What follows belongs to an exercise in optimizing a design on an open flow for small area and a short achievable clock period; a production flow would make more cautious choices.
The RTL was checked by simulation tests, not by an equivalence proof against the original design.
Some runs may be left out. An edit can pass the tests and still lose a function that they never use.

[design/flow/run.sh]
#!/bin/bash
# synth_recipe.tcl (not shown) runs the flow's synth.tcl, then flattens the netlist and writes it again
# the make line also repeats each setting of config.mk as NAME=value (left out here)
make -C /OpenROAD-flow-scripts/flow DESIGN_CONFIG=/design/flow/config.mk WORK_HOME=/design/flow/orfs CLKGATE_MAP_FILE= SYNTH_SCRIPT=/design/flow/synth_recipe.tcl finish
[design/flow/config.mk]
export PLATFORM = sky130hd
export DESIGN_NAME = fp16MAC
export DESIGN_NICKNAME = fp16MAC
export VERILOG_FILES = /design/flow/design.v
export SDC_FILE = /design/flow/constraint.sdc
export NUM_CORES = 4
export LEC_CHECK = 0
export ABC_AREA = 1
export CAP_MARGIN = 20
export CORE_MARGIN = 2
export CORE_UTILIZATION = 55
export SLEW_MARGIN = 20
[design/flow/constraint.sdc]
create_clock -name core_clock -period 15.5 [get_ports {CLK}]
set_input_delay 3.1000 -clock core_clock [delete_from_list [all_inputs] [get_ports {CLK}]]
set_output_delay 3.1000 -clock core_clock [all_outputs]
set_load 0.01 [all_outputs]
[design/flow/design.v]
module fm_mul_pre(a, b, s, e, c);
	input  [15:0] a, b;
	output        s;
	output [4:0]  e;
	output [1:0]  c;
	wire za  = ~|a[14:0];
	wire zb  = ~|b[14:0];
	wire ia  = &a[14:10];
	wire ib  = &b[14:10];
	wire nan = (ia & |a[9:0]) | (ib & |b[9:0]);
	wire z   = za | zb;
	wire i   = ia | ib;
	assign s = a[15] ^ b[15];
	assign e = a[14:10] + b[14:10] + 5'd17;
	assign c = (nan | (z & i)) ? 2'd3 : z ? 2'd0 : i ? 2'd2 : 2'd1;
endmodule
module fm_mul_prod(ma, mb, m, st);
	input  [9:0]  ma, mb;
	output [12:0] m;
	output        st;
	wire pp_0_0 = ma[0] & mb[0];
	wire pp_0_1 = ma[0] & mb[1];
	wire pp_0_2 = ma[0] & mb[2];
	wire pp_0_3 = ma[0] & mb[3];
	wire pp_0_4 = ma[0] & mb[4];
	wire pp_0_5 = ma[0] & mb[5];
	wire pp_0_6 = ma[0] & mb[6];
	wire pp_0_7 = ma[0] & mb[7];
	wire pp_0_8 = ma[0] & mb[8];
	wire pp_0_9 = ma[0] & mb[9];
	wire pp_1_0 = ma[1] & mb[0];
	wire pp_1_1 = ma[1] & mb[1];
	wire pp_1_2 = ma[1] & mb[2];
	wire pp_1_3 = ma[1] & mb[3];
	wire pp_1_4 = ma[1] & mb[4];
	wire pp_1_5 = ma[1] & mb[5];
	wire pp_1_6 = ma[1] & mb[6];
	wire pp_1_7 = ma[1] & mb[7];
	wire pp_1_8 = ma[1] & mb[8];
	wire pp_1_9 = ma[1] & mb[9];
	wire pp_2_0 = ma[2] & mb[0];
	wire pp_2_1 = ma[2] & mb[1];
	wire pp_2_2 = ma[2] & mb[2];
	wire pp_2_3 = ma[2] & mb[3];
	wire pp_2_4 = ma[2] & mb[4];
	wire pp_2_5 = ma[2] & mb[5];
	wire pp_2_6 = ma[2] & mb[6];
	wire pp_2_7 = ma[2] & mb[7];
	wire pp_2_8 = ma[2] & mb[8];
	wire pp_2_9 = ma[2] & mb[9];
	wire pp_3_0 = ma[3] & mb[0];
	wire pp_3_1 = ma[3] & mb[1];
	wire pp_3_2 = ma[3] & mb[2];
	wire pp_3_3 = ma[3] & mb[3];
	wire pp_3_4 = ma[3] & mb[4];
	wire pp_3_5 = ma[3] & mb[5];
	wire pp_3_6 = ma[3] & mb[6];
	wire pp_3_7 = ma[3] & mb[7];
	wire pp_3_8 = ma[3] & mb[8];
	wire pp_3_9 = ma[3] & mb[9];
	wire pp_4_0 = ma[4] & mb[0];
	wire pp_4_1 = ma[4] & mb[1];
	wire pp_4_2 = ma[4] & mb[2];
	wire pp_4_3 = ma[4] & mb[3];
	wire pp_4_4 = ma[4] & mb[4];
	wire pp_4_5 = ma[4] & mb[5];
	wire pp_4_6 = ma[4] & mb[6];
	wire pp_4_7 = ma[4] & mb[7];
	wire pp_4_8 = ma[4] & mb[8];
	wire pp_4_9 = ma[4] & mb[9];
	wire pp_5_0 = ma[5] & mb[0];
	wire pp_5_1 = ma[5] & mb[1];
	wire pp_5_2 = ma[5] & mb[2];
	wire pp_5_3 = ma[5] & mb[3];
	wire pp_5_4 = ma[5] & mb[4];
	wire pp_5_5 = ma[5] & mb[5];
	wire pp_5_6 = ma[5] & mb[6];
	wire pp_5_7 = ma[5] & mb[7];
	wire pp_5_8 = ma[5] & mb[8];
	wire pp_5_9 = ma[5] & mb[9];
	wire pp_6_0 = ma[6] & mb[0];
	wire pp_6_1 = ma[6] & mb[1];
	wire pp_6_2 = ma[6] & mb[2];
	wire pp_6_3 = ma[6] & mb[3];
	wire pp_6_4 = ma[6] & mb[4];
	wire pp_6_5 = ma[6] & mb[5];
	wire pp_6_6 = ma[6] & mb[6];
	wire pp_6_7 = ma[6] & mb[7];
	wire pp_6_8 = ma[6] & mb[8];
	wire pp_6_9 = ma[6] & mb[9];
	wire pp_7_0 = ma[7] & mb[0];
	wire pp_7_1 = ma[7] & mb[1];
	wire pp_7_2 = ma[7] & mb[2];
	wire pp_7_3 = ma[7] & mb[3];
	wire pp_7_4 = ma[7] & mb[4];
	wire pp_7_5 = ma[7] & mb[5];
	wire pp_7_6 = ma[7] & mb[6];
	wire pp_7_7 = ma[7] & mb[7];
	wire pp_7_8 = ma[7] & mb[8];
	wire pp_7_9 = ma[7] & mb[9];
	wire pp_8_0 = ma[8] & mb[0];
	wire pp_8_1 = ma[8] & mb[1];
	wire pp_8_2 = ma[8] & mb[2];
	wire pp_8_3 = ma[8] & mb[3];
	wire pp_8_4 = ma[8] & mb[4];
	wire pp_8_5 = ma[8] & mb[5];
	wire pp_8_6 = ma[8] & mb[6];
	wire pp_8_7 = ma[8] & mb[7];
	wire pp_8_8 = ma[8] & mb[8];
	wire pp_8_9 = ma[8] & mb[9];
	wire pp_9_0 = ma[9] & mb[0];
	wire pp_9_1 = ma[9] & mb[1];
	wire pp_9_2 = ma[9] & mb[2];
	wire pp_9_3 = ma[9] & mb[3];
	wire pp_9_4 = ma[9] & mb[4];
	wire pp_9_5 = ma[9] & mb[5];
	wire pp_9_6 = ma[9] & mb[6];
	wire pp_9_7 = ma[9] & mb[7];
	wire pp_9_8 = ma[9] & mb[8];
	wire pp_9_9 = ma[9] & mb[9];
	wire hs0 = pp_0_9 ^ pp_1_8;
	wire hc0 = pp_0_9 & pp_1_8;
	wire fs1 = ma[0] ^ pp_1_9 ^ pp_2_8;
	wire fc1 = (ma[0] & pp_1_9) | (ma[0] & pp_2_8) | (pp_1_9 & pp_2_8);
	wire hs2 = pp_3_7 ^ pp_4_6;
	wire hc2 = pp_3_7 & pp_4_6;
	wire fs3 = ma[1] ^ pp_2_9 ^ pp_3_8;
	wire fc3 = (ma[1] & pp_2_9) | (ma[1] & pp_3_8) | (pp_2_9 & pp_3_8);
	wire hs4 = pp_4_7 ^ pp_5_6;
	wire hc4 = pp_4_7 & pp_5_6;
	wire fs5 = ma[2] ^ pp_3_9 ^ pp_4_8;
	wire fc5 = (ma[2] & pp_3_9) | (ma[2] & pp_4_8) | (pp_3_9 & pp_4_8);
	wire hs6 = pp_0_6 ^ pp_1_5;
	wire hc6 = pp_0_6 & pp_1_5;
	wire fs7 = pp_0_7 ^ pp_1_6 ^ pp_2_5;
	wire fc7 = (pp_0_7 & pp_1_6) | (pp_0_7 & pp_2_5) | (pp_1_6 & pp_2_5);
	wire hs8 = pp_3_4 ^ pp_4_3;
	wire hc8 = pp_3_4 & pp_4_3;
	wire fs9 = pp_0_8 ^ pp_1_7 ^ pp_2_6;
	wire fc9 = (pp_0_8 & pp_1_7) | (pp_0_8 & pp_2_6) | (pp_1_7 & pp_2_6);
	wire fs10 = pp_3_5 ^ pp_4_4 ^ pp_5_3;
	wire fc10 = (pp_3_5 & pp_4_4) | (pp_3_5 & pp_5_3) | (pp_4_4 & pp_5_3);
	wire hs11 = pp_6_2 ^ pp_7_1;
	wire hc11 = pp_6_2 & pp_7_1;
	wire fs12 = hs0 ^ pp_2_7 ^ pp_3_6;
	wire fc12 = (hs0 & pp_2_7) | (hs0 & pp_3_6) | (pp_2_7 & pp_3_6);
	wire fs13 = pp_4_5 ^ pp_5_4 ^ pp_6_3;
	wire fc13 = (pp_4_5 & pp_5_4) | (pp_4_5 & pp_6_3) | (pp_5_4 & pp_6_3);
	wire fs14 = pp_7_2 ^ pp_8_1 ^ pp_9_0;
	wire fc14 = (pp_7_2 & pp_8_1) | (pp_7_2 & pp_9_0) | (pp_8_1 & pp_9_0);
	wire fs15 = hc0 ^ fs1 ^ hs2;
	wire fc15 = (hc0 & fs1) | (hc0 & hs2) | (fs1 & hs2);
	wire fs16 = pp_5_5 ^ pp_6_4 ^ pp_7_3;
	wire fc16 = (pp_5_5 & pp_6_4) | (pp_5_5 & pp_7_3) | (pp_6_4 & pp_7_3);
	wire fs17 = pp_8_2 ^ pp_9_1 ^ mb[0];
	wire fc17 = (pp_8_2 & pp_9_1) | (pp_8_2 & mb[0]) | (pp_9_1 & mb[0]);
	wire fs18 = fc1 ^ hc2 ^ fs3;
	wire fc18 = (fc1 & hc2) | (fc1 & fs3) | (hc2 & fs3);
	wire fs19 = hs4 ^ pp_6_5 ^ pp_7_4;
	wire fc19 = (hs4 & pp_6_5) | (hs4 & pp_7_4) | (pp_6_5 & pp_7_4);
	wire fs20 = pp_8_3 ^ pp_9_2 ^ mb[1];
	wire fc20 = (pp_8_3 & pp_9_2) | (pp_8_3 & mb[1]) | (pp_9_2 & mb[1]);
	wire fs21 = fc3 ^ hc4 ^ fs5;
	wire fc21 = (fc3 & hc4) | (fc3 & fs5) | (hc4 & fs5);
	wire fs22 = pp_5_7 ^ pp_6_6 ^ pp_7_5;
	wire fc22 = (pp_5_7 & pp_6_6) | (pp_5_7 & pp_7_5) | (pp_6_6 & pp_7_5);
	wire fs23 = pp_8_4 ^ pp_9_3 ^ mb[2];
	wire fc23 = (pp_8_4 & pp_9_3) | (pp_8_4 & mb[2]) | (pp_9_3 & mb[2]);
	wire fs24 = fc5 ^ ma[3] ^ pp_4_9;
	wire fc24 = (fc5 & ma[3]) | (fc5 & pp_4_9) | (ma[3] & pp_4_9);
	wire fs25 = pp_5_8 ^ pp_6_7 ^ pp_7_6;
	wire fc25 = (pp_5_8 & pp_6_7) | (pp_5_8 & pp_7_6) | (pp_6_7 & pp_7_6);
	wire fs26 = pp_8_5 ^ pp_9_4 ^ mb[3];
	wire fc26 = (pp_8_5 & pp_9_4) | (pp_8_5 & mb[3]) | (pp_9_4 & mb[3]);
	wire fs27 = ma[4] ^ pp_5_9 ^ pp_6_8;
	wire fc27 = (ma[4] & pp_5_9) | (ma[4] & pp_6_8) | (pp_5_9 & pp_6_8);
	wire fs28 = pp_7_7 ^ pp_8_6 ^ pp_9_5;
	wire fc28 = (pp_7_7 & pp_8_6) | (pp_7_7 & pp_9_5) | (pp_8_6 & pp_9_5);
	wire fs29 = ma[5] ^ pp_6_9 ^ pp_7_8;
	wire fc29 = (ma[5] & pp_6_9) | (ma[5] & pp_7_8) | (pp_6_9 & pp_7_8);
	wire hs30 = pp_0_4 ^ pp_1_3;
	wire hc30 = pp_0_4 & pp_1_3;
	wire fs31 = pp_0_5 ^ pp_1_4 ^ pp_2_3;
	wire fc31 = (pp_0_5 & pp_1_4) | (pp_0_5 & pp_2_3) | (pp_1_4 & pp_2_3);
	wire hs32 = pp_3_2 ^ pp_4_1;
	wire hc32 = pp_3_2 & pp_4_1;
	wire fs33 = hs6 ^ pp_2_4 ^ pp_3_3;
	wire fc33 = (hs6 & pp_2_4) | (hs6 & pp_3_3) | (pp_2_4 & pp_3_3);
	wire fs34 = pp_4_2 ^ pp_5_1 ^ pp_6_0;
	wire fc34 = (pp_4_2 & pp_5_1) | (pp_4_2 & pp_6_0) | (pp_5_1 & pp_6_0);
	wire fs35 = hc6 ^ fs7 ^ hs8;
	wire fc35 = (hc6 & fs7) | (hc6 & hs8) | (fs7 & hs8);
	wire fs36 = pp_5_2 ^ pp_6_1 ^ pp_7_0;
	wire fc36 = (pp_5_2 & pp_6_1) | (pp_5_2 & pp_7_0) | (pp_6_1 & pp_7_0);
	wire fs37 = fc7 ^ hc8 ^ fs9;
	wire fc37 = (fc7 & hc8) | (fc7 & fs9) | (hc8 & fs9);
	wire fs38 = fs10 ^ hs11 ^ pp_8_0;
	wire fc38 = (fs10 & hs11) | (fs10 & pp_8_0) | (hs11 & pp_8_0);
	wire fs39 = fc9 ^ fc10 ^ hc11;
	wire fc39 = (fc9 & fc10) | (fc9 & hc11) | (fc10 & hc11);
	wire fs40 = fs12 ^ fs13 ^ fs14;
	wire fc40 = (fs12 & fs13) | (fs12 & fs14) | (fs13 & fs14);
	wire fs41 = fc12 ^ fc13 ^ fc14;
	wire fc41 = (fc12 & fc13) | (fc12 & fc14) | (fc13 & fc14);
	wire fs42 = fs15 ^ fs16 ^ fs17;
	wire fc42 = (fs15 & fs16) | (fs15 & fs17) | (fs16 & fs17);
	wire fs43 = fc15 ^ fc16 ^ fc17;
	wire fc43 = (fc15 & fc16) | (fc15 & fc17) | (fc16 & fc17);
	wire fs44 = fs18 ^ fs19 ^ fs20;
	wire fc44 = (fs18 & fs19) | (fs18 & fs20) | (fs19 & fs20);
	wire fs45 = fc18 ^ fc19 ^ fc20;
	wire fc45 = (fc18 & fc19) | (fc18 & fc20) | (fc19 & fc20);
	wire fs46 = fs21 ^ fs22 ^ fs23;
	wire fc46 = (fs21 & fs22) | (fs21 & fs23) | (fs22 & fs23);
	wire fs47 = fc21 ^ fc22 ^ fc23;
	wire fc47 = (fc21 & fc22) | (fc21 & fc23) | (fc22 & fc23);
	wire fs48 = fs24 ^ fs25 ^ fs26;
	wire fc48 = (fs24 & fs25) | (fs24 & fs26) | (fs25 & fs26);
	wire fs49 = fc24 ^ fc25 ^ fc26;
	wire fc49 = (fc24 & fc25) | (fc24 & fc26) | (fc25 & fc26);
	wire fs50 = fs27 ^ fs28 ^ mb[4];
	wire fc50 = (fs27 & fs28) | (fs27 & mb[4]) | (fs28 & mb[4]);
	wire fs51 = fc27 ^ fc28 ^ fs29;
	wire fc51 = (fc27 & fc28) | (fc27 & fs29) | (fc28 & fs29);
	wire fs52 = pp_8_7 ^ pp_9_6 ^ mb[5];
	wire fc52 = (pp_8_7 & pp_9_6) | (pp_8_7 & mb[5]) | (pp_9_6 & mb[5]);
	wire fs53 = fc29 ^ ma[6] ^ pp_7_9;
	wire fc53 = (fc29 & ma[6]) | (fc29 & pp_7_9) | (ma[6] & pp_7_9);
	wire fs54 = pp_8_8 ^ pp_9_7 ^ mb[6];
	wire fc54 = (pp_8_8 & pp_9_7) | (pp_8_8 & mb[6]) | (pp_9_7 & mb[6]);
	wire fs55 = ma[7] ^ pp_8_9 ^ pp_9_8;
	wire fc55 = (ma[7] & pp_8_9) | (ma[7] & pp_9_8) | (pp_8_9 & pp_9_8);
	wire hs56 = pp_0_3 ^ pp_1_2;
	wire hc56 = pp_0_3 & pp_1_2;
	wire fs57 = hs30 ^ pp_2_2 ^ pp_3_1;
	wire fc57 = (hs30 & pp_2_2) | (hs30 & pp_3_1) | (pp_2_2 & pp_3_1);
	wire fs58 = hc30 ^ fs31 ^ hs32;
	wire fc58 = (hc30 & fs31) | (hc30 & hs32) | (fs31 & hs32);
	wire fs59 = fc31 ^ hc32 ^ fs33;
	wire fc59 = (fc31 & hc32) | (fc31 & fs33) | (hc32 & fs33);
	wire fs60 = fc33 ^ fc34 ^ fs35;
	wire fc60 = (fc33 & fc34) | (fc33 & fs35) | (fc34 & fs35);
	wire fs61 = fc35 ^ fc36 ^ fs37;
	wire fc61 = (fc35 & fc36) | (fc35 & fs37) | (fc36 & fs37);
	wire fs62 = fc37 ^ fc38 ^ fs39;
	wire fc62 = (fc37 & fc38) | (fc37 & fs39) | (fc38 & fs39);
	wire fs63 = fc39 ^ fc40 ^ fs41;
	wire fc63 = (fc39 & fc40) | (fc39 & fs41) | (fc40 & fs41);
	wire fs64 = fc41 ^ fc42 ^ fs43;
	wire fc64 = (fc41 & fc42) | (fc41 & fs43) | (fc42 & fs43);
	wire fs65 = fc43 ^ fc44 ^ fs45;
	wire fc65 = (fc43 & fc44) | (fc43 & fs45) | (fc44 & fs45);
	wire fs66 = fc45 ^ fc46 ^ fs47;
	wire fc66 = (fc45 & fc46) | (fc45 & fs47) | (fc46 & fs47);
	wire fs67 = fc47 ^ fc48 ^ fs49;
	wire fc67 = (fc47 & fc48) | (fc47 & fs49) | (fc48 & fs49);
	wire fs68 = fc49 ^ fc50 ^ fs51;
	wire fc68 = (fc49 & fc50) | (fc49 & fs51) | (fc50 & fs51);
	wire fs69 = fc51 ^ fc52 ^ fs53;
	wire fc69 = (fc51 & fc52) | (fc51 & fs53) | (fc52 & fs53);
	wire fs70 = fc53 ^ fc54 ^ fs55;
	wire fc70 = (fc53 & fc54) | (fc53 & fs55) | (fc54 & fs55);
	wire fs71 = fc55 ^ ma[8] ^ pp_9_9;
	wire fc71 = (fc55 & ma[8]) | (fc55 & pp_9_9) | (ma[8] & pp_9_9);
	wire hs72 = pp_0_2 ^ pp_1_1;
	wire hc72 = pp_0_2 & pp_1_1;
	wire fs73 = hs56 ^ pp_2_1 ^ pp_3_0;
	wire fc73 = (hs56 & pp_2_1) | (hs56 & pp_3_0) | (pp_2_1 & pp_3_0);
	wire fs74 = hc56 ^ fs57 ^ pp_4_0;
	wire fc74 = (hc56 & fs57) | (hc56 & pp_4_0) | (fs57 & pp_4_0);
	wire fs75 = fc57 ^ fs58 ^ pp_5_0;
	wire fc75 = (fc57 & fs58) | (fc57 & pp_5_0) | (fs58 & pp_5_0);
	wire fs76 = fc58 ^ fs59 ^ fs34;
	wire fc76 = (fc58 & fs59) | (fc58 & fs34) | (fs59 & fs34);
	wire fs77 = fc59 ^ fs60 ^ fs36;
	wire fc77 = (fc59 & fs60) | (fc59 & fs36) | (fs60 & fs36);
	wire fs78 = fc60 ^ fs61 ^ fs38;
	wire fc78 = (fc60 & fs61) | (fc60 & fs38) | (fs61 & fs38);
	wire fs79 = fc61 ^ fs62 ^ fs40;
	wire fc79 = (fc61 & fs62) | (fc61 & fs40) | (fs62 & fs40);
	wire fs80 = fc62 ^ fs63 ^ fs42;
	wire fc80 = (fc62 & fs63) | (fc62 & fs42) | (fs63 & fs42);
	wire fs81 = fc63 ^ fs64 ^ fs44;
	wire fc81 = (fc63 & fs64) | (fc63 & fs44) | (fs64 & fs44);
	wire fs82 = fc64 ^ fs65 ^ fs46;
	wire fc82 = (fc64 & fs65) | (fc64 & fs46) | (fs65 & fs46);
	wire fs83 = fc65 ^ fs66 ^ fs48;
	wire fc83 = (fc65 & fs66) | (fc65 & fs48) | (fs66 & fs48);
	wire fs84 = fc66 ^ fs67 ^ fs50;
	wire fc84 = (fc66 & fs67) | (fc66 & fs50) | (fs67 & fs50);
	wire fs85 = fc67 ^ fs68 ^ fs52;
	wire fc85 = (fc67 & fs68) | (fc67 & fs52) | (fs68 & fs52);
	wire fs86 = fc68 ^ fs69 ^ fs54;
	wire fc86 = (fc68 & fs69) | (fc68 & fs54) | (fs69 & fs54);
	wire fs87 = fc69 ^ fs70 ^ mb[7];
	wire fc87 = (fc69 & fs70) | (fc69 & mb[7]) | (fs70 & mb[7]);
	wire fs88 = fc70 ^ fs71 ^ mb[8];
	wire fc88 = (fc70 & fs71) | (fc70 & mb[8]) | (fs71 & mb[8]);
	wire fs89 = fc71 ^ ma[9] ^ mb[9];
	wire fc89 = (fc71 & ma[9]) | (fc71 & mb[9]) | (ma[9] & mb[9]);
	wire [21:0] ra = {1'b0, fc89, fc88, fc87, fc86, fc85, fc84, fc83, fc82, fc81, fc80, fc79, fc78, fc77, fc76, fc75, fc74, fc73, hc72, hs72, pp_0_1, pp_0_0};
	wire [21:0] rb = {1'b0, 1'b1, fs89, fs88, fs87, fs86, fs85, fs84, fs83, fs82, fs81, fs80, fs79, fs78, fs77, fs76, fs75, fs74, fs73, pp_2_0, pp_1_0, 1'b0};
	wire [21:0] p = ra + rb;
	assign m  = p[21:9];
	assign st = |p[8:0];
endmodule
module fm_mul_round(s, e, c, m, st, p);
	input         s;
	input  [4:0]  e;
	input  [1:0]  c;
	input  [12:0] m;      
	input         st;     
	output [15:0] p;
	wire hi = m[12];
	wire r  = hi ? m[1] : m[0];
	wire g  = hi ? m[2] : m[1];
	wire sk = st | (hi & m[0]);
	wire up = r & (g | sk);
	wire [10:0] k  = hi ? m[12:2] : m[11:1];
	wire [11:0] kp = {1'b0, k} + up;
	wire        cy = hi | kp[11];
	wire [9:0]  f  = kp[11] ? kp[10:1] : kp[9:0];
	wire [4:0]  ex = e + cy;
	reg [14:0] mag;
	always @(*) begin
		case (c)
			2'd0: mag = 15'h0000;
			2'd1: mag = {ex, f};
			2'd2: mag = 15'h7c00;
			default: mag = 15'h7c01;
		endcase
	end
	assign p = {s, mag};
endmodule
module fm_add(A, B, Y);
	input  [15:0] A, B;
	output [15:0] Y;
	wire       sA = A[15], sB = B[15];
	wire [4:0] eA = A[14:10], eB = B[14:10];
	wire [9:0] mA = A[9:0],   mB = B[9:0];
	wire zA  = ~|eA;
	wire zB  = ~|eB;
	wire iA  = &eA;
	wire iB  = &eB;
	wire nan = (iA & |mA) | (iB & |mB);
	wire sub = sA ^ sB;
	wire [5:0]  dab  = {1'b0, eA} - {1'b0, eB};
	wire [4:0]  dba  = eB - eA;
	wire        ge   = ~dab[5];
	wire [4:0]  d    = ge ? dab[4:0] : dba;
	wire [4:0]  emax = ge ? eA : eB;
	wire [10:0] Mbig = ge ? {1'b1, mA} : {1'b1, mB};
	wire [10:0] Msm  = ge ? {1'b1, mB} : {1'b1, mA};
	wire        sbig = ge ? sA : sB;
	wire [21:0] yal = {Msm, 11'b0} >> d;
	wire        st8 = |yal[8:0];
	wire        st9 = st8 | yal[9];
	wire        st10 = st9 | yal[10];
	wire [11:0] H = {1'b0, Mbig} + ({12{sub}} ^ {1'b0, yal[21:11]}) + {11'b0, sub & ~st10};
	wire        R10 = yal[10] ^ (sub & st9);
	wire        R9  = yal[9]  ^ (sub & st8);
	reg  [10:0] fk;
	reg         fr, fg, fs;
	reg  [4:0]  fe;
	always @(*) begin
		if (H[11]) begin
			fk = H[11:1]; fr = H[0]; fg = H[1]; fs = st10; fe = emax + 5'd1;
		end else if (H[10]) begin
			fk = H[10:0]; fr = R10;  fg = H[0]; fs = st9;  fe = emax;
		end else begin
			fk = {H[9:0], R10}; fr = R9; fg = R10; fs = st8; fe = emax - 5'd1;
		end
	end
	wire        fup = fr & (fg | fs);
	wire [11:0] fkp = {1'b0, fk} + fup;
	wire [4:0]  fe2 = fe + fkp[11];
	wire [14:0] far_mag = {fe2, fkp[9:0]};
	wire        d0 = (eA == eB);
	wire        d1 = (d == 5'd1);
	wire [11:0] dA = {1'b0, mA} - {1'b0, mB};    
	wire        negA = dA[11];
	wire [10:0] dAbs = negA ? (~dA[10:0] + 11'd1) : dA[10:0];
	wire [11:0] T1 = {Mbig, 1'b0} - {1'b0, Msm};
	wire [11:0] T  = d0 ? {dAbs, 1'b0} : T1;
	wire        sn = d0 ? (sA ^ negA) : sbig;
	reg [3:0] lz;
	always @(*) begin
		casez (T[10:0])
			11'b1??????????: lz = 4'd0;
			11'b01?????????: lz = 4'd1;
			11'b001????????: lz = 4'd2;
			11'b0001???????: lz = 4'd3;
			11'b00001??????: lz = 4'd4;
			11'b000001?????: lz = 4'd5;
			11'b0000001????: lz = 4'd6;
			11'b00000001???: lz = 4'd7;
			11'b000000001??: lz = 4'd8;
			default:         lz = 4'd9;
		endcase
	end
	wire [10:0] V   = T[10:0] << lz;
	wire [4:0]  en  = emax - 5'd1 - {1'b0, lz};
	wire        nv  = V[10];
	wire [15:0] near_res = nv ? {sn, en, V[9:0]} : {6'b0, V[9:0]};
	wire        near_sel = sub & (d0 | (d1 & ~T[11]));
	wire [15:0] normal = near_sel ? near_res : {sbig, far_mag};
	assign Y = nan ? 16'h7c01 :
	           zA  ? B :
	           zB  ? A :
	           (iA | iB) ? (sub ? 16'h7c01 : {sA, 15'h7c00}) :
	           normal;
endmodule
module fp16MAC(a, b, acc, CLK, RESETn);
	input [15:0] a, b;
	input CLK, RESETn;
	output reg [15:0] acc;
	wire        pre_s;
	wire [4:0]  pre_e;
	wire [1:0]  pre_c;
	fm_mul_pre u_pre(.a(a), .b(b), .s(pre_s), .e(pre_e), .c(pre_c));
	reg        in_s;
	reg [1:0]  in_c;
	reg [4:0]  in_e;
	reg [9:0]  in_ma, in_mb;
	wire [12:0] mul_m;
	wire        mul_st;
	fm_mul_prod u_prod(.ma(in_ma), .mb(in_mb), .m(mul_m), .st(mul_st));
	reg        md_s;
	reg [1:0]  md_c;
	reg [4:0]  md_e;
	reg [12:0] md_m;
	reg        md_st;
	wire [15:0] prod_w;
	fm_mul_round u_rnd(.s(md_s), .e(md_e), .c(md_c), .m(md_m), .st(md_st), .p(prod_w));
	reg [15:0] prod;
	wire [15:0] sum_w;
	fm_add u_add(.A(acc), .B(prod), .Y(sum_w));
	always @(posedge CLK, negedge RESETn) begin
		if (!RESETn) begin
			in_s <= 1'b0;
			in_c <= 2'd0;
			md_s <= 1'b0;
			md_c <= 2'd0;
			prod <= 16'd0;
			acc  <= 16'd0;
		end else begin
			in_s <= pre_s;
			in_c <= pre_c;
			md_s <= in_s;
			md_c <= in_c;
			prod <= prod_w;
			acc  <= sum_w;
		end
	end
	always @(posedge CLK) begin
		in_e  <= pre_e;
		in_ma <= a[9:0];
		in_mb <= b[9:0];
		md_e  <= in_e;
		md_m  <= mul_m;
		md_st <= mul_st;
	end
endmodule
run_1/layer_met2.png
Scale: 2 px per um. Cells faint in the background.
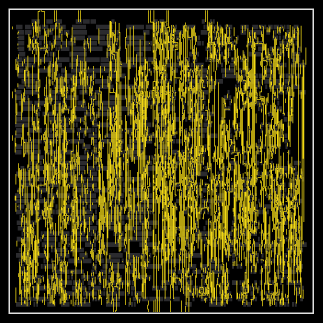
longest straight run = 84.0 um
main direction = vertical
wire length on this layer = 16900 um
share of all routed wire = 50%
nets with wire on the layer = 1581
Final Routed Wirelength: 33900 um
detailed-route via count: 11400
met2 Track Usage GR: 0.535

run_1/sizes.png
Scale: 3 px per um.
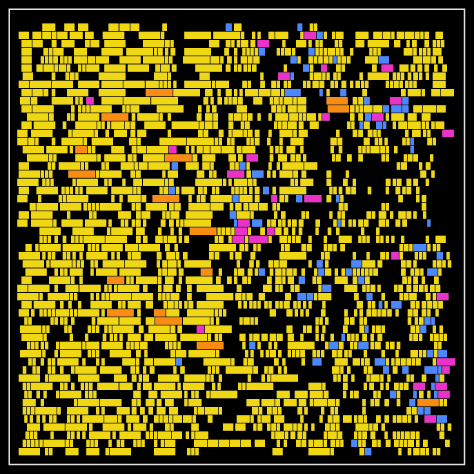
_3 and _4 cells -> magenta  # cells 29
_6 and larger -> orange  # cells 16
_2 cells -> blue  # cells 81
_0 and _1 cells -> yellow  # cells 1673

==> flow_summary.toml, run 1 <==
[synth]
yosys_warnings = 3
synth.ff_latch_count = 82
syn_inst = 1779
netlist.area_leader.share = 0.149
average_cell_area_after_synthesis_um2 = 6.71
async_flop_share = 0.463

[timing]
drv_slew = 0
report.final.setup_viol = 0
rsz0062_at_grt = "false"
worstMarginPinSlew_ps = 929
worst_rel_slew_slack = 0.379

[cts]
tritoncts.num_buffers = 9
ctsLongestPathBuffers = 2
ctsHtreeMaxLevel = 3
cts_hold_buf = 0

[cells_and_area]
syn_to_final_growth_pct = 7.67
final_cell_area_um2 = 12800
layout-drive-gt1-share = 0.0700
finalNonFillerCells = 2074

[floorplanning]
initial_core_util = 0.564
rows = 53
floorplan.die_area_um2 = 22900

[global_routing]
grt_util_met1 = 0.377

[routing]
route.layer.met1.wl_um = 13900
routed.top_layer = "met4"
drt-wirelength-per-cell_um = 16.4

[status]
status = "timing/DRC/antenna clean"

[placement]
numPortBuffers = 49
dpl.hpwl_um = 28000

[worst_hold_path]
hold_path.class = "reg2reg"

[flow_run]
max_cap_violations = 0

[critical_path]
critical_path.startpoint = "prod[14]"
run_1/flops_by_reg.png
Scale: 4 px per um.
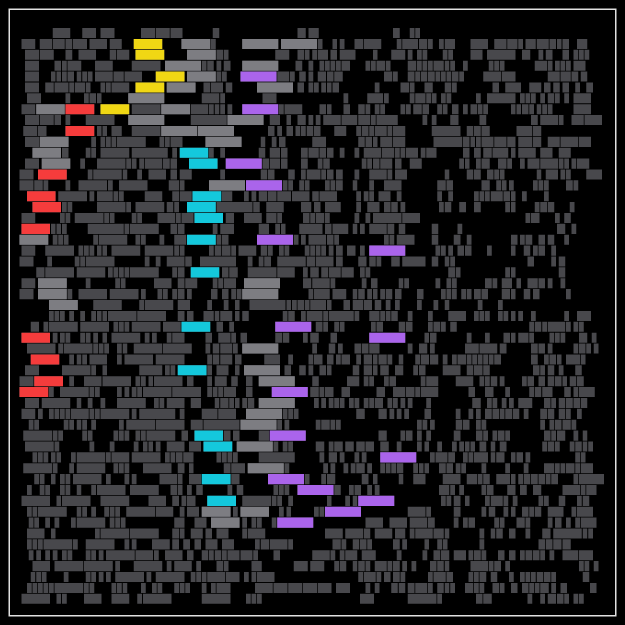
`acc` -> purple  # placed flops 16
`in_ma` -> red  # placed flops 10
`md_m` -> cyan  # placed flops 13
`in_e` -> yellow  # placed flops 5, where upper left
not coloured = 38
register cell area after layout: 1830 um2
fraction of the core area covered by cells at the end of the flow: 0.607

run 1: synth_stat cells, types with 3 or more instances:
master	count
sky130_fd_sc_hd__a21o_1	4
sky130_fd_sc_hd__xnor2_1	17
sky130_fd_sc_hd__clkbuf_1	31
sky130_fd_sc_hd__nand3_1	134
sky130_fd_sc_hd__xor2_1	51
sky130_fd_sc_hd__nor2_4	6
sky130_fd_sc_hd__o21ai_0	56
sky130_fd_sc_hd__nor2_1	86
sky130_fd_sc_hd__inv_2	20
sky130_fd_sc_hd__buf_2	11
sky130_fd_sc_hd__nand2_2	30
sky130_fd_sc_hd__a31oi_1	9
sky130_fd_sc_hd__nor4_1	7
sky130_fd_sc_hd__a21oi_1	81
sky130_fd_sc_hd__or2_2	6
sky130_fd_sc_hd__o21bai_1	6
sky130_fd_sc_hd__o21ai_2	4
sky130_fd_sc_hd__nand3b_1	4
sky130_fd_sc_hd__nand2_4	10
sky130_fd_sc_hd__a22oi_1	3
sky130_fd_sc_hd__nand3_2	7
sky130_fd_sc_hd__o211ai_1	11
sky130_fd_sc_hd__nor3_1	21
sky130_fd_sc_hd__fa_1	88
sky130_fd_sc_hd__clkinv_1	4
sky130_fd_sc_hd__nor2_2	6
sky130_fd_sc_hd__nand4_1	34
sky130_fd_sc_hd__o21ai_1	29
sky130_fd_sc_hd__inv_1	321
sky130_fd_sc_hd__o22ai_1	4
sky130_fd_sc_hd__dfxtp_1	44
sky130_fd_sc_hd__nand2_1	472
sky130_fd_sc_hd__dfrtp_1	38
sky130_fd_sc_hd__ha_1	82
run 1: state kept, by name, summed over array words and instances (netlist names):
name   flops
in_mb     10
acc       16
in_e       5
md_e       5
md_m      13
in_ma     10
prod      16
in_s       1
md_st      1
md_s       1
md_c       2
in_c       2
run 1: worst min-delay path by stage:
stage / from / to / slack [ps] / cells past startpoint
final: in_e[1] / md_e[1] / 330 / 0
after global placement: in_e[4] / md_e[4] / 310 / 0
after global routing: in_e[2] / md_e[2] / 330 / 0
after CTS: in_e[1] / md_e[1] / 330 / 0
after detailed placement: in_e[1] / md_e[1] / 310 / 0
after floorplan: in_e[0] / md_e[0] / 310 / 0
run 1: area by class of cell:
type	count	area (um2)
multi-input combinational	1301	8550
fill	2050	8310
sequential	82	1830
inverter	347	1310
timing repair buffer	53	515
tap	275	344
clock buffer	9	225
clock inverter	7	72.6
run 1: metrics by stage:
step / hold WS, ps / util / setup slack [ps]
after detailed placement: 313 / 0.593 / 7670
final: 327 / 0.607 / 7510
after CTS: 327 / 0.607 / 7650
after floorplan: 310 / - / 9110
after global routing: 331 / 0.607 / 6610
after global placement: 310 / 0.593 / 7820
run 1: cell usage in the layout, fill, tap and decap left out, types with 7 or more instances in the layout:
cell type / n
sky130_fd_sc_hd__o211ai_1: 11
sky130_fd_sc_hd__xnor2_1: 17
sky130_fd_sc_hd__fa_1: 88
sky130_fd_sc_hd__a21oi_1: 81
sky130_fd_sc_hd__inv_1: 321
sky130_fd_sc_hd__o21ai_1: 29
sky130_fd_sc_hd__nor4_1: 7
sky130_fd_sc_hd__xor2_1: 51
sky130_fd_sc_hd__nand3_2: 7
sky130_fd_sc_hd__nand2_2: 30
sky130_fd_sc_hd__nand3_1: 134
sky130_fd_sc_hd__inv_2: 20
sky130_fd_sc_hd__nand2_4: 10
sky130_fd_sc_hd__nor3_1: 21
sky130_fd_sc_hd__clkbuf_16: 9
sky130_fd_sc_hd__ha_1: 82
sky130_fd_sc_hd__dfxtp_1: 44
sky130_fd_sc_hd__nand2_1: 472
sky130_fd_sc_hd__clkdlybuf4s50_1: 48
sky130_fd_sc_hd__dfrtp_1: 38
sky130_fd_sc_hd__a31oi_1: 9
sky130_fd_sc_hd__nor2_1: 86
sky130_fd_sc_hd__nand4_1: 34
sky130_fd_sc_hd__o21ai_0: 56
run 1: cell families after synthesis:
logic type,count (synthesis),share of synthesized area
xor gates and xnor gates,68,0.0499
and+or+nand+nor,835,0.321
muxes,2,0.00168
AOI/OAI and AO/OA,226,0.110
DFF,82,0.154
buffers and inverters,396,0.130
adders and majority gates,170,0.234
==> inputs of run 2 (changes only) <==
--- a/design/flow/design.v
+++ b/design/flow/design.v
@@ -1,2 +1,48 @@
+module fm_sk #(parameter N = 8) (a, b, cin, sum, cout);
+	input  [N-1:0] a, b;
+	input          cin;
+	output [N-1:0] sum;
+	output         cout;
+	localparam L = (N >= 16) ? 5 : (N >= 8) ? 4 : (N >= 4) ? 3 : (N >= 2) ? 2 : 1;
+	wire [N:0] g0 = {a & b, cin};
+	wire [N:0] p0 = {a ^ b, 1'b0};
+	wire [N:0] g [0:L];
+	wire [N:0] p [0:L];
+	assign g[0] = g0;
+	assign p[0] = p0;
+	genvar l, i;
+	generate
+		for (l = 0; l < L; l = l + 1) begin : lv
+			for (i = 0; i <= N; i = i + 1) begin : bt
+				if (((i >> l) & 1) == 1) begin : comb
+					localparam integer J = ((i >> l) << l) - 1;
+					assign g[l+1][i] = g[l][i] | (p[l][i] & g[l][J]);
+					assign p[l+1][i] = p[l][i] & p[l][J];
+				end else begin : pass
+					assign g[l+1][i] = g[l][i];
+					assign p[l+1][i] = p[l][i];
+				end
+			end
+		end
+	endgenerate
+	assign sum  = p0[N:1] ^ g[L][N-1:0];
+	assign cout = g[L][N];
+endmodule
+module fm_inc #(parameter N = 8) (a, inc, sum, cout);
+	input  [N-1:0] a;
+	input          inc;
+	output [N-1:0] sum;
+	output         cout;
+	wire [N:0] c;
+	assign c[0] = inc;
+	genvar i;
+	generate
+		for (i = 1; i <= N; i = i + 1) begin : bt
+			assign c[i] = inc & (&a[i-1:0]);
+		end
+	endgenerate
+	assign sum  = a ^ c[N-1:0];
+	assign cout = c[N];
+endmodule
 module fm_mul_pre(a, b, s, e, c);
 	input  [15:0] a, b;
@@ -345,43 +391,51 @@
 	wire nan = (iA & |mA) | (iB & |mB);
 	wire sub = sA ^ sB;
-	wire [5:0]  dab  = {1'b0, eA} - {1'b0, eB};
-	wire [4:0]  dba  = eB - eA;
-	wire        ge   = ~dab[5];
-	wire [4:0]  d    = ge ? dab[4:0] : dba;
-	wire [4:0]  emax = ge ? eA : eB;
-	wire [10:0] Mbig = ge ? {1'b1, mA} : {1'b1, mB};
-	wire [10:0] Msm  = ge ? {1'b1, mB} : {1'b1, mA};
-	wire        sbig = ge ? sA : sB;
+	wire [4:0] dab, dba;
+	wire       cab, cba;
+	fm_sk #(5) u_dab(.a(eA), .b(~eB), .cin(1'b1), .sum(dab), .cout(cab));    
+	fm_sk #(5) u_dba(.a(eB), .b(~eA), .cin(1'b1), .sum(dba), .cout(cba));    
+	wire [9:0] mdum;
+	wire       cm;
+	fm_sk #(10) u_mc(.a(mA), .b(~mB), .cin(1'b1), .sum(mdum), .cout(cm));    
+	wire       d0   = cab & cba;
+	wire       ge   = cab;                       
+	wire       gm   = cab & (~cba | cm);         
+	wire [4:0] d    = ge ? dab : dba;
+	wire [4:0] emax = ge ? eA : eB;
+	wire [10:0] Mbig = gm ? {1'b1, mA} : {1'b1, mB};
+	wire [10:0] Msm  = gm ? {1'b1, mB} : {1'b1, mA};
+	wire        sbig = gm ? sA : sB;
 	wire [21:0] yal = {Msm, 11'b0} >> d;
 	wire        st8 = |yal[8:0];
 	wire        st9 = st8 | yal[9];
 	wire        st10 = st9 | yal[10];
-	wire [11:0] H = {1'b0, Mbig} + ({12{sub}} ^ {1'b0, yal[21:11]}) + {11'b0, sub & ~st10};
+	wire [11:0] H;
+	wire        Hc;
+	fm_sk #(12) u_h(.a({1'b0, Mbig}), .b({12{sub}} ^ {1'b0, yal[21:11]}), .cin(sub & ~st10), .sum(H), .cout(Hc));
 	wire        R10 = yal[10] ^ (sub & st9);
 	wire        R9  = yal[9]  ^ (sub & st8);
-	reg  [10:0] fk;
-	reg         fr, fg, fs;
-	reg  [4:0]  fe;
-	always @(*) begin
-		if (H[11]) begin
-			fk = H[11:1]; fr = H[0]; fg = H[1]; fs = st10; fe = emax + 5'd1;
-		end else if (H[10]) begin
-			fk = H[10:0]; fr = R10;  fg = H[0]; fs = st9;  fe = emax;
-		end else begin
-			fk = {H[9:0], R10}; fr = R9; fg = R10; fs = st8; fe = emax - 5'd1;
-		end
-	end
+	wire        n0 = H[11];
+	wire        n1 = ~H[11] & H[10];
+	wire        n2 = ~H[11] & ~H[10];
+	wire [10:0] fk = ({11{n0}} & H[11:1]) | ({11{n1}} & H[10:0]) | ({11{n2}} & {H[9:0], R10});
+	wire        fr = (n0 & H[0]) | (n1 & R10) | (n2 & R9);
+	wire        fg = (n0 & H[1]) | (n1 & H[0]) | (n2 & R10);
+	wire        fs = (n0 & st10) | (n1 & st9) | (n2 & st8);
 	wire        fup = fr & (fg | fs);
-	wire [11:0] fkp = {1'b0, fk} + fup;
-	wire [4:0]  fe2 = fe + fkp[11];
-	wire [14:0] far_mag = {fe2, fkp[9:0]};
-	wire        d0 = (eA == eB);
-	wire        d1 = (d == 5'd1);
-	wire [11:0] dA = {1'b0, mA} - {1'b0, mB};    
-	wire        negA = dA[11];
-	wire [10:0] dAbs = negA ? (~dA[10:0] + 11'd1) : dA[10:0];
-	wire [11:0] T1 = {Mbig, 1'b0} - {1'b0, Msm};
-	wire [11:0] T  = d0 ? {dAbs, 1'b0} : T1;
-	wire        sn = d0 ? (sA ^ negA) : sbig;
+	wire [10:0] fkp;
+	wire        fov;
+	fm_inc #(11) u_fi(.a(fk), .inc(fup), .sum(fkp), .cout(fov));
+	wire [4:0]  emp1, emp2, emm1;
+	wire        dc0, dc1, dc2;
+	fm_inc #(5) u_e1(.a(emax), .inc(1'b1), .sum(emp1), .cout(dc0));
+	fm_inc #(5) u_e2(.a(emp1), .inc(1'b1), .sum(emp2), .cout(dc1));
+	fm_sk  #(5) u_e3(.a(emax), .b(5'b11111), .cin(1'b0), .sum(emm1), .cout(dc2));
+	wire [4:0]  fe = n0 ? (fov ? emp2 : emp1) :
+	                 n1 ? (fov ? emp1 : emax) :
+	                      (fov ? emax : emm1);
+	wire [14:0] far_mag = {fe, fkp[9:0]};
+	wire [11:0] T;
+	wire        Tc;
+	fm_sk #(12) u_t(.a({Mbig, 1'b0}), .b(~(d0 ? {Msm, 1'b0} : {1'b0, Msm})), .cin(1'b1), .sum(T), .cout(Tc));
 	reg [3:0] lz;
 	always @(*) begin
@@ -399,9 +453,11 @@
 		endcase
 	end
-	wire [10:0] V   = T[10:0] << lz;
-	wire [4:0]  en  = emax - 5'd1 - {1'b0, lz};
-	wire        nv  = V[10];
-	wire [15:0] near_res = nv ? {sn, en, V[9:0]} : {6'b0, V[9:0]};
-	wire        near_sel = sub & (d0 | (d1 & ~T[11]));
+	wire [10:0] V  = T[10:0] << lz;
+	wire [4:0]  en;
+	wire        enc;
+	fm_sk #(5) u_en(.a(emax), .b(~{1'b0, lz}), .cin(1'b0), .sum(en), .cout(enc));    
+	wire        nv = V[10];
+	wire [15:0] near_res = nv ? {sbig, en, V[9:0]} : {6'b0, V[9:0]};
+	wire        near_sel = sub & (d0 | ((d == 5'd1) & ~T[11]));
 	wire [15:0] normal = near_sel ? near_res : {sbig, far_mag};
 	assign Y = nan ? 16'h7c01 :
==> design/flow/flow/run.sh (new file) <==
#!/bin/bash
# Own flow: the standard layout (standard.sh, unchanged scripts and
# settings), except that synthesis may not use the full/half adder cells.
# Yosys's extract_fa otherwise turns the arithmetic into chains of slow
# fa/ha cells with inverters around them; without them ABC maps the same
# logic into ordinary gates.  Registers, floorplan, power grid, placement,
# clock tree and routing are the standard flow's.
set -euo pipefail
export DONT_USE_CELLS="sky130_fd_sc_hd__fa_1 sky130_fd_sc_hd__fa_2 sky130_fd_sc_hd__fa_4 sky130_fd_sc_hd__ha_1 sky130_fd_sc_hd__ha_2 sky130_fd_sc_hd__ha_4"
bash standard.sh > standard.log 2>&1
==> design/flow/standard.sh (new file) <==
#!/bin/bash
# synth_recipe.tcl (not shown) runs the flow's synth.tcl, then flattens the netlist and writes it again
# the make line also repeats each setting of config.mk as NAME=value (left out here)
make -C /OpenROAD-flow-scripts/flow DESIGN_CONFIG=/design/flow/config.mk WORK_HOME=/design/flow/orfs CLKGATE_MAP_FILE= SYNTH_SCRIPT=/design/flow/synth_recipe.tcl "${@:-finish}"
removed: design/flow/run.sh
run_2/sizes.png
Scale: 3 px per um.
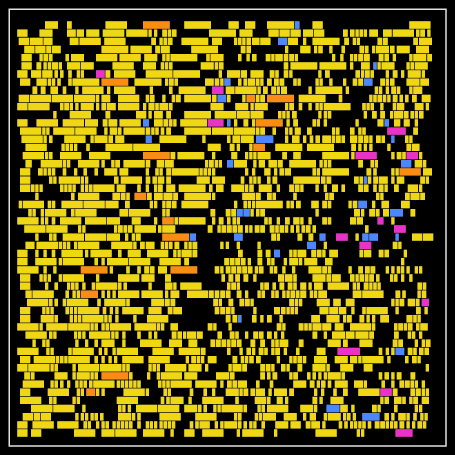
_0 and _1 cells -> yellow  # cells 1517
_6 and larger -> orange  # cells 16
_3 and _4 cells -> magenta  # cells 14
_2 cells -> blue  # cells 31
area growth from synthesis to final layout: 8.06%
Non-CTS buffers: 50
Final Cell Area: 11800 um2
setup ws final: 7930 ps

run_2/layer_met2.png
Scale: 2 px per um. Cells faint in the background.
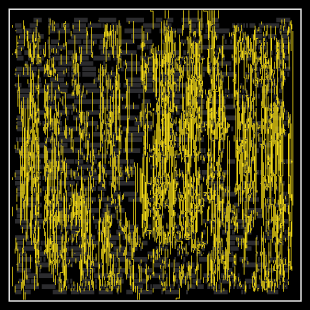
longest straight run = 87.0 um
nets with wire on the layer = 1411
share of all routed wire = 51%
detailed-route via count: 9858
Final Routed Wirelength: 29100 um

==> flow_summary.toml, run 2 <==
[timing]
worstMarginPinSlew_ps = 993
rsz0062_at_grt = "false"
drv_slew = 0
worst_rel_slew_slack = 0.333
report.final.setup_viol = 0
final.hold.worst_slack_ps = 325

[synth]
yosysUniqueCellTypes = 60
post-synth-top-area-cell = "sky130_fd_sc_hd__fa_1"
synth.ff_latch_count = 82
post-synth-top-count-cell = "sky130_fd_sc_hd__nand2_1"
syn_inst = 1560
netlist_top_cells_count = "381 x sky130_fd_sc_hd__nand2_1, 308 x sky130_fd_sc_hd__inv_1, 146 x sky130_fd_sc_hd__nand3_1"
netlist.area_leader.share = 0.174
async_flop_share = 0.463
yosys_warnings = 6
average_cell_area_after_synthesis_um2 = 7.02

[cts]
ctsLongestPathBuffers = 2
ctsHtreeMaxLevel = 3
tritoncts.num_buffers = 9
cts_hold_buf = 0

[critical_path]
critical_path_buf_inv_count = 2
worstPathArrival_ps = 7770
largest_stage_delay_worst_path_ps = 490

[routing]
firstDrtPassIters = 5
drc_errors = 0
detailedRoute.firstIterationViolations = 614
drt-wirelength-per-cell_um = 15.8
drt-vias-per-instance = 5.35

[placement]
dpl.hpwl_um = 24200
numPortBuffers = 49
dp_worst_setup_slack_ps = 8120

[cells_and_area]
mostFrequentLayoutCells = "381 x sky130_fd_sc_hd__nand2_1, 308 x sky130_fd_sc_hd__inv_1, 146 x sky130_fd_sc_hd__nand3_1"
layout-drive-gt1-share = 0.0387
layout.cells.most_common = "sky130_fd_sc_hd__nand2_1"
largest_registers = "acc x16, prod x16, md_m x13"

[status]
status = "timing/DRC/antenna clean"

[floorplanning]
initial_core_util = 0.561
floorplan.die_area_um2 = 21000

[worst_hold_path]
hold_path.class = "reg2reg"

[flow_run]
max_cap_violations = 0
run_2/flops_by_reg.png
Scale: 4 px per um.
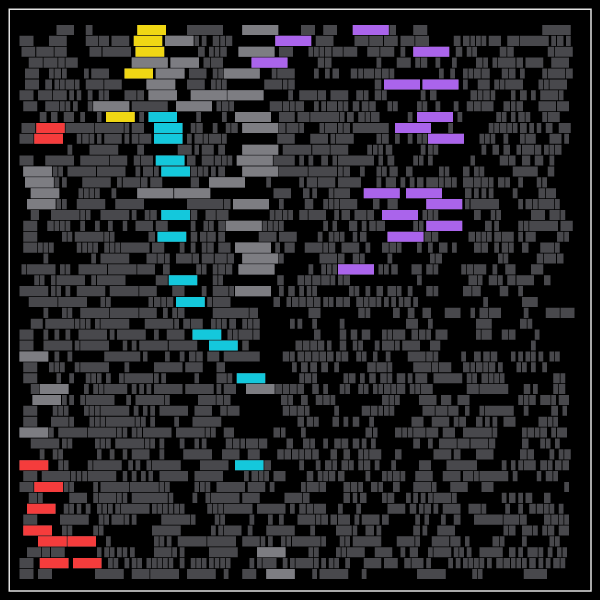
`md_m` -> cyan  # placed flops 13
`in_ma` -> red  # placed flops 10
`in_e` -> yellow  # placed flops 5, where upper left
`acc` -> purple  # placed flops 16
not coloured = 38
sequential cell area share: 0.155
fraction of the core area covered by cells at the end of the flow: 0.606

run_2/placement.png
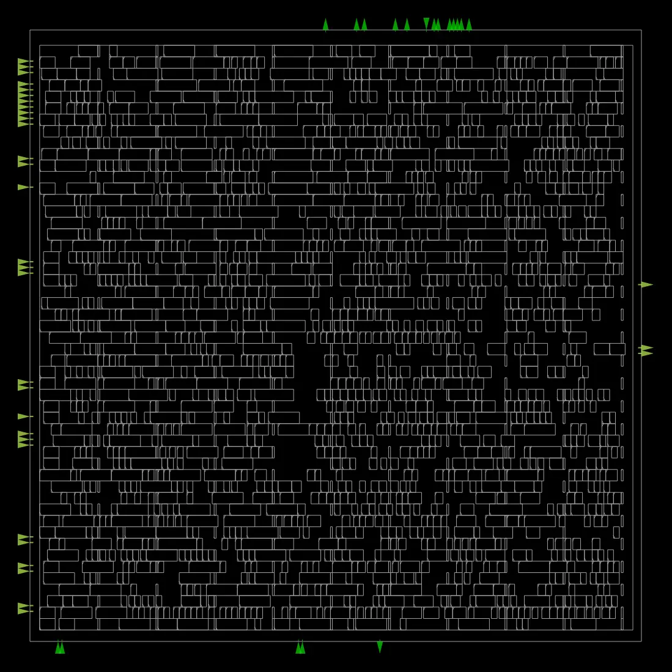
num sequential: 82
final std cells w/o fill: 1843
site row count: 51
number of filler cells placed in the layout: 1905
core region area: 19500 um2

## run 2: cells by family after synthesis
| group | synth area share |
|---|---|
| and+or+nand+nor | 0.258 |
| xor gates and xnor gates | 0.0542 |
| muxes | 0.00320 |
| buffers and inverters | 0.132 |
| AOI/OAI and AO/OA | 0.113 |
| DFF | 0.167 |
| adders and majority gates | 0.272 |
## run 2: final timing paths
kind | cells after the start | slack (ps) | to | start
setup / recovery | 41 | 7930 | acc[10] | acc[14]
hold / removal | 0 | 330 | md_e[1] | in_e[1]
setup reg to reg | 41 | 7930 | acc[10] | acc[14]
hold reg to reg | 0 | 330 | md_e[1] | in_e[1]
max in group asynchronous | 1 | 12100 | prod[2] | RESETn
min in group asynchronous | 1 | 2850 | acc[11] | RESETn
## run 2: area by class of cell
cell class              count  area [um2]  area share
well taps                 265         332      0.0280
inverters                 318        1200       0.101
repair buffers             50         493      0.0417
clock inverters             7        76.3     0.00645
flip-flops and latches     82        1830       0.155
clock buffers               9         225      0.0190
multi-input cells        1112        7670       0.649
## run 2: layer usage
layer / up-vias / part of all wire / wire length [um] / track usage
met5: - / 0 / 0 / 0
met2: 288 / 0.51 / 14900 / 0.514
met1: 4578 / 0.41 / 11800 / 0.340
li1: 4921 / - / - / -
met4: 0 / 0.041 / 1200 / 0.128
met3: 71 / 0.040 / 1170 / 0.0283
==> inputs of run 3 (changes only) <==
==> design/flow/run.sh (new file) <==
#!/bin/bash
# synth_recipe.tcl (not shown) runs the flow's synth.tcl, then flattens the netlist and writes it again
# the make line also repeats each setting of config.mk as NAME=value (left out here)
make -C /OpenROAD-flow-scripts/flow DESIGN_CONFIG=/design/flow/config.mk WORK_HOME=/design/flow/orfs CLKGATE_MAP_FILE= SYNTH_SCRIPT=/design/flow/synth_recipe.tcl finish
removed: design/flow/flow/run.sh
removed: design/flow/standard.sh
run_3/cell_density.png
Scale: 2 px per um. The die is cut into 15 by 15 equal tiles; dark purple is low, yellow is high, 0 to 100% covered.
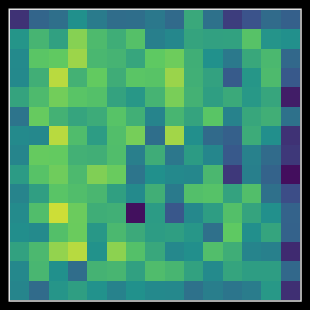
fullest tile = 93%
mean over tiles = 55%
tiles over 75% full = 12%
Initial Util: 0.561

==> flow_summary.toml, run 3 <==
[cts]
tritoncts.num_buffers = 9
cts_hold_buf = 0

[placement]
numPortBuffers = 49
dp_worst_setup_slack_ps = 8120

[timing]
drv_slew = 0
rsz0062_at_grt = "false"
worstMarginPinSlew_ps = 993

[routing]
firstDrtPassIters = 5
drt-vias-per-instance = 5.35
route.layer.met1.wl_um = 11800
drt-wirelength-per-cell_um = 15.8
drc_errors = 0
wl_met3_um = 1170
detailedRoute.firstIterationViolations = 614
dr_wl_met2_um = 14900
routed.top_layer = "met4"
drt_wl_total_um = 29100

[status]
status = "timing/DRC/antenna clean"

[cells_and_area]
final_cell_area_um2 = 11800
layout-drive-gt1-share = 0.0387
fillCellCount = 1905
mostFrequentLayoutCells = "381 x sky130_fd_sc_hd__nand2_1, 308 x sky130_fd_sc_hd__inv_1, 146 x sky130_fd_sc_hd__nand3_1"
largest_registers = "acc x16, prod x16, md_m x13"

[floorplanning]
core_area_um2 = 19500

[synth]
netlist.area_leader.share = 0.174
post-synth-top-count-cell = "sky130_fd_sc_hd__nand2_1"
yosysUniqueCellTypes = 60
yosys_warnings = 6
async_flop_share = 0.463
post-synth-top-area-cell = "sky130_fd_sc_hd__fa_1"
netlist_top_cells_count = "381 x sky130_fd_sc_hd__nand2_1, 308 x sky130_fd_sc_hd__inv_1, 146 x sky130_fd_sc_hd__nand3_1"
synth.ff_latch_count = 82
average_cell_area_after_synthesis_um2 = 7.02
syn_inst = 1560

[critical_path]
reg2reg_slack_ps = 7930
worstPathArrival_ps = 7770
-- run 3: cell counts in the layout (fill, tap and decap cells not counted) --
Identical to the previous run, type by type.
-- run 3: through the flow --
step	hold WS [ps]	utilization	instances
floorplan	310	-	1560
global placement	313	0.590	1827
finish	325	0.606	1843
global route	326	0.606	1843
CTS	324	0.606	1843
detailed placement	313	0.590	1827
-- run 3: worst paths after layout --
path	startpoint	end	depth (start not counted)
max	acc[14]	acc[10]	41
min	in_e[1]	md_e[1]	0
max reg2reg	acc[14]	acc[10]	41
min reg2reg	in_e[1]	md_e[1]	0
max in group asynchronous	RESETn	prod[2]	1
min in group asynchronous	RESETn	acc[11]	1
-- run 3: cells by family (layout without fill, tap and decap cells) --
family                     count (synthesis)  after routing  synth area share
DFF                                       82             82             0.167
and+or+nand+nor                          655            655             0.258
muxes                                      3              3           0.00320
xor gates and xnor gates                  66             66            0.0542
adders and majority gates                181            181             0.272
AOI/OAI and AO/OA                        207            207             0.113
buffers and inverters                    366            384             0.132
-- run 3: layer usage --
layer	up-vias	global-route usage
met4	0	0.128
li1	4921	-
met3	71	0.0283
met1	4578	0.340
met2	288	0.514
met5	-	0
-- run 3: area by class of cell --
cell class	count	area [um2]	area share
well taps	265	332	0.0280
clock inverters	7	76.3	0.00645
clock buffers	9	225	0.0190
inverters	318	1200	0.101
flip-flops and latches	82	1830	0.155
repair buffers	50	493	0.0417
multi-input cells	1112	7670	0.649
-- run 3: critical path, delay by kind of cell (launching register included) --
kind | cells | cell delay [ps]
buffers and inverters | 2 | 310
AO/OA/AOI/OAI | 8 | 1540
adder cells (fa/ha/maj) | 2 | 820
AND/OR/NAND/NOR | 29 | 4180
flip-flops | 1 | 490
==> inputs of run 4 (changes only) <==
==> design/flow/flow/run.sh (new file) <==
#!/bin/bash
# Own flow: the standard layout (standard.sh: the same ORFS scripts and
# settings), except that the full/half adder cells are on the don't-use list.
# Yosys's extract_fa otherwise turns the arithmetic into chains of slow
# fa/ha cells with inverters around them; without them ABC maps the same
# logic into ordinary gates.  Registers, floorplan, power grid, placement,
# clock tree and routing are the standard flow's.
set -euo pipefail
cp config.mk own_config.mk
cat >> own_config.mk <<'EOC'
export DONT_USE_CELLS += sky130_fd_sc_hd__fa_1 sky130_fd_sc_hd__fa_2 sky130_fd_sc_hd__fa_4 sky130_fd_sc_hd__ha_1 sky130_fd_sc_hd__ha_2 sky130_fd_sc_hd__ha_4
EOC
sed -E "s#DESIGN_CONFIG=[^ ]+#DESIGN_CONFIG=$PWD/own_config.mk#" standard.sh > own_standard.sh
grep -q "DESIGN_CONFIG=$PWD/own_config.mk" own_standard.sh
bash own_standard.sh > standard.log 2>&1
==> design/flow/standard.sh (new file) <==
#!/bin/bash
# synth_recipe.tcl (not shown) runs the flow's synth.tcl, then flattens the netlist and writes it again
# the make line also repeats each setting of config.mk as NAME=value (left out here)
make -C /OpenROAD-flow-scripts/flow DESIGN_CONFIG=/design/flow/config.mk WORK_HOME=/design/flow/orfs CLKGATE_MAP_FILE= SYNTH_SCRIPT=/design/flow/synth_recipe.tcl "${@:-finish}"
removed: design/flow/run.sh
run_4/flops_by_reg.png
Scale: 4 px per um.
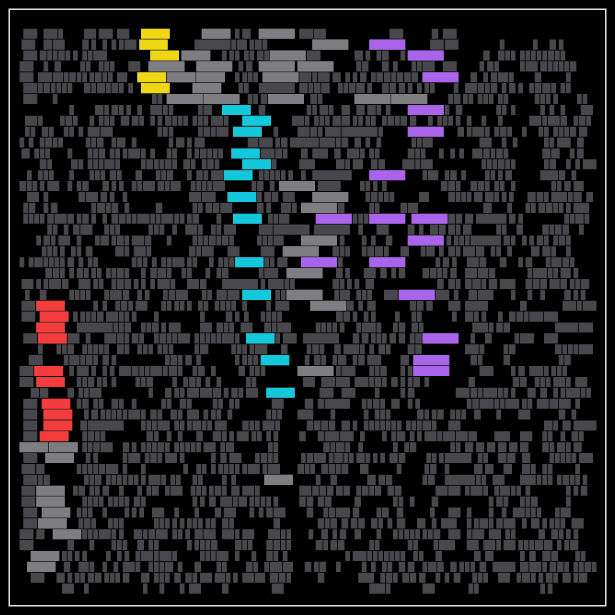
`in_e` -> yellow  # placed flops 5, where upper left
`md_m` -> cyan  # placed flops 13
`in_ma` -> red  # placed flops 10, where middle left
`acc` -> purple  # placed flops 16
not coloured = 38
fraction of the core area covered by cells at the end of the flow: 0.604
sequential cell area share: 0.148

run_4/placement.png
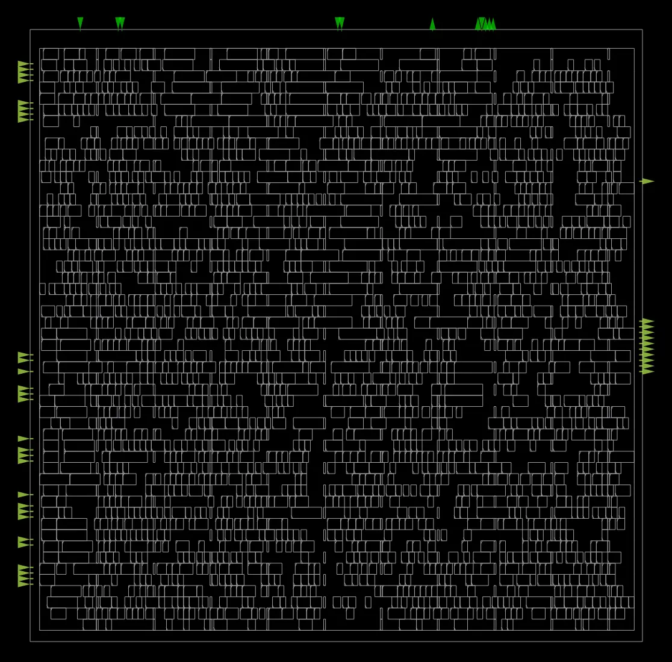
tap cell count: 270
final std cells w/o fill: 2350
site row count: 52

==> flow_summary.toml, run 4 <==
[status]
status = "timing/DRC/antenna clean"

[timing]
worstMarginPinSlew_ps = 870
report.final.setup_viol = 0
worst_rel_slew_slack = 0.420
rsz0062_at_grt = "false"

[placement]
placedCellCount = 2334
dpl.hpwl_um = 26400
numPortBuffers = 49

[floorplanning]
initial_core_util = 0.564
floorplan.die_area_um2 = 22100
core_area_um2 = 20400

[flow_run]
max_cap_violations = 0

[cells_and_area]
layout.cells.most_common = "sky130_fd_sc_hd__nand2_1"
mostFrequentLayoutCells = "669 x sky130_fd_sc_hd__nand2_1, 286 x sky130_fd_sc_hd__inv_1, 202 x sky130_fd_sc_hd__nor2_1"

[synth]
post-synth-top-count-cell = "sky130_fd_sc_hd__nand2_1"
async_flop_share = 0.463
yosysUniqueCellTypes = 65
synth.ff_latch_count = 82
syn_inst = 2063
post-synth-top-area-cell = "sky130_fd_sc_hd__nand2_1"
netlist_top_cells_count = "669 x sky130_fd_sc_hd__nand2_1, 286 x sky130_fd_sc_hd__inv_1, 202 x sky130_fd_sc_hd__nor2_1"

[routing]
drt-wirelength-per-cell_um = 13.5
drc_errors = 0
drt-vias-per-instance = 5.32
detailedRoute.firstIterationViolations = 845
drt_wl_total_um = 31700
vias = 12500

[critical_path]
largest_stage_delay_worst_path_ps = 500
worstPathArrival_ps = 6230

[cts]
cts_hold_buf = 0
ctsLongestPathBuffers = 2
ctsHtreeMaxLevel = 3

[worst_hold_path]
hold_path.class = "reg2reg"
run_4/sizes.png
Scale: 3 px per um.
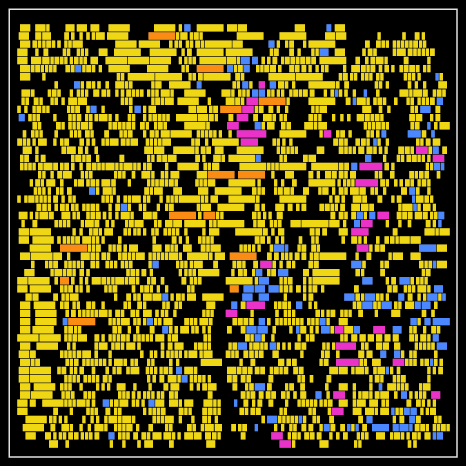
_6 and larger -> orange  # cells 13
_3 and _4 cells -> magenta  # cells 29
_0 and _1 cells -> yellow  # cells 1913
_2 cells -> blue  # cells 125
setup ws final: 9500 ps
Final Cell Area: 12300 um2
area growth from synthesis to final layout: 7.11%

run_4/layer_met2.png
Scale: 2 px per um. Cells faint in the background.
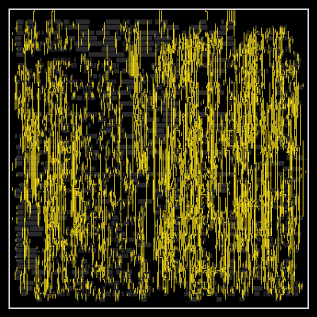
longest straight run = 80.9 um
share of all routed wire = 47%
main direction = vertical
nets with wire on the layer = 1632
wire length on this layer = 15100 um

run 4: cell count changes after synthesis, sizes merged, moves of 15 or more:
cell	previous run	this run
xor2	45	101
nor2	75	215
fa	95	0
nand4	13	33
ha	86	0
nand3	148	163
nand2	392	715
or2	4	25
o21ai	95	149
a21oi	60	95
run 4: logic make-up (layout without fill, tap and decap cells):
kind of cell | count (synthesis) | in the layout | share of synthesized area
and+or+nand+nor | 1181 | 1181 | 0.459
buffers and inverters | 365 | 382 | 0.128
AOI/OAI and AO/OA | 296 | 296 | 0.144
xor gates and xnor gates | 131 | 131 | 0.103
DFF | 82 | 82 | 0.159
muxes | 8 | 8 | 0.00695
run 4: layout make-up:
type	instances	area (um2)
clock buffer	9	225
inverter	316	1190
fill	2080	8090
tap	270	338
clock inverter	7	50.0
multi-input combinational	1616	8220
timing repair buffer	50	493
sequential	82	1830
run 4: metrics by stage:
stage	instance area (um2)	worst slack, ps	utilization
5_1_grt	12300	8860	0.604
4_1_cts	12300	9610	0.604
6_report	12300	9500	0.604
3_5_place_dp	12100	9660	0.591
3_3_place_gp	12100	9650	0.591
2_1_floorplan	11500	11180	-
run 4: per-layer routing:
layer,vias up,wire [um],track usage
met1,5446,13700,0.349
met3,95,1440,0.0287
met5,-,0,0
met2,415,15100,0.518
met4,0,1570,0.144
li1,6544,-,-
run 4: path summary, 6_finish.rpt:
| kind | startpoint | endpoint | slack, ps | depth (start not counted) |
|---|---|---|---|---|
| worst max register to register | acc[7] | acc[13] | 9500 | 40 |
| max in group asynchronous | RESETn | prod[8] | 12080 | 1 |
| worst min-delay path | in_e[2] | md_e[2] | 330 | 0 |
| min in group asynchronous | RESETn | acc[11] | 2870 | 1 |
| worst min register to register | in_e[2] | md_e[2] | 330 | 0 |
| worst max-delay path | acc[7] | acc[13] | 9500 | 40 |
run 4: worst max-delay path: cells and delay by family, from the launching register on:
kind / cells / cell delay, ps
AO/OA/AOI/OAI: 7 / 990
buffers and inverters: 2 / 240
flip-flops: 1 / 500
AND/OR/NAND/NOR: 31 / 4150
==> inputs of run 5 (changes only) <==
--- a/design/flow/flow/run.sh
+++ b/design/flow/flow/run.sh
@@ -10,4 +10,5 @@
 cat >> own_config.mk <<'EOC'
 export DONT_USE_CELLS += sky130_fd_sc_hd__fa_1 sky130_fd_sc_hd__fa_2 sky130_fd_sc_hd__fa_4 sky130_fd_sc_hd__ha_1 sky130_fd_sc_hd__ha_2 sky130_fd_sc_hd__ha_4
+export SETUP_SLACK_MARGIN = 10.5
 EOC
 sed -E "s#DESIGN_CONFIG=[^ ]+#DESIGN_CONFIG=$PWD/own_config.mk#" standard.sh > own_standard.sh
run_5/placement.png
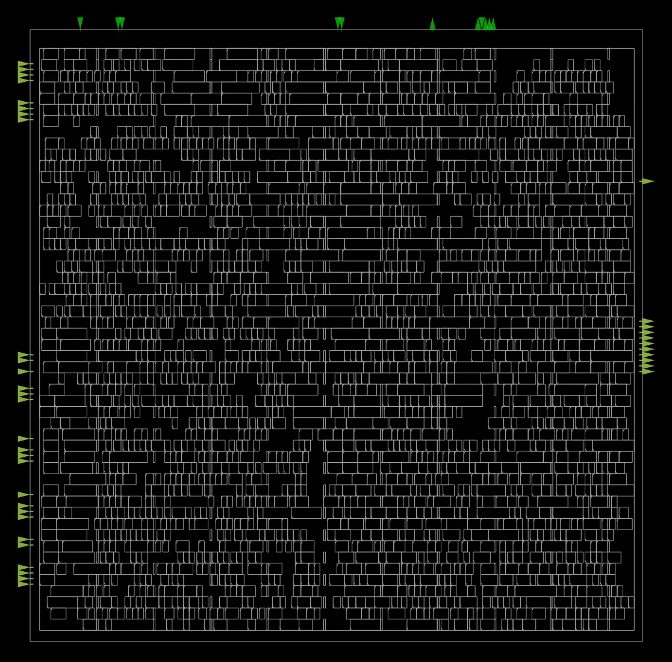
fraction of the core area covered by cells at the end of the flow: 0.708
final std cells w/o fill: 2480

run_5/flops_by_reg.png
Scale: 4 px per um.
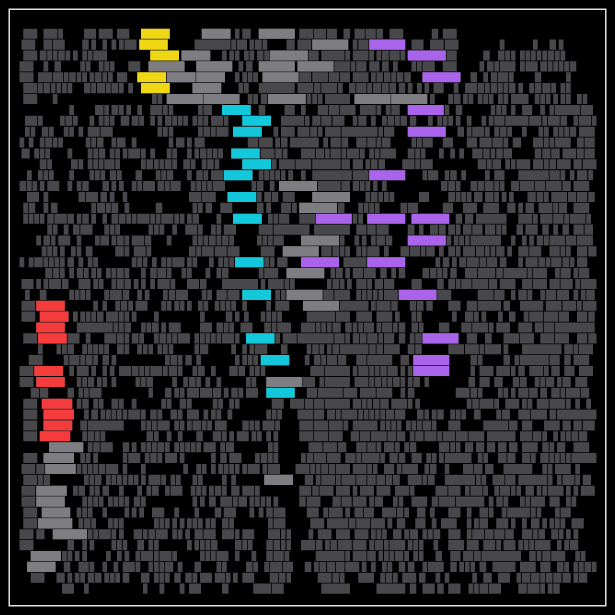
`in_e` -> yellow  # placed flops 5, where upper left
`md_m` -> cyan  # placed flops 13
`in_ma` -> red  # placed flops 10, where middle left
`acc` -> purple  # placed flops 16

==> flow_summary.toml, run 5 <==
[cells_and_area]
largest_registers = "acc x16, prod x16, md_m x13"
fillCellCount = 1763
mostFrequentLayoutCells = "617 x sky130_fd_sc_hd__nand2_1, 275 x sky130_fd_sc_hd__inv_1, 188 x sky130_fd_sc_hd__nor2_1"
layout-drive-gt1-share = 0.218
syn_to_final_growth_pct = 25.6
layout.cells.most_common = "sky130_fd_sc_hd__nand2_1"
area.sequential_um2 = 1870
final_cell_area_um2 = 14500

[timing]
final.hold.worst_slack_ps = 327
report.final.setup_viol = 0
rsz0062_at_grt = "true"
drv_slew = 0
worst_rel_slew_slack = 0.418
finalWorstSetupSlack_ps = 10210

[floorplanning]
core_area_um2 = 20400
initial_core_util = 0.564
floorplan.die_area_um2 = 22100
rows = 52

[synth]
post-synth-top-count-cell = "sky130_fd_sc_hd__nand2_1"
yosys_warnings = 6
syn_inst = 2063
yosysUniqueCellTypes = 65
async_flop_share = 0.463
synth.ff_latch_count = 82
average_cell_area_after_synthesis_um2 = 5.59
netlist.area_leader.share = 0.218
netlist_top_cells_count = "669 x sky130_fd_sc_hd__nand2_1, 286 x sky130_fd_sc_hd__inv_1, 202 x sky130_fd_sc_hd__nor2_1"

[global_routing]
number_of_antenna_violations_at_the_first_check_in_global_routing = 0

[routing]
firstDrtPassIters = 7
drt-vias-per-instance = 5.48
drc_errors = 0
detailedRoute.firstIterationViolations = 1146
drt-wirelength-per-cell_um = 14.8

[placement]
numPortBuffers = 49
dpl.hpwl_um = 26400
placedCellCount = 2334
dp_worst_setup_slack_ps = 9660

[cts]
clk-insertion-delay-late_ps = 340
ctsLongestPathBuffers = 2
clk_transition_reported_paths_ps = 60

[flow_run]
max_cap_violations = 0

[critical_path]
worstPathArrival_ps = 5570
largest_stage_delay_worst_path_ps = 450

[status]
status = "timing/DRC/antenna clean"
run_5/layer_met2.png
Scale: 2 px per um. Cells faint in the background.
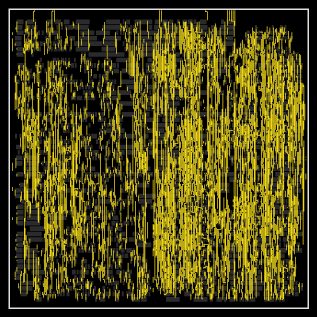
main direction = vertical
longest straight run = 65.3 um
share of all routed wire = 48%
detailed-route via count: 13600
Final Routed Wirelength: 36700 um
met2 Track Usage GR: 0.541

run_5/cell_density.png
Scale: 2 px per um. The die is cut into 15 by 15 equal tiles; dark purple is low, yellow is high, 0 to 100% covered.
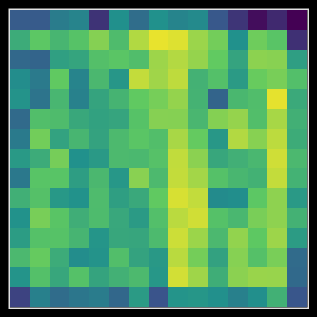
tiles over 75% full = 29%
fullest tile = 97%
mean over tiles = 64%
nearly empty tiles = 0.40%

run 5: critical path: cells and delay by family (launching register included):
family                    cells  cell delay (ps)
AOI/OAI and AO/OA             4              730
xor gates and xnor gates      2              660
DFF                           1              440
buffers and inverters         6              780
and+or+nand+nor              26             2600
run 5: logic make-up (layout without fill, tap and decap cells):
kind of cell | Yosys count | after routing | share of synthesized area
compound gates | 296 | 296 | 0.144
xor+xnor | 131 | 131 | 0.103
buf+inv | 365 | 503 | 0.128
flops | 82 | 82 | 0.159
mux | 8 | 8 | 0.00695
simple gates | 1181 | 1190 | 0.459
run 5: path summary, 6_finish.rpt:
kind                       startpoint  endpoint  slack, ps  depth (start not counted)
setup reg to reg             prod[11]   acc[14]      10210                         38
setup / recovery             prod[11]   acc[14]      10210                         38
max in group asynchronous      RESETn   prod[1]      12020                          1
hold / removal                in_e[2]   md_e[2]        330                          0
min in group asynchronous      RESETn   acc[13]       2870                          1
hold reg to reg               in_e[2]   md_e[2]        330                          0
run 5: what timing repair did:
action	CTS	global route
hold buffers	0	0
pin swaps	30	73
buffers inserted	38	83
cloned	6	3
resized for setup	66	216
endpoints found under the setup margin	16	21
run 5: cell type report:
class / instances / area share
multi-input cells: 1625 / 0.640
flip-flops and latches: 82 / 0.129
repair buffers: 171 / 0.104
inverters: 316 / 0.0841
well taps: 270 / 0.0233
clock buffers: 9 / 0.0156
clock inverters: 7 / 0.00346
run 5: metal layers:
metal  vias to the layer above  GRT usage  part of all wire
li1                       6825          -                 -
met1                      5996      0.356              0.40
met2                       614      0.541              0.48
met3                       157     0.0333             0.065
met4                         0      0.163             0.056
met5                         -          0                 0
==> inputs of run 6 (changes only) <==
--- a/design/flow/flow/run.sh
+++ b/design/flow/flow/run.sh
@@ -10,5 +10,5 @@
 cat >> own_config.mk <<'EOC'
 export DONT_USE_CELLS += sky130_fd_sc_hd__fa_1 sky130_fd_sc_hd__fa_2 sky130_fd_sc_hd__fa_4 sky130_fd_sc_hd__ha_1 sky130_fd_sc_hd__ha_2 sky130_fd_sc_hd__ha_4
-export SETUP_SLACK_MARGIN = 10.5
+export SETUP_SLACK_MARGIN = 11.5
 EOC
 sed -E "s#DESIGN_CONFIG=[^ ]+#DESIGN_CONFIG=$PWD/own_config.mk#" standard.sh > own_standard.sh
run_6/sizes.png
Scale: 3 px per um.
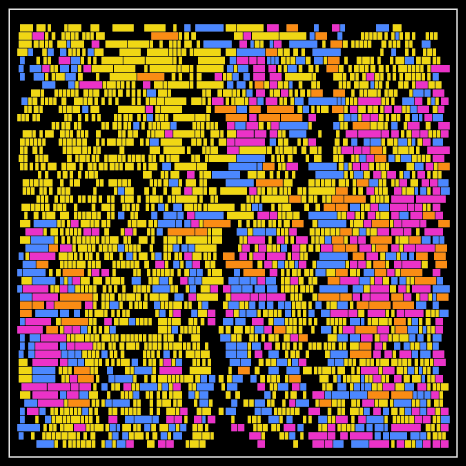
_0 and _1 cells -> yellow  # cells 1563
_2 cells -> blue  # cells 371
_3 and _4 cells -> magenta  # cells 280
_6 and larger -> orange  # cells 91

run_6/cell_density.png
Scale: 2 px per um. The die is cut into 15 by 15 equal tiles; dark purple is low, yellow is high, 0 to 100% covered.
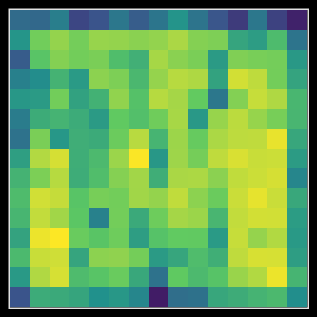
mean over tiles = 70%
fullest tile = 100%
tiles over 75% full = 52%
fraction of the core area covered by cells at the end of the flow: 0.777
Initial Util: 0.564
core region area: 20400 um2

==> flow_summary.toml, run 6 <==
[status]
status = "timing/DRC/antenna clean"

[synth]
netlist_top_cells_count = "669 x sky130_fd_sc_hd__nand2_1, 286 x sky130_fd_sc_hd__inv_1, 202 x sky130_fd_sc_hd__nor2_1"
yosys_warnings = 6
syn_inst = 2063
post-synth-top-area-cell = "sky130_fd_sc_hd__nand2_1"

[floorplanning]
rows = 52

[timing]
final.hold.worst_slack_ps = 325
finalWorstSetupSlack_ps = 10090
rsz0062_at_grt = "true"

[cts]
clk_transition_reported_paths_ps = 70
ctsLongestPathBuffers = 2
clk-insertion-delay-late_ps = 350
cts_hold_buf = 0
tritoncts.num_buffers = 9

[cells_and_area]
largest_registers = "acc x16, prod x16, md_m x13"
syn_to_final_growth_pct = 37.7

[placement]
dp_worst_setup_slack_ps = 9530

[routing]
drc_errors = 0
vias = 14800
drt_wl_total_um = 42900
drt-wirelength-per-cell_um = 16.6

[critical_path]
worstPathArrival_ps = 5700
run_6/placement.png
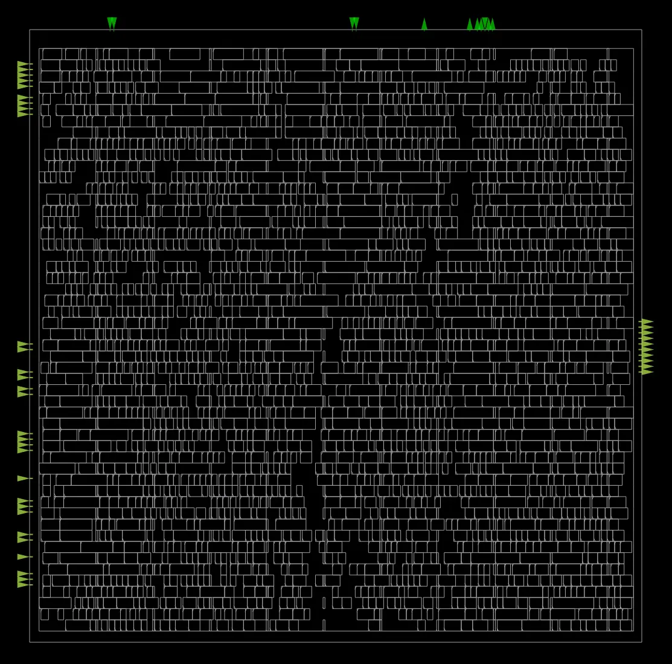
sequential cell area share: 0.120
final std cells w/o fill: 2575
number of filler cells placed in the layout: 1517

run_6/flops_by_reg.png
Scale: 4 px per um.
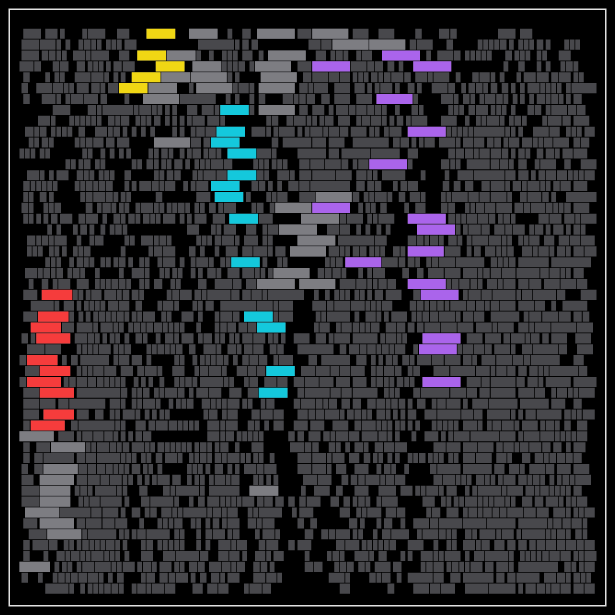
`md_m` -> cyan  # placed flops 13
`acc` -> purple  # placed flops 16
`in_ma` -> red  # placed flops 10, where middle left
`in_e` -> yellow  # placed flops 5, where upper left
register cell area after layout: 1910 um2

run 6: cell counts after synthesis:
No cell type changed its count.
run 6: logic make-up (layout without fill, tap and decap cells):
| family | after synthesis | count (layout) | share of synthesized area |
|---|---|---|---|
| xor+xnor | 131 | 131 | 0.103 |
| flops | 82 | 82 | 0.159 |
| simple gates | 1181 | 1189 | 0.459 |
| mux | 8 | 8 | 0.00695 |
| compound gates | 296 | 296 | 0.144 |
| buf+inv | 365 | 599 | 0.128 |
run 6: critical path, delay by kind of cell, from the launching register on:
family / cells / cell delay (ps)
xor+xnor: 1 / 220
flops: 1 / 430
compound gates: 5 / 700
buf+inv: 5 / 730
simple gates: 28 / 3230
run 6: final timing paths:
check                      endpoint    start  slack (ps)
setup / recovery             acc[9]  acc[14]       10090
hold / removal              md_e[4]  in_e[4]         330
setup reg to reg             acc[9]  acc[14]       10090
hold reg to reg             md_e[4]  in_e[4]         330
max in group asynchronous   prod[6]   RESETn       12030
min in group asynchronous  prod[15]   RESETn        2870
run 6: per-stage QoR:
step / area [um2]
2_1_floorplan: 11700
3_3_place_gp: 12200
3_5_place_dp: 12200
4_1_cts: 14600
5_1_grt: 15900
6_report: 15900
run 6: routing by layer:
layer  track usage  share of wire
met1         0.391           0.37
met3        0.0434          0.081
met5             0              0
met2         0.608           0.48
met4         0.190          0.070
run 6: final cells by class:
class / count / area, um2
Tap cell: 270 / 338
Fill cell: 1517 / 4560
Multi-Input combinational cell: 1624 / 9780
Clock buffer: 9 / 225
Clock inverter: 7 / 82.6
Timing Repair inverter: 1 / 16.3
Sequential cell: 82 / 1910
Timing Repair Buffer: 266 / 2300
Inverter: 316 / 1220
run 6: what timing repair did:
item	CTS	global route
gates cloned	9	0
resized for setup	382	215
setup endpoints to repair	44	42
pin swaps	116	134
buffers inserted	146	70
==> inputs of run 7 (changes only) <==
==> design/flow/flow/run.sh (replaced) <==
#!/bin/bash
# Own flow: the standard layout (standard.sh, unchanged ORFS scripts and
# settings) with its own synthesis script, flow/own_synth.tcl (see there).
# Floorplan, power grid, placement, clock tree and routing are the standard
# flow's.  Each make step writes its full log under orfs/logs/; the make
# output itself goes to standard.log here.
set -euo pipefail
sed -E "s#SYNTH_SCRIPT=[^ ]+#SYNTH_SCRIPT=$PWD/flow/own_synth.tcl#" standard.sh > own_standard.sh
grep -q "SYNTH_SCRIPT=$PWD/flow/own_synth.tcl" own_standard.sh
bash own_standard.sh > standard.log 2>&1
==> design/flow/flow/abc_area.script (new file) <==
strash
dch
amap
topo
stime -c
buffer -c
upsize -c
dnsize -c
==> design/flow/flow/abc_fast.script (new file) <==
strash
dch
map -B 0.9
topo
stime -c
buffer -c
upsize -c
dnsize -c
==> design/flow/flow/own_synth.tcl (new file) <==
set own_dir [file dirname [file normalize [info script]]]
proc synth {args} {
  if {[lsearch -exact $args "fine:"] >= 0} {
    yosys synth -nofsm -noshare -noabc {*}$args
  } else {
    yosys synth -nofsm -noshare {*}$args
  }
}
proc extract_fa {args} { yosys extract_fa {*}$args fm_mul_prod }
proc keep_hierarchy {args} {
  foreach m {fm_add fm_mul_prod fm_mul_round} { yosys setattr -mod -set keep_hierarchy 1 $m }
}
proc abc {args} {
  global own_dir
  set i [expr {[lsearch -exact $args -script] + 1}]
  yosys abc {*}[lreplace $args $i $i $own_dir/abc_fast.script] fm_add
  yosys abc {*}[lreplace $args $i $i $own_dir/abc_area.script] fm_mul_prod fm_mul_round fp16MAC
}
source $::env(SCRIPTS_DIR)/synth.tcl
# left out here: clear keep_hierarchy, flatten, clean up, hide names made inside functions, write 1_2_yosys.v
--- a/design/flow/config.mk
+++ b/design/flow/config.mk
@@ -9,4 +9,5 @@
 export CAP_MARGIN = 20
 export CORE_MARGIN = 2
-export CORE_UTILIZATION = 55
+export CORE_UTILIZATION = 70
 export SLEW_MARGIN = 20
+export SYNTH_HIERARCHICAL = 1
run_7/layer_met2.png
Scale: 3 px per um. Cells faint in the background.
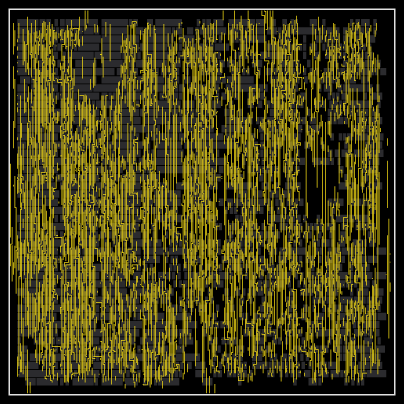
nets with wire on the layer = 1466
share of all routed wire = 49%
main direction = vertical

run_7/cell_density.png
Scale: 3 px per um. The die is cut into 13 by 13 equal tiles; dark purple is low, yellow is high, 0 to 100% covered.
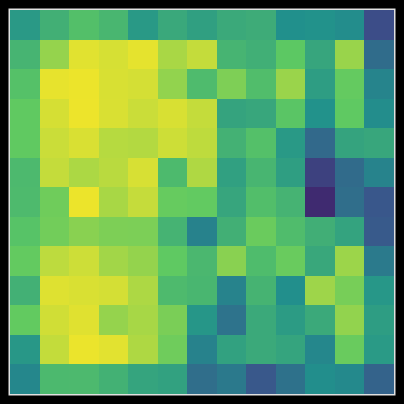
fullest tile = 98%
mean over tiles = 69%
emptiest ninth of the die = middle right

==> flow_summary.toml, run 7 <==
[synth]
post-synth-top-area-cell = "sky130_fd_sc_hd__fa_1"
synth.ff_latch_count = 82
average_cell_area_after_synthesis_um2 = 6.82
post-synth-top-count-cell = "sky130_fd_sc_hd__nand2_1"
netlist.area_leader.share = 0.151
netlist_top_cells_count = "323 x sky130_fd_sc_hd__nand2_1, 236 x sky130_fd_sc_hd__nor2_1, 143 x sky130_fd_sc_hd__inv_1"
async_flop_share = 0.463
syn_inst = 1577
yosysUniqueCellTypes = 80
yosys_warnings = 12

[routing]
vias = 11100
drt-wirelength-per-cell_um = 18.1
firstDrtPassIters = 6
drc_errors = 0
drt_wl_total_um = 32300
drt-vias-per-instance = 6.23
detailedRoute.firstIterationViolations = 1001

[floorplanning]
rows = 45
core_area_um2 = 15100
floorplan.die_area_um2 = 16400
initial_core_util = 0.713

[cells_and_area]
fillCellCount = 1136
layout.cells.most_common = "sky130_fd_sc_hd__nand2_1"
n_antenna_cell = 0
mostFrequentLayoutCells = "323 x sky130_fd_sc_hd__nand2_1, 236 x sky130_fd_sc_hd__nor2_1, 143 x sky130_fd_sc_hd__inv_1"
nNetsFinal = 1735
largest_registers = "acc x16, prod x16, md_m x13"
layout-drive-gt1-share = 0.0934
final_cell_area_um2 = 11500

[worst_hold_path]
hold_path.class = "reg2reg"

[critical_path]
timing.critical_path.fanout_max = 24
critical_path_buf_inv_count = 3
worstPathArrival_ps = 6090
largest_stage_delay_worst_path_ps = 450
path_delay_family = "simple AND/OR/NAND/NOR gates"

[cts]
clk-insertion-delay-late_ps = 340
clk_transition_reported_paths_ps = 70
tritoncts.num_buffers = 9
cts_post_setup_buffers_inserted = 0
cts_hold_buf = 0
ctsHtreeMaxLevel = 3
tritoncts_clock_tree = "done"
post_cts_resize_count = 0
ctsLongestPathBuffers = 2

[placement]
placed_inst_area_um2 = 11200
dpl.hpwl_um = 24200
numPortBuffers = 49

[timing]
drv_slew = 0
report.final.setup_viol = 0
rsz0062_at_grt = "false"
worstMarginPinSlew_ps = 1100
worst_rel_slew_slack = 0.262

[global_routing]
number_of_antenna_violations_at_the_first_check_in_global_routing = 0
grt_pass1_vias = 10700

[status]
status = "timing/DRC/antenna clean"

[flow_run]
max_cap_violations = 0
run_7/placement.png
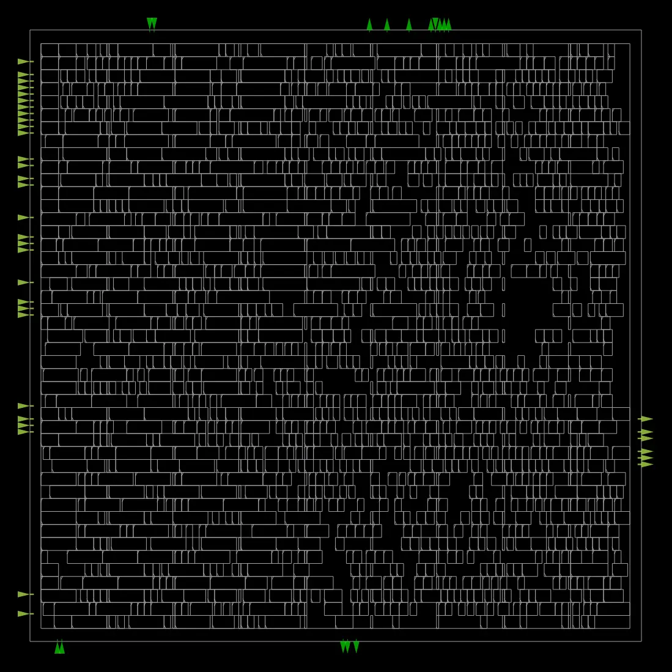
final std cells w/o fill: 1784
tap cell count: 188
sequential cell area share: 0.159

run_7/sizes.png
Scale: 4 px per um.
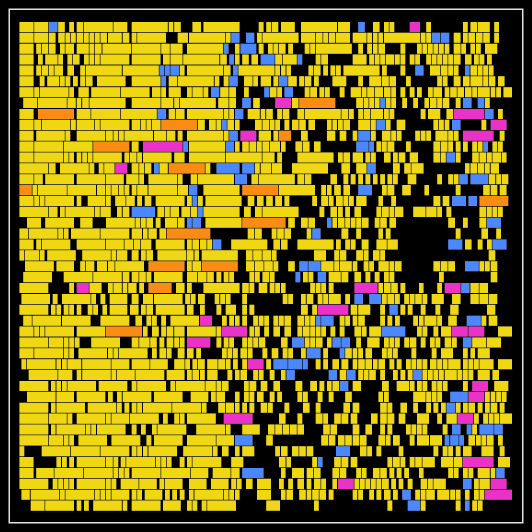
_6 and larger -> orange  # cells 15
_0 and _1 cells -> yellow  # cells 1447
_2 cells -> blue  # cells 108
_3 and _4 cells -> magenta  # cells 26

-- run 7: changes by cell type in the layout (fill, tap and decap cells not counted), sizes merged, moves of 25 or more --
cell,change
nand2,-358
inv,-142
xor2,-66
ha,+29
nor2,+35
nand3,-25
o21ai,-49
fa,+81
clkdlybuf4s50,+43
buf,-240
-- run 7: worst paths after layout --
kind / startpoint / end / slack, ps / cells after the start
setup / recovery: acc[14] / acc[10] / 9620 / 32
hold / removal: in_e[0] / md_e[0] / 320 / 0
min in group asynchronous: RESETn / acc[13] / 2860 / 1
setup reg to reg: acc[14] / acc[10] / 9620 / 32
hold reg to reg: in_e[0] / md_e[0] / 320 / 0
max in group asynchronous: RESETn / acc[3] / 12090 / 1
-- run 7: modules after synthesis (local to each module, per instance) --
module	flops+latches	cells	area (um2)
fp16MAC	82	139	2110
fm_mul_prod	0	365	3200
fm_add	0	994	4990
fm_mul_round	0	79	465
-- run 7: routing by layer --
metal,wire length [um],global-route usage,vias up
met3,2360,0.0576,177
met4,2370,0.259,0
met2,15900,0.713,648
met5,0,0,-
li1,-,-,5173
met1,11700,0.453,5108
-- run 7: cells by family (layout without fill, tap and decap cells) --
| family | after synthesis | in the layout | share of synthesized area |
|---|---|---|---|
| AO/OA/AOI/OAI | 263 | 263 | 0.152 |
| XOR/XNOR | 43 | 43 | 0.0364 |
| adder cells (fa/ha/maj) | 110 | 110 | 0.184 |
| buffers and inverters | 245 | 264 | 0.0985 |
| flip-flops | 82 | 82 | 0.170 |
| AND/OR/NAND/NOR | 834 | 834 | 0.358 |
-- run 7: cell type report --
class                      instances  area [um2]  area share
clock buffer                       9         225      0.0196
clock inverter                     7         111     0.00967
inverter                         198         744      0.0647
multi-input combinational       1250        7870       0.684
sequential                        82        1830       0.159
tap                              188         235      0.0204
timing repair buffer              50         493      0.0428
-- run 7: per-stage QoR --
stage | worst slack (ps) | std cells | utilization | hold slack, ps
2_1_floorplan | 10970 | 1577 | - | 310
3_3_place_gp | 9830 | 1768 | 0.741 | 311
3_5_place_dp | 9770 | 1768 | 0.741 | 312
4_1_cts | 9760 | 1784 | 0.763 | 324
5_1_grt | 9120 | 1784 | 0.763 | 333
6_report | 9620 | 1784 | 0.763 | 321
==> inputs of run 8 (changes only) <==
--- a/design/flow/config.mk
+++ b/design/flow/config.mk
@@ -9,5 +9,5 @@
 export CAP_MARGIN = 20
 export CORE_MARGIN = 2
-export CORE_UTILIZATION = 70
+export CORE_UTILIZATION = 55
 export SLEW_MARGIN = 20
 export SYNTH_HIERARCHICAL = 1
run_8/cell_density.png
Scale: 2 px per um. The die is cut into 14 by 14 equal tiles; dark purple is low, yellow is high, 0 to 100% covered.
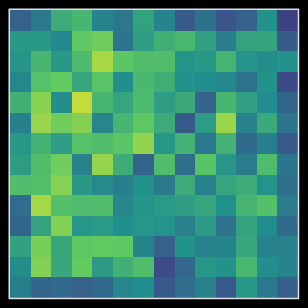
fullest tile = 91%
tiles over 75% full = 9.7%
mean over tiles = 54%
core region area: 19300 um2
Initial Util: 0.557
fraction of the core area covered by cells at the end of the flow: 0.598

run_8/layer_met2.png
Scale: 2 px per um. Cells faint in the background.
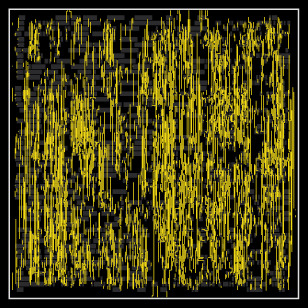
longest straight run = 77.2 um
share of all routed wire = 51%
detailed-route via count: 10400
Final Routed Wirelength: 29100 um
met2 Track Usage GR: 0.539

==> flow_summary.toml, run 8 <==
[synth]
average_cell_area_after_synthesis_um2 = 6.82
synth.ff_latch_count = 82
post-synth-top-count-cell = "sky130_fd_sc_hd__nand2_1"
syn_inst = 1577
netlist.area_leader.share = 0.151
yosysUniqueCellTypes = 80
netlist_top_cells_count = "323 x sky130_fd_sc_hd__nand2_1, 236 x sky130_fd_sc_hd__nor2_1, 143 x sky130_fd_sc_hd__inv_1"
async_flop_share = 0.463

[timing]
rsz0062_at_grt = "false"
drv_slew = 0
report.final.setup_viol = 0
worst_rel_slew_slack = 0.436

[routing]
drc_errors = 0
detailedRoute.firstIterationViolations = 552
firstDrtPassIters = 7
drt-vias-per-instance = 5.57
route.layer.met1.wl_um = 12000
wl_met3_um = 1080
routed.top_layer = "met4"
drt-wirelength-per-cell_um = 15.7
dr_wl_met2_um = 15000

[cts]
tritoncts_clock_tree = "done"
clk-insertion-delay-late_ps = 340
clk_transition_reported_paths_ps = 70
cts_hold_buf = 0
ctsLongestPathBuffers = 2
tritoncts.num_buffers = 9
cts_post_setup_buffers_inserted = 0

[flow_run]
max_cap_violations = 0

[critical_path]
critical_path.startpoint = "acc[14]"
worstPathArrival_ps = 6100
reg2reg_slack_ps = 9640
largest_stage_delay_worst_path_ps = 510
worst_r2r_startpoint = "acc[14]"
timing.critical_path.fanout_max = 24
cell_count_of_the_worst_reg_to_reg_path = 38
worst_setup_path_endpoint = "acc[11]"
crit-reg2reg-capture = "acc[11]"

[floorplanning]
floorplan.die_area_um2 = 20700

[cells_and_area]
syn_to_final_growth_pct = 7.44
n_antenna_cell = 0
layout.cells.most_common = "sky130_fd_sc_hd__nand2_1"
mostFrequentLayoutCells = "323 x sky130_fd_sc_hd__nand2_1, 235 x sky130_fd_sc_hd__nor2_1, 143 x sky130_fd_sc_hd__inv_1"
layout-drive-gt1-share = 0.0940
largest_registers = "acc x16, prod x16, md_m x13"

[worst_hold_path]
hold_path.class = "reg2reg"
min_path_cells = 0

[global_routing]
grt_pass1_vias = 9882
number_of_antenna_violations_at_the_first_check_in_global_routing = 0

[status]
status = "timing/DRC/antenna clean"
run_8/placement.png
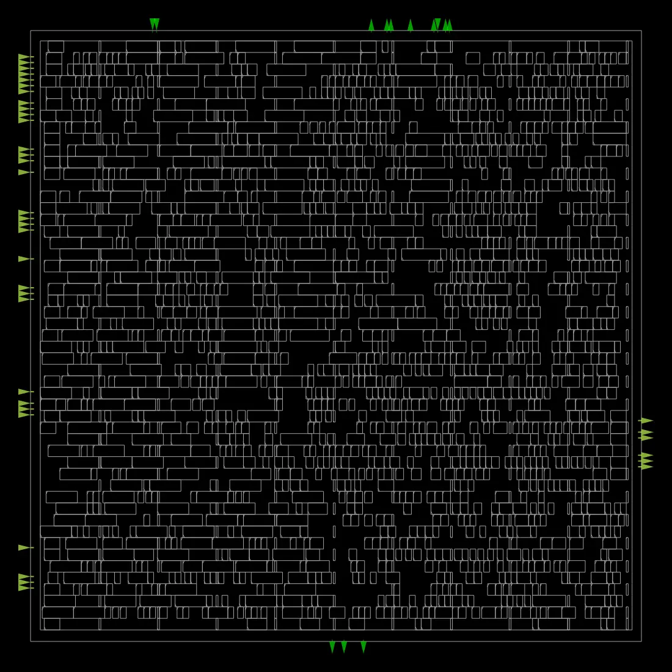
sequential cell area share: 0.158
site row count: 51
number of filler cells placed in the layout: 1929
tap cell count: 265

run_8/flops_by_reg.png
Scale: 4 px per um.
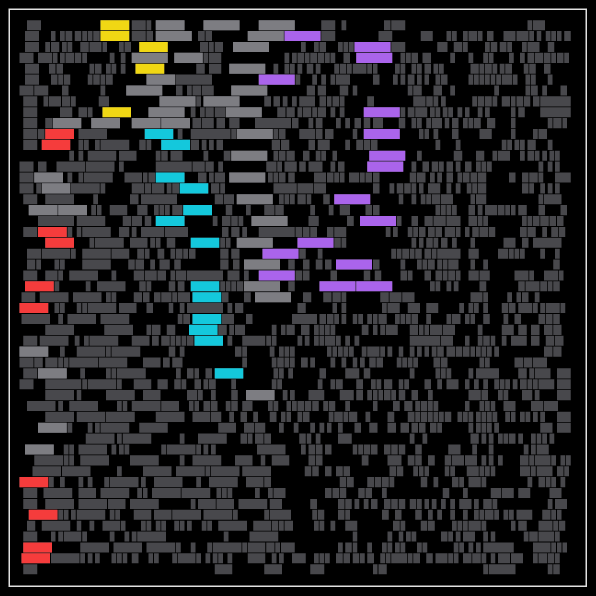
`acc` -> purple  # placed flops 16
`in_e` -> yellow  # placed flops 5, where upper left
`md_m` -> cyan  # placed flops 13
`in_ma` -> red  # placed flops 10

==> run 8: per-stage QoR <==
stage	cell area, um2	utilization	instances	hold slack (ps)	worst slack, ps
after floorplan	10800	-	1577	310	10970
after global placement	11300	0.583	1845	312	9740
after detailed placement	11300	0.583	1845	316	9710
after CTS	11600	0.598	1861	319	9700
after global routing	11600	0.598	1861	322	9120
final	11600	0.598	1861	320	9640
==> run 8: routing by layer <==
metal	track usage	vias to the layer above
li1	-	5167
met3	0.0313	72
met4	0.122	0
met5	0	-
met2	0.539	275
met1	0.341	4854
==> run 8: logic make-up after synthesis <==
family                     count (synthesis)  share of synthesized area
AOI/OAI and AO/OA                        263                      0.152
xor gates and xnor gates                  43                     0.0364
adders and majority gates                110                      0.184
buffers and inverters                    245                     0.0985
DFF                                       82                      0.170
and+or+nand+nor                          834                      0.358
==> run 8: worst min-delay path by stage <==
stage	end	slack, ps
after floorplan	md_e[0]	310
after global placement	md_e[3]	310
after detailed placement	md_e[0]	320
after CTS	md_e[0]	320
after global routing	md_e[3]	320
final	md_e[3]	320
==> run 8: per-module statistics from Yosys, one instance, submodules excluded <==
module | cells inside | area, um2
fm_add | 994 | 4990
fm_mul_prod | 365 | 3200
fp16MAC | 139 | 2110
fm_mul_round | 79 | 465
==> run 8: cell type report <==
type,count,area [um2]
well taps,265,332
inverters,198,744
clock buffers,9,225
repair buffers,50,493
clock inverters,7,63.8
multi-input cells,1250,7870
fillers,1929,7770
flip-flops and latches,82,1830
==> run 8: worst max-delay path: cells and delay by family, from the launching register on <==
family	cells	cell delay (ps)
compound gates	2	560
buf+inv	3	710
flops	1	460
simple gates	33	3980
==> inputs of run 9 (changes only) <==
--- a/design/flow/config.mk
+++ b/design/flow/config.mk
@@ -7,7 +7,7 @@
 export LEC_CHECK = 0
 export ABC_AREA = 1
-export CAP_MARGIN = 20
+export CAP_MARGIN = 80
 export CORE_MARGIN = 2
 export CORE_UTILIZATION = 55
-export SLEW_MARGIN = 20
+export SLEW_MARGIN = 80
 export SYNTH_HIERARCHICAL = 1
run_9/cell_density.png
Scale: 2 px per um. The die is cut into 14 by 14 equal tiles; dark purple is low, yellow is high, 0 to 100% covered.
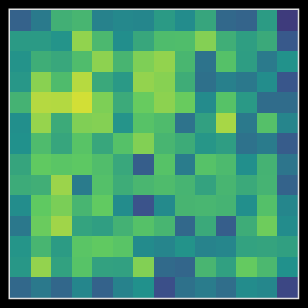
mean over tiles = 58%
fullest tile = 93%
tiles over 75% full = 17%

run_9/flops_by_reg.png
Scale: 4 px per um.
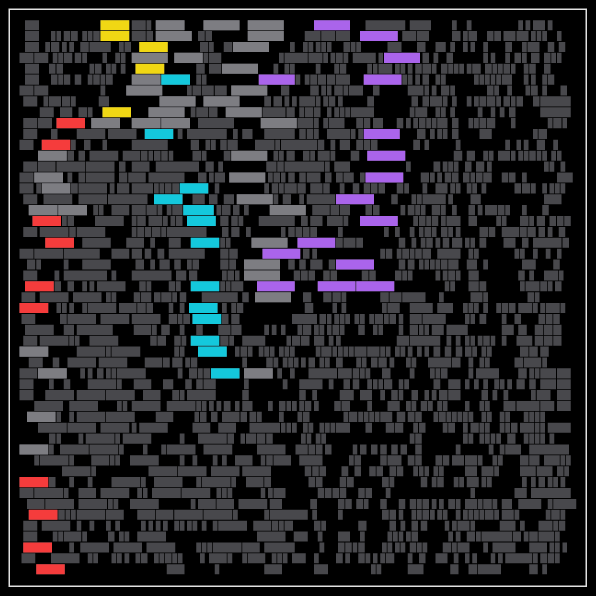
`md_m` -> cyan  # placed flops 13
`in_ma` -> red  # placed flops 10
`in_e` -> yellow  # placed flops 5, where upper left
`acc` -> purple  # placed flops 16
not coloured = 38

==> flow_summary.toml, run 9 <==
[cts]
clk-insertion-delay-late_ps = 340
post_cts_resize_count = 0
tritoncts_clock_tree = "done"
ctsLongestPathBuffers = 2
cts_hold_buf = 0

[worst_hold_path]
min_path_cells = 0
min_from = "in_e[0]"

[routing]
firstDrtPassIters = 5
detailedRoute.firstIterationViolations = 497
drc_errors = 0

[critical_path]
timing.critical_path.fanout_max = 24
reg2reg_slack_ps = 9890
critical_path_buf_inv_count = 7
worstPathArrival_ps = 5840
largest_stage_delay_worst_path_ps = 440
crit-reg2reg-capture = "acc[11]"
cell_count_of_the_worst_reg_to_reg_path = 42

[floorplanning]
floorplan.die_area_um2 = 20700
core_area_um2 = 19300

[placement]
placedCellCount = 1867
dpl.hpwl_um = 24500

[timing]
worstMarginPinSlew_ps = 302
report.final.setup_viol = 0
rsz0062_at_grt = "false"

[synth]
post-synth-top-area-cell = "sky130_fd_sc_hd__fa_1"
syn_inst = 1577
netlist.area_leader.share = 0.151
synth.ff_latch_count = 82

[cells_and_area]
nNetsFinal = 1762
n_antenna_cell = 0

[flow_run]
max_cap_violations = 0

[global_routing]
number_of_antenna_violations_at_the_first_check_in_global_routing = 0
grt_pass1_vias = 10200

[status]
status = "timing/DRC/antenna clean"
run_9/placement.png
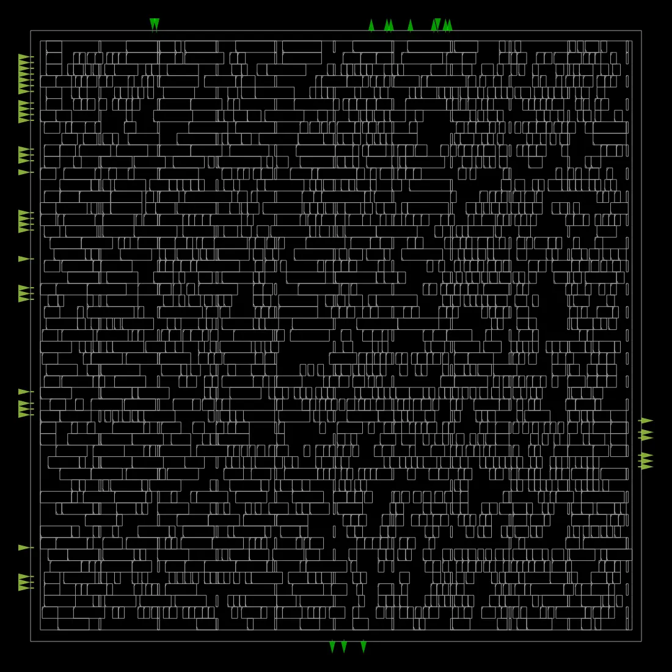
final std cells w/o fill: 1888
fraction of the core area covered by cells at the end of the flow: 0.639
number of filler cells placed in the layout: 1814
sequential cell area share: 0.150

run_9/layer_met2.png
Scale: 2 px per um. Cells faint in the background.
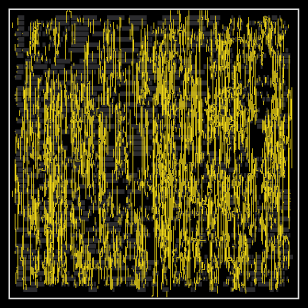
wire length on this layer = 15400 um
main direction = vertical
longest straight run = 88.1 um
share of all routed wire = 52%
detailed-route via count: 10500
met2 Track Usage GR: 0.549
Final Routed Wirelength: 29900 um

==> run 9: cell counts after synthesis <==
No cell type changed its count.
==> run 9: Yosys stat by module (local to each module, per instance) <==
module	flip-flops and latches	copies in the design	cells
fm_mul_prod	0	1	365
fp16MAC	82	1	139
fm_add	0	1	994
fm_mul_round	0	1	79
==> run 9: how the worst max path moves through the flow <==
stage / start / endpoint / cells past startpoint
after CTS: acc[14] / acc[11] / 40
after detailed placement: acc[14] / acc[11] / 40
final: prod[13] / acc[11] / 42
after global placement: acc[10] / acc[11] / 36
after floorplan: in_ma[3] / md_m[11] / 17
after global routing: prod[13] / acc[11] / 45
==> run 9: worst register-to-register path: cells and delay by family (launching register included) <==
kind,cells,cell delay [ps]
compound gates,2,220
flops,1,440
xor+xnor,1,180
simple gates,32,3800
buf+inv,7,820
==> run 9: kinds of logic (layout without fill, tap and decap cells) <==
kind of cell	Yosys count	after routing	synth area share
compound gates	263	263	0.152
xor+xnor	43	43	0.0364
fa+ha+maj	110	110	0.184
buf+inv	245	291	0.0985
flops	82	82	0.170
simple gates	834	834	0.358
==> run 9: layout make-up <==
type | count | area [um2] | share of cell area
Clock buffer | 11 | 243 | 0.0197
Sequential cell | 82 | 1850 | 0.150
Multi-Input combinational cell | 1250 | 8400 | 0.680
Inverter | 198 | 778 | 0.0630
Timing Repair Buffer | 77 | 669 | 0.0542
Clock inverter | 5 | 85.1 | 0.00689
Tap cell | 265 | 332 | 0.0268
==> run 9: per-layer routing <==
metal	wire, um	vias up
met5	0	-
met4	1270	0
met3	1090	84
met2	15400	274
met1	12100	4902
li1	-	5222
==> run 9: per-stage QoR <==
step	worst slack [ps]	hold WS [ps]	area (um2)
2_1_floorplan	10970	310	10800
3_3_place_gp	9740	312	11300
3_5_place_dp	9980	316	11900
4_1_cts	9970	329	12200
5_1_grt	9390	334	12400
6_report	9890	327	12400
==> inputs of run 10 (changes only) <==
--- a/design/flow/flow/run.sh
+++ b/design/flow/flow/run.sh
@@ -6,5 +6,5 @@
 # output itself goes to standard.log here.
 set -euo pipefail
-sed -E "s#SYNTH_SCRIPT=[^ ]+#SYNTH_SCRIPT=$PWD/flow/own_synth.tcl#" standard.sh > own_standard.sh
+sed -E "s#SYNTH_SCRIPT=[^ ]+#SYNTH_SCRIPT=$PWD/flow/own_synth.tcl SETUP_SLACK_MARGIN=10.1#" standard.sh > own_standard.sh
 grep -q "SYNTH_SCRIPT=$PWD/flow/own_synth.tcl" own_standard.sh
 bash own_standard.sh > standard.log 2>&1
--- a/design/flow/config.mk
+++ b/design/flow/config.mk
@@ -7,7 +7,7 @@
 export LEC_CHECK = 0
 export ABC_AREA = 1
-export CAP_MARGIN = 80
+export CAP_MARGIN = 20
 export CORE_MARGIN = 2
 export CORE_UTILIZATION = 55
-export SLEW_MARGIN = 80
+export SLEW_MARGIN = 20
 export SYNTH_HIERARCHICAL = 1
run_10/sizes.png
Scale: 3 px per um.
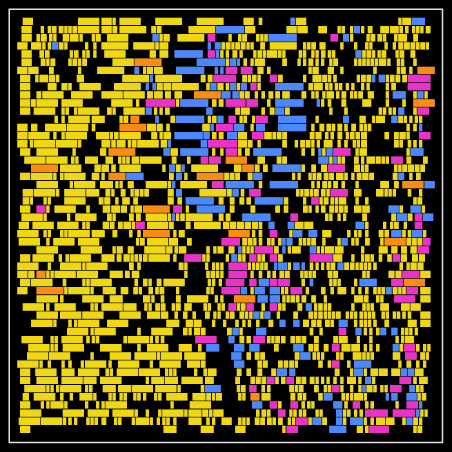
_0 and _1 cells -> yellow  # cells 1369
_3 and _4 cells -> magenta  # cells 84
_6 and larger -> orange  # cells 22
_2 cells -> blue  # cells 158
Non-CTS buffers: 80
Final Cell Area: 12400 um2
setup ws final: 10380 ps
area growth from synthesis to final layout: 14.8%

run_10/flops_by_reg.png
Scale: 4 px per um.
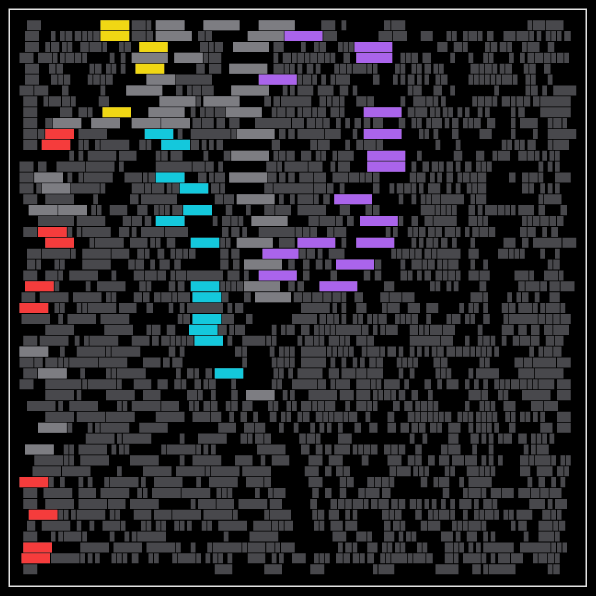
`in_e` -> yellow  # placed flops 5, where upper left
`acc` -> purple  # placed flops 16
`md_m` -> cyan  # placed flops 13
`in_ma` -> red  # placed flops 10

==> flow_summary.toml, run 10 <==
[worst_hold_path]
hold_path.class = "reg2reg"

[synth]
synth.area.mux_share = 0
synth.ff_latch_count = 82
synth-compound-area-share = 0.152
netlist_top_cells_count = "323 x sky130_fd_sc_hd__nand2_1, 236 x sky130_fd_sc_hd__nor2_1, 143 x sky130_fd_sc_hd__inv_1"
yosysUniqueCellTypes = 80
synth_area_in_simple_gates = 0.358
syn_inst = 1577
netlist.area_leader.share = 0.151
post-synth-top-count-cell = "sky130_fd_sc_hd__nand2_1"
synth_xor_area_frac = 0.0364

[cts]
ctsHtreeMaxLevel = 3
clk_transition_reported_paths_ps = 70
tritoncts.num_buffers = 9
tritoncts_clock_tree = "done"

[critical_path]
timing.critical_path.fanout_max = 7
largest_stage_delay_worst_path_ps = 460

[timing]
worstMarginPinSlew_ps = 867
rsz0062_at_grt = "true"

[placement]
placed_inst_area_um2 = 11300
placedCellCount = 1845

[routing]
drc_errors = 0
firstDrtPassIters = 5
drt-vias-per-instance = 5.66

[flow_run]
max_cap_violations = 0

[cells_and_area]
largest_registers = "acc x16, prod x16, md_m x13"
nNetsFinal = 1772
layout-drive-gt1-share = 0.162
area.sequential_um2 = 1860

[floorplanning]
core_area_um2 = 19300
rows = 51
floorplan.die_area_um2 = 20700

[status]
status = "timing/DRC/antenna clean"
run_10/placement.png
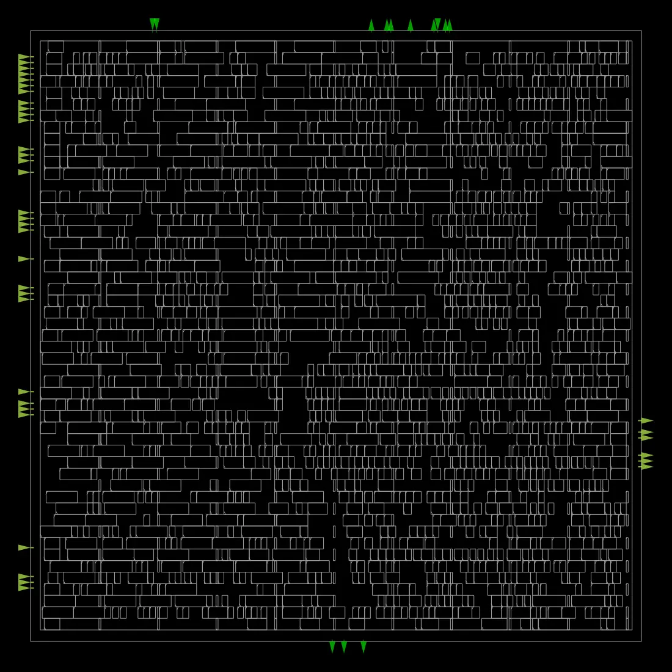
final std cells w/o fill: 1898
fraction of the core area covered by cells at the end of the flow: 0.639
sequential cell area share: 0.150

run_10/layer_met2.png
Scale: 2 px per um. Cells faint in the background.
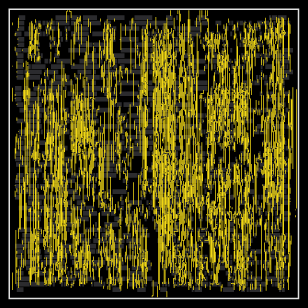
wire length on this layer = 15600 um
main direction = vertical
nets with wire on the layer = 1501
longest straight run = 77.2 um
Final Routed Wirelength: 30500 um
met2 Track Usage GR: 0.540
detailed-route via count: 10700

[run 10: cell counts after synthesis]
Identical to the previous run, type by type.
[run 10: cell type report]
class                           instances  area share
Sequential cell                        82       0.150
Tap cell                              265      0.0268
Clock inverter                          7     0.00516
Timing Repair inverter                  1    0.000607
Inverter                              198      0.0621
Clock buffer                            9      0.0182
Multi-Input combinational cell       1256       0.676
Timing Repair Buffer                   80      0.0604
[run 10: kinds of logic (layout without fill, tap and decap cells)]
logic type,Yosys count,in the layout
XOR/XNOR,43,43
buffers and inverters,245,295
AND/OR/NAND/NOR,834,840
AO/OA/AOI/OAI,263,263
flip-flops,82,82
adder cells (fa/ha/maj),110,110
[run 10: layer usage]
| layer | vias up | global-route usage | routed length, um |
|---|---|---|---|
| li1 | 5256 | - | - |
| met1 | 5016 | 0.341 | 12000 |
| met2 | 365 | 0.540 | 15600 |
| met3 | 98 | 0.0327 | 1460 |
| met4 | 0 | 0.124 | 1450 |
| met5 | - | 0 | 0 |
[run 10: Yosys stat by module, one instance, submodules excluded]
| module | cell area (um2) | times used |
|---|---|---|
| fm_add | 4990 | 1 |
| fp16MAC | 2110 | 1 |
| fm_mul_round | 465 | 1 |
| fm_mul_prod | 3200 | 1 |
[run 10: worst max-delay path, delay by kind of cell, from the launching register on]
kind,cells,cell delay [ps]
xor+xnor,2,590
flops,1,460
compound gates,1,150
buf+inv,4,370
simple gates,34,3400
[run 10: worst paths after layout]
path,slack [ps],cells after the start,start,end
min,320,0,in_e[3],md_e[3]
max in group asynchronous,12070,1,RESETn,acc[2]
min reg2reg,320,0,in_e[3],md_e[3]
max reg2reg,10380,41,acc[11],acc[11]
min in group asynchronous,2850,1,RESETn,acc[15]
max,10380,41,acc[11],acc[11]
[run 10: what timing repair did]
action,in CTS,in global routing
buffers inserted,2,28
endpoints found under the hold margin,0,0
gates cloned,1,6
pin swaps,0,19
endpoints found under the setup margin,14,16
gates resized for setup,12,115
==> inputs of run 11 (changes only) <==
--- a/design/flow/flow/run.sh
+++ b/design/flow/flow/run.sh
@@ -6,5 +6,5 @@
 # output itself goes to standard.log here.
 set -euo pipefail
-sed -E "s#SYNTH_SCRIPT=[^ ]+#SYNTH_SCRIPT=$PWD/flow/own_synth.tcl SETUP_SLACK_MARGIN=10.1#" standard.sh > own_standard.sh
+sed -E "s#SYNTH_SCRIPT=[^ ]+#SYNTH_SCRIPT=$PWD/flow/own_synth.tcl SETUP_SLACK_MARGIN=10.4#" standard.sh > own_standard.sh
 grep -q "SYNTH_SCRIPT=$PWD/flow/own_synth.tcl" own_standard.sh
 bash own_standard.sh > standard.log 2>&1
run_11/cell_density.png
Scale: 2 px per um. The die is cut into 14 by 14 equal tiles; dark purple is low, yellow is high, 0 to 100% covered.
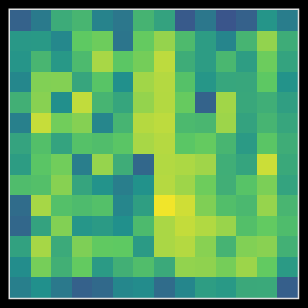
fullest tile = 98%
tiles over 75% full = 33%
mean over tiles = 65%
fraction of the core area covered by cells at the end of the flow: 0.717

run_11/sizes.png
Scale: 3 px per um.
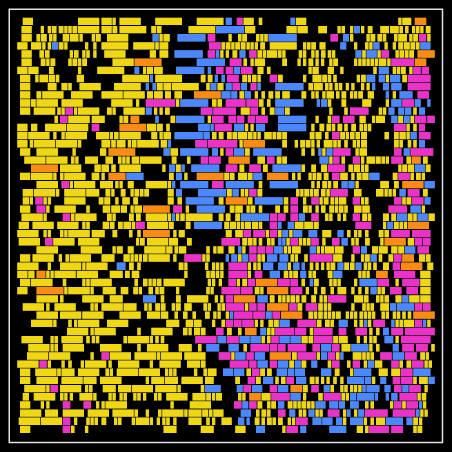
_6 and larger -> orange  # cells 36
_0 and _1 cells -> yellow  # cells 1235
_3 and _4 cells -> magenta  # cells 210
_2 cells -> blue  # cells 234
Non-CTS buffers: 157
setup ws final: 10340 ps

==> flow_summary.toml, run 11 <==
[cells_and_area]
largest_registers = "acc x16, prod x16, md_m x13"
nNetsFinal = 1854
layout-drive-gt1-share = 0.280
syn_to_final_growth_pct = 28.8

[critical_path]
critical_path_buf_inv_count = 4
path_delay_family = "simple AND/OR/NAND/NOR gates"
worst_r2r_startpoint = "prod[7]"
worstPathArrival_ps = 5440

[routing]
drc_errors = 0
detailedRoute.firstIterationViolations = 780

[timing]
drv_slew = 0

[worst_hold_path]
hold_path.class = "reg2reg"
min_from = "in_e[3]"
min_path_cells = 0

[synth]
average_cell_area_after_synthesis_um2 = 6.82
netlist.area_leader.share = 0.151
netlist_top_cells_count = "323 x sky130_fd_sc_hd__nand2_1, 236 x sky130_fd_sc_hd__nor2_1, 143 x sky130_fd_sc_hd__inv_1"
synth.ff_latch_count = 82
syn_inst = 1577
post-synth-top-count-cell = "sky130_fd_sc_hd__nand2_1"

[cts]
ctsHtreeMaxLevel = 3

[flow_run]
max_cap_violations = 0

[status]
status = "timing/DRC/antenna clean"
run_11/placement.png
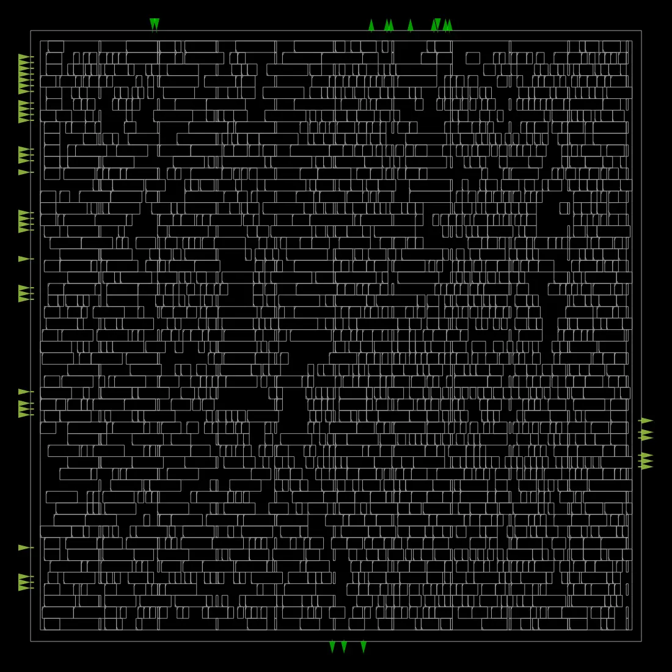
final std cells w/o fill: 1980
sequential cell area share: 0.135
number of filler cells placed in the layout: 1602

run_11/flops_by_reg.png
Scale: 4 px per um.
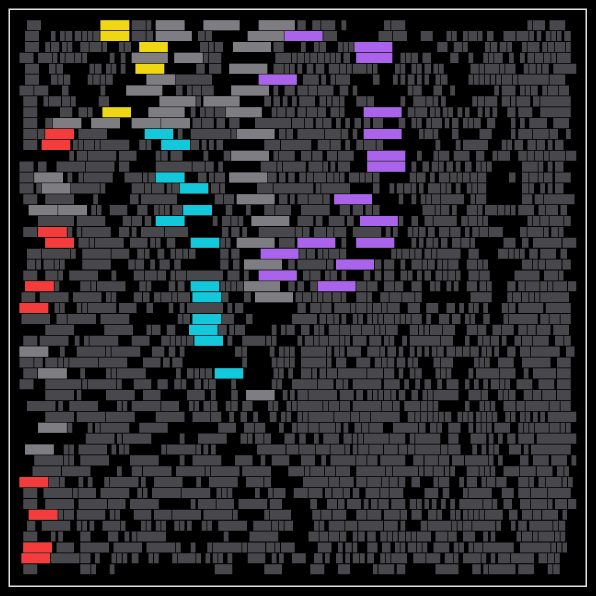
`in_ma` -> red  # placed flops 10
`md_m` -> cyan  # placed flops 13
`in_e` -> yellow  # placed flops 5, where upper left
`acc` -> purple  # placed flops 16

## run 11: worst max path at each step
stage                          end  slack, ps  depth (start not counted)
after floorplan           md_m[11]      10970                         17
after global placement     acc[11]       9740                         36
after detailed placement   acc[11]       9710                         38
after CTS                  acc[10]      10410                         35
after global routing       acc[12]       9960                         38
final                      acc[13]      10340                         39
## run 11: kinds of logic (layout without fill, tap and decap cells)
family	Yosys count	count (layout)	synth area share
AND/OR/NAND/NOR	834	844	0.358
AO/OA/AOI/OAI	263	263	0.152
buffers and inverters	245	373	0.0985
adder cells (fa/ha/maj)	110	110	0.184
flip-flops	82	82	0.170
XOR/XNOR	43	43	0.0364
## run 11: routing by layer
metal / routed length [um] / vias up / global-route usage
met2: 17300 / 436 / 0.537
met1: 13000 / 5415 / 0.350
met5: 0 / - / 0
met4: 1720 / 0 / 0.141
li1: - / 5440 / -
met3: 1900 / 132 / 0.0367
## run 11: per-module statistics from Yosys, one instance, submodules excluded
module | cell area, um2 | flip-flops and latches
fm_add | 4990 | 0
fm_mul_prod | 3200 | 0
fp16MAC | 2110 | 82
fm_mul_round | 465 | 0
## run 11: cell type report
cell class | count | area, um2
Timing Repair Buffer | 157 | 1410
Clock inverter | 7 | 63.8
Multi-Input combinational cell | 1260 | 9150
Sequential cell | 82 | 1860
Clock buffer | 9 | 225
Timing Repair inverter | 2 | 16.3
Inverter | 198 | 803
Fill cell | 1602 | 5480
Tap cell | 265 | 332
## run 11: through the flow
step	area, um2	cells	util
6_report	13900	1980	0.717
5_1_grt	13900	1980	0.717
4_1_cts	11700	1868	0.608
3_5_place_dp	11300	1845	0.583
3_3_place_gp	11300	1845	0.583
2_1_floorplan	10800	1577	-
## run 11: repair_timing
action / CTS / global route
endpoints found under the setup margin: 16 / 19
gates resized for setup: 31 / 294
pin swaps: 6 / 83
buffers inserted: 3 / 104
gates cloned: 4 / 8
## run 11: worst register-to-register path, delay by kind of cell, from the launching register on
kind / cells / cell delay (ps)
AOI/OAI and AO/OA: 1 / 240
DFF: 1 / 450
and+or+nand+nor: 32 / 3510
xor gates and xnor gates: 2 / 380
buffers and inverters: 4 / 480
==> inputs of run 12 (changes only) <==
--- a/design/flow/flow/run.sh
+++ b/design/flow/flow/run.sh
@@ -6,5 +6,5 @@
 # output itself goes to standard.log here.
 set -euo pipefail
-sed -E "s#SYNTH_SCRIPT=[^ ]+#SYNTH_SCRIPT=$PWD/flow/own_synth.tcl SETUP_SLACK_MARGIN=10.4#" standard.sh > own_standard.sh
+sed -E "s#SYNTH_SCRIPT=[^ ]+#SYNTH_SCRIPT=$PWD/flow/own_synth.tcl SETUP_SLACK_MARGIN=9.8#" standard.sh > own_standard.sh
 grep -q "SYNTH_SCRIPT=$PWD/flow/own_synth.tcl" own_standard.sh
 bash own_standard.sh > standard.log 2>&1
==> design/flow/flow/abc_fast.script (replaced) <==
strash
dch
amap
topo
stime -c
buffer -c
upsize -c
dnsize -c
run_12/layer_met2.png
Scale: 3 px per um. Cells faint in the background.
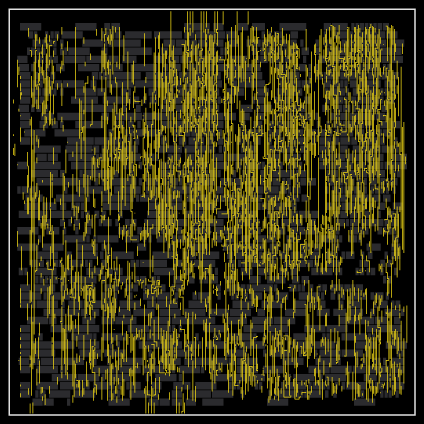
share of all routed wire = 44%
longest straight run = 68.0 um
main direction = vertical
wire length on this layer = 12900 um
nets with wire on the layer = 1331
detailed-route via count: 9930
met2 Track Usage GR: 0.494
Final Routed Wirelength: 29000 um

run_12/cell_density.png
Scale: 3 px per um. The die is cut into 13 by 13 equal tiles; dark purple is low, yellow is high, 0 to 100% covered.
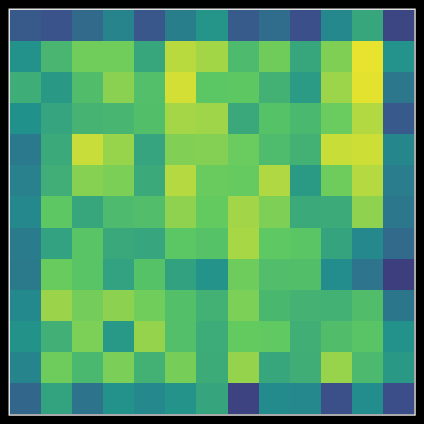
tiles over 75% full = 31%
densest ninth of the die = centre
fullest tile = 97%
mean over tiles = 63%
fraction of the core area covered by cells at the end of the flow: 0.708
core region area: 16600 um2
Initial Util: 0.565

==> flow_summary.toml, run 12 <==
[status]
status = "timing/DRC/antenna clean"

[critical_path]
path_delay_family = "compound AO/OA/AOI/OAI gates"
critical_path_buf_inv_count = 10
cp.depth = 51
cell_count_of_the_worst_reg_to_reg_path = 51
timing.critical_path.fanout_max = 8

[worst_hold_path]
hold_path.class = "reg2reg"

[routing]
route.layer.met1.wl_um = 12700
dr_wl_met2_um = 12900
wl_met3_um = 2630
drt-wirelength-per-cell_um = 18.1

[cts]
clk-insertion-delay-late_ps = 340
ctsHtreeMaxLevel = 3
clk_transition_reported_paths_ps = 70

[synth]
post-synth-top-area-cell = "sky130_fd_sc_hd__fa_1"
yosys_warnings = 12
synth-compound-area-share = 0.292
netlist.area_leader.share = 0.172
synth_xor_area_frac = 0.00279

[cells_and_area]
layout-drive-gt1-share = 0.221
syn_to_final_growth_pct = 25.2

[flow_run]
max_cap_violations = 0

[timing]
worst_rel_slew_slack = 0.284
rsz0062_at_grt = "true"
worstMarginPinSlew_ps = 1070

[placement]
dpl.hpwl_um = 20900
numPortBuffers = 49

[global_routing]
grt_pass1_vias = 9441
run_12/flops_by_reg.png
Scale: 4 px per um.
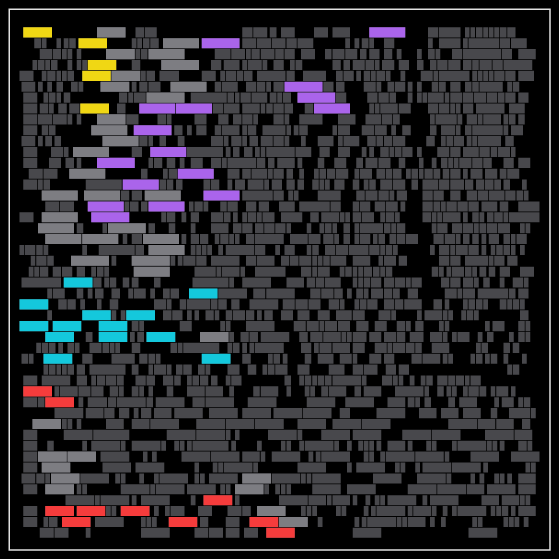
`acc` -> purple  # placed flops 16
`in_ma` -> red  # placed flops 10, where lower left
`md_m` -> cyan  # placed flops 13, where middle left
`in_e` -> yellow  # placed flops 5, where upper left
not coloured = 38
sequential cell area share: 0.157

run_12/placement.png
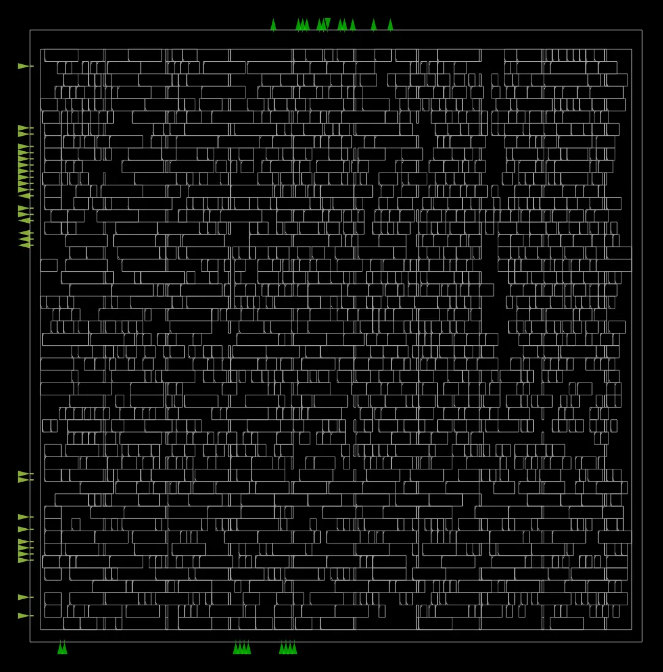
final std cells w/o fill: 1597
tap cell count: 220
site row count: 47
number of filler cells placed in the layout: 1325

[run 12: per-stage QoR]
stage	worst slack [ps]	instances	cell area (um2)
3_3_place_gp	6410	1474	10100
4_1_cts	8340	1570	11300
5_1_grt	7630	1597	11800
3_5_place_dp	6210	1474	10100
2_1_floorplan	8640	1250	9550
6_report	7960	1597	11800
[run 12: per-layer routing]
metal | global-route usage | vias up
met3 | 0.0706 | 71
met1 | 0.463 | 4704
li1 | - | 4676
met5 | 0 | -
met2 | 0.494 | 479
met4 | 0.100 | 0
[run 12: path summary, 6_finish.rpt]
| kind | startpoint | endpoint | slack [ps] |
|---|---|---|---|
| worst max-delay path | acc[11] | acc[12] | 7960 |
| worst min-delay path | in_e[1] | md_e[1] | 330 |
| worst max register to register | acc[11] | acc[12] | 7960 |
| worst min register to register | in_e[1] | md_e[1] | 330 |
| max in group asynchronous | RESETn | prod[4] | 12070 |
| min in group asynchronous | RESETn | acc[13] | 2840 |
[run 12: cell type report]
| class | count | area [um2] |
|---|---|---|
| Fill cell | 1325 | 4870 |
| Clock buffer | 12 | 256 |
| Timing Repair Buffer | 156 | 1350 |
| Inverter | 120 | 495 |
| Sequential cell | 82 | 1850 |
| Multi-Input combinational cell | 1002 | 7510 |
| Clock inverter | 4 | 35.0 |
| Tap cell | 220 | 275 |
| Timing Repair inverter | 1 | 7.51 |
[run 12: modules after synthesis, one instance, submodules excluded]
| module | cells inside | cell area (um2) | flops+latches | copies in the design |
|---|---|---|---|---|
| fm_mul_prod | 365 | 3200 | 0 | 1 |
| fm_add | 667 | 3640 | 0 | 1 |
| fp16MAC | 139 | 2110 | 82 | 1 |
| fm_mul_round | 79 | 465 | 0 | 1 |

## what the ideal ports hide
The results above use ideal ports. As a check the final layouts listed here were re-extracted and re-timed, cells and wires unchanged. Step 1: set_driving_cell puts a clkbuf_16 on CLK and a buf_2 on each other input, an assumption about the parent block. Step 2 adds t to the input delays and takes it off the output delays; t is the mean of the earliest and latest rising clock arrival at the registers after step 1. Input paths then give back, and output paths get back, about the clock's delay inside the block. a / b / c = ideal / step 1 / step 2; a / b = the first two.
| run | shift t [ns] | setup WS [ns] | worst register clock-pin slew, ns | worst slew at a driven data input, ns |
|---|---|---|---|---|
| run 1 | 0.379 | 7.508 / 7.508 / 7.508 | 0.07 / 0.07 | 0.03 |
| run 2 | 0.398 | 7.928 / 7.928 / 7.928 | 0.07 / 0.07 | 0.03 |
| run 3 | 0.398 | 7.928 / 7.928 / 7.928 | 0.07 / 0.07 | 0.03 |
| run 4 | 0.381 | 9.499 / 9.499 / 9.499 | 0.06 / 0.06 | 0.03 |
| run 5 | 0.381 | 10.205 / 10.205 / 10.205 | 0.06 / 0.06 | 0.03 |
| run 6 | 0.386 | 10.087 / 10.087 / 10.087 | 0.07 / 0.07 | 0.04 |
| run 7 | 0.380 | 9.623 / 9.623 / 9.623 | 0.07 / 0.07 | 0.05 |
| run 8 | 0.379 | 9.635 / 9.635 / 9.635 | 0.07 / 0.07 | 0.03 |
| run 9 | 0.378 | 9.886 / 9.886 / 9.886 | 0.07 / 0.07 | 0.05 |
| run 10 | 0.379 | 10.384 / 10.384 / 10.384 | 0.07 / 0.07 | 0.03 |
| run 11 | 0.379 | 10.342 / 10.342 / 10.342 | 0.07 / 0.07 | 0.03 |
| run 12 | 0.377 | 7.957 / 7.957 / 7.957 | 0.07 / 0.07 | 0.03 |
After both steps every run listed still meets setup and hold.
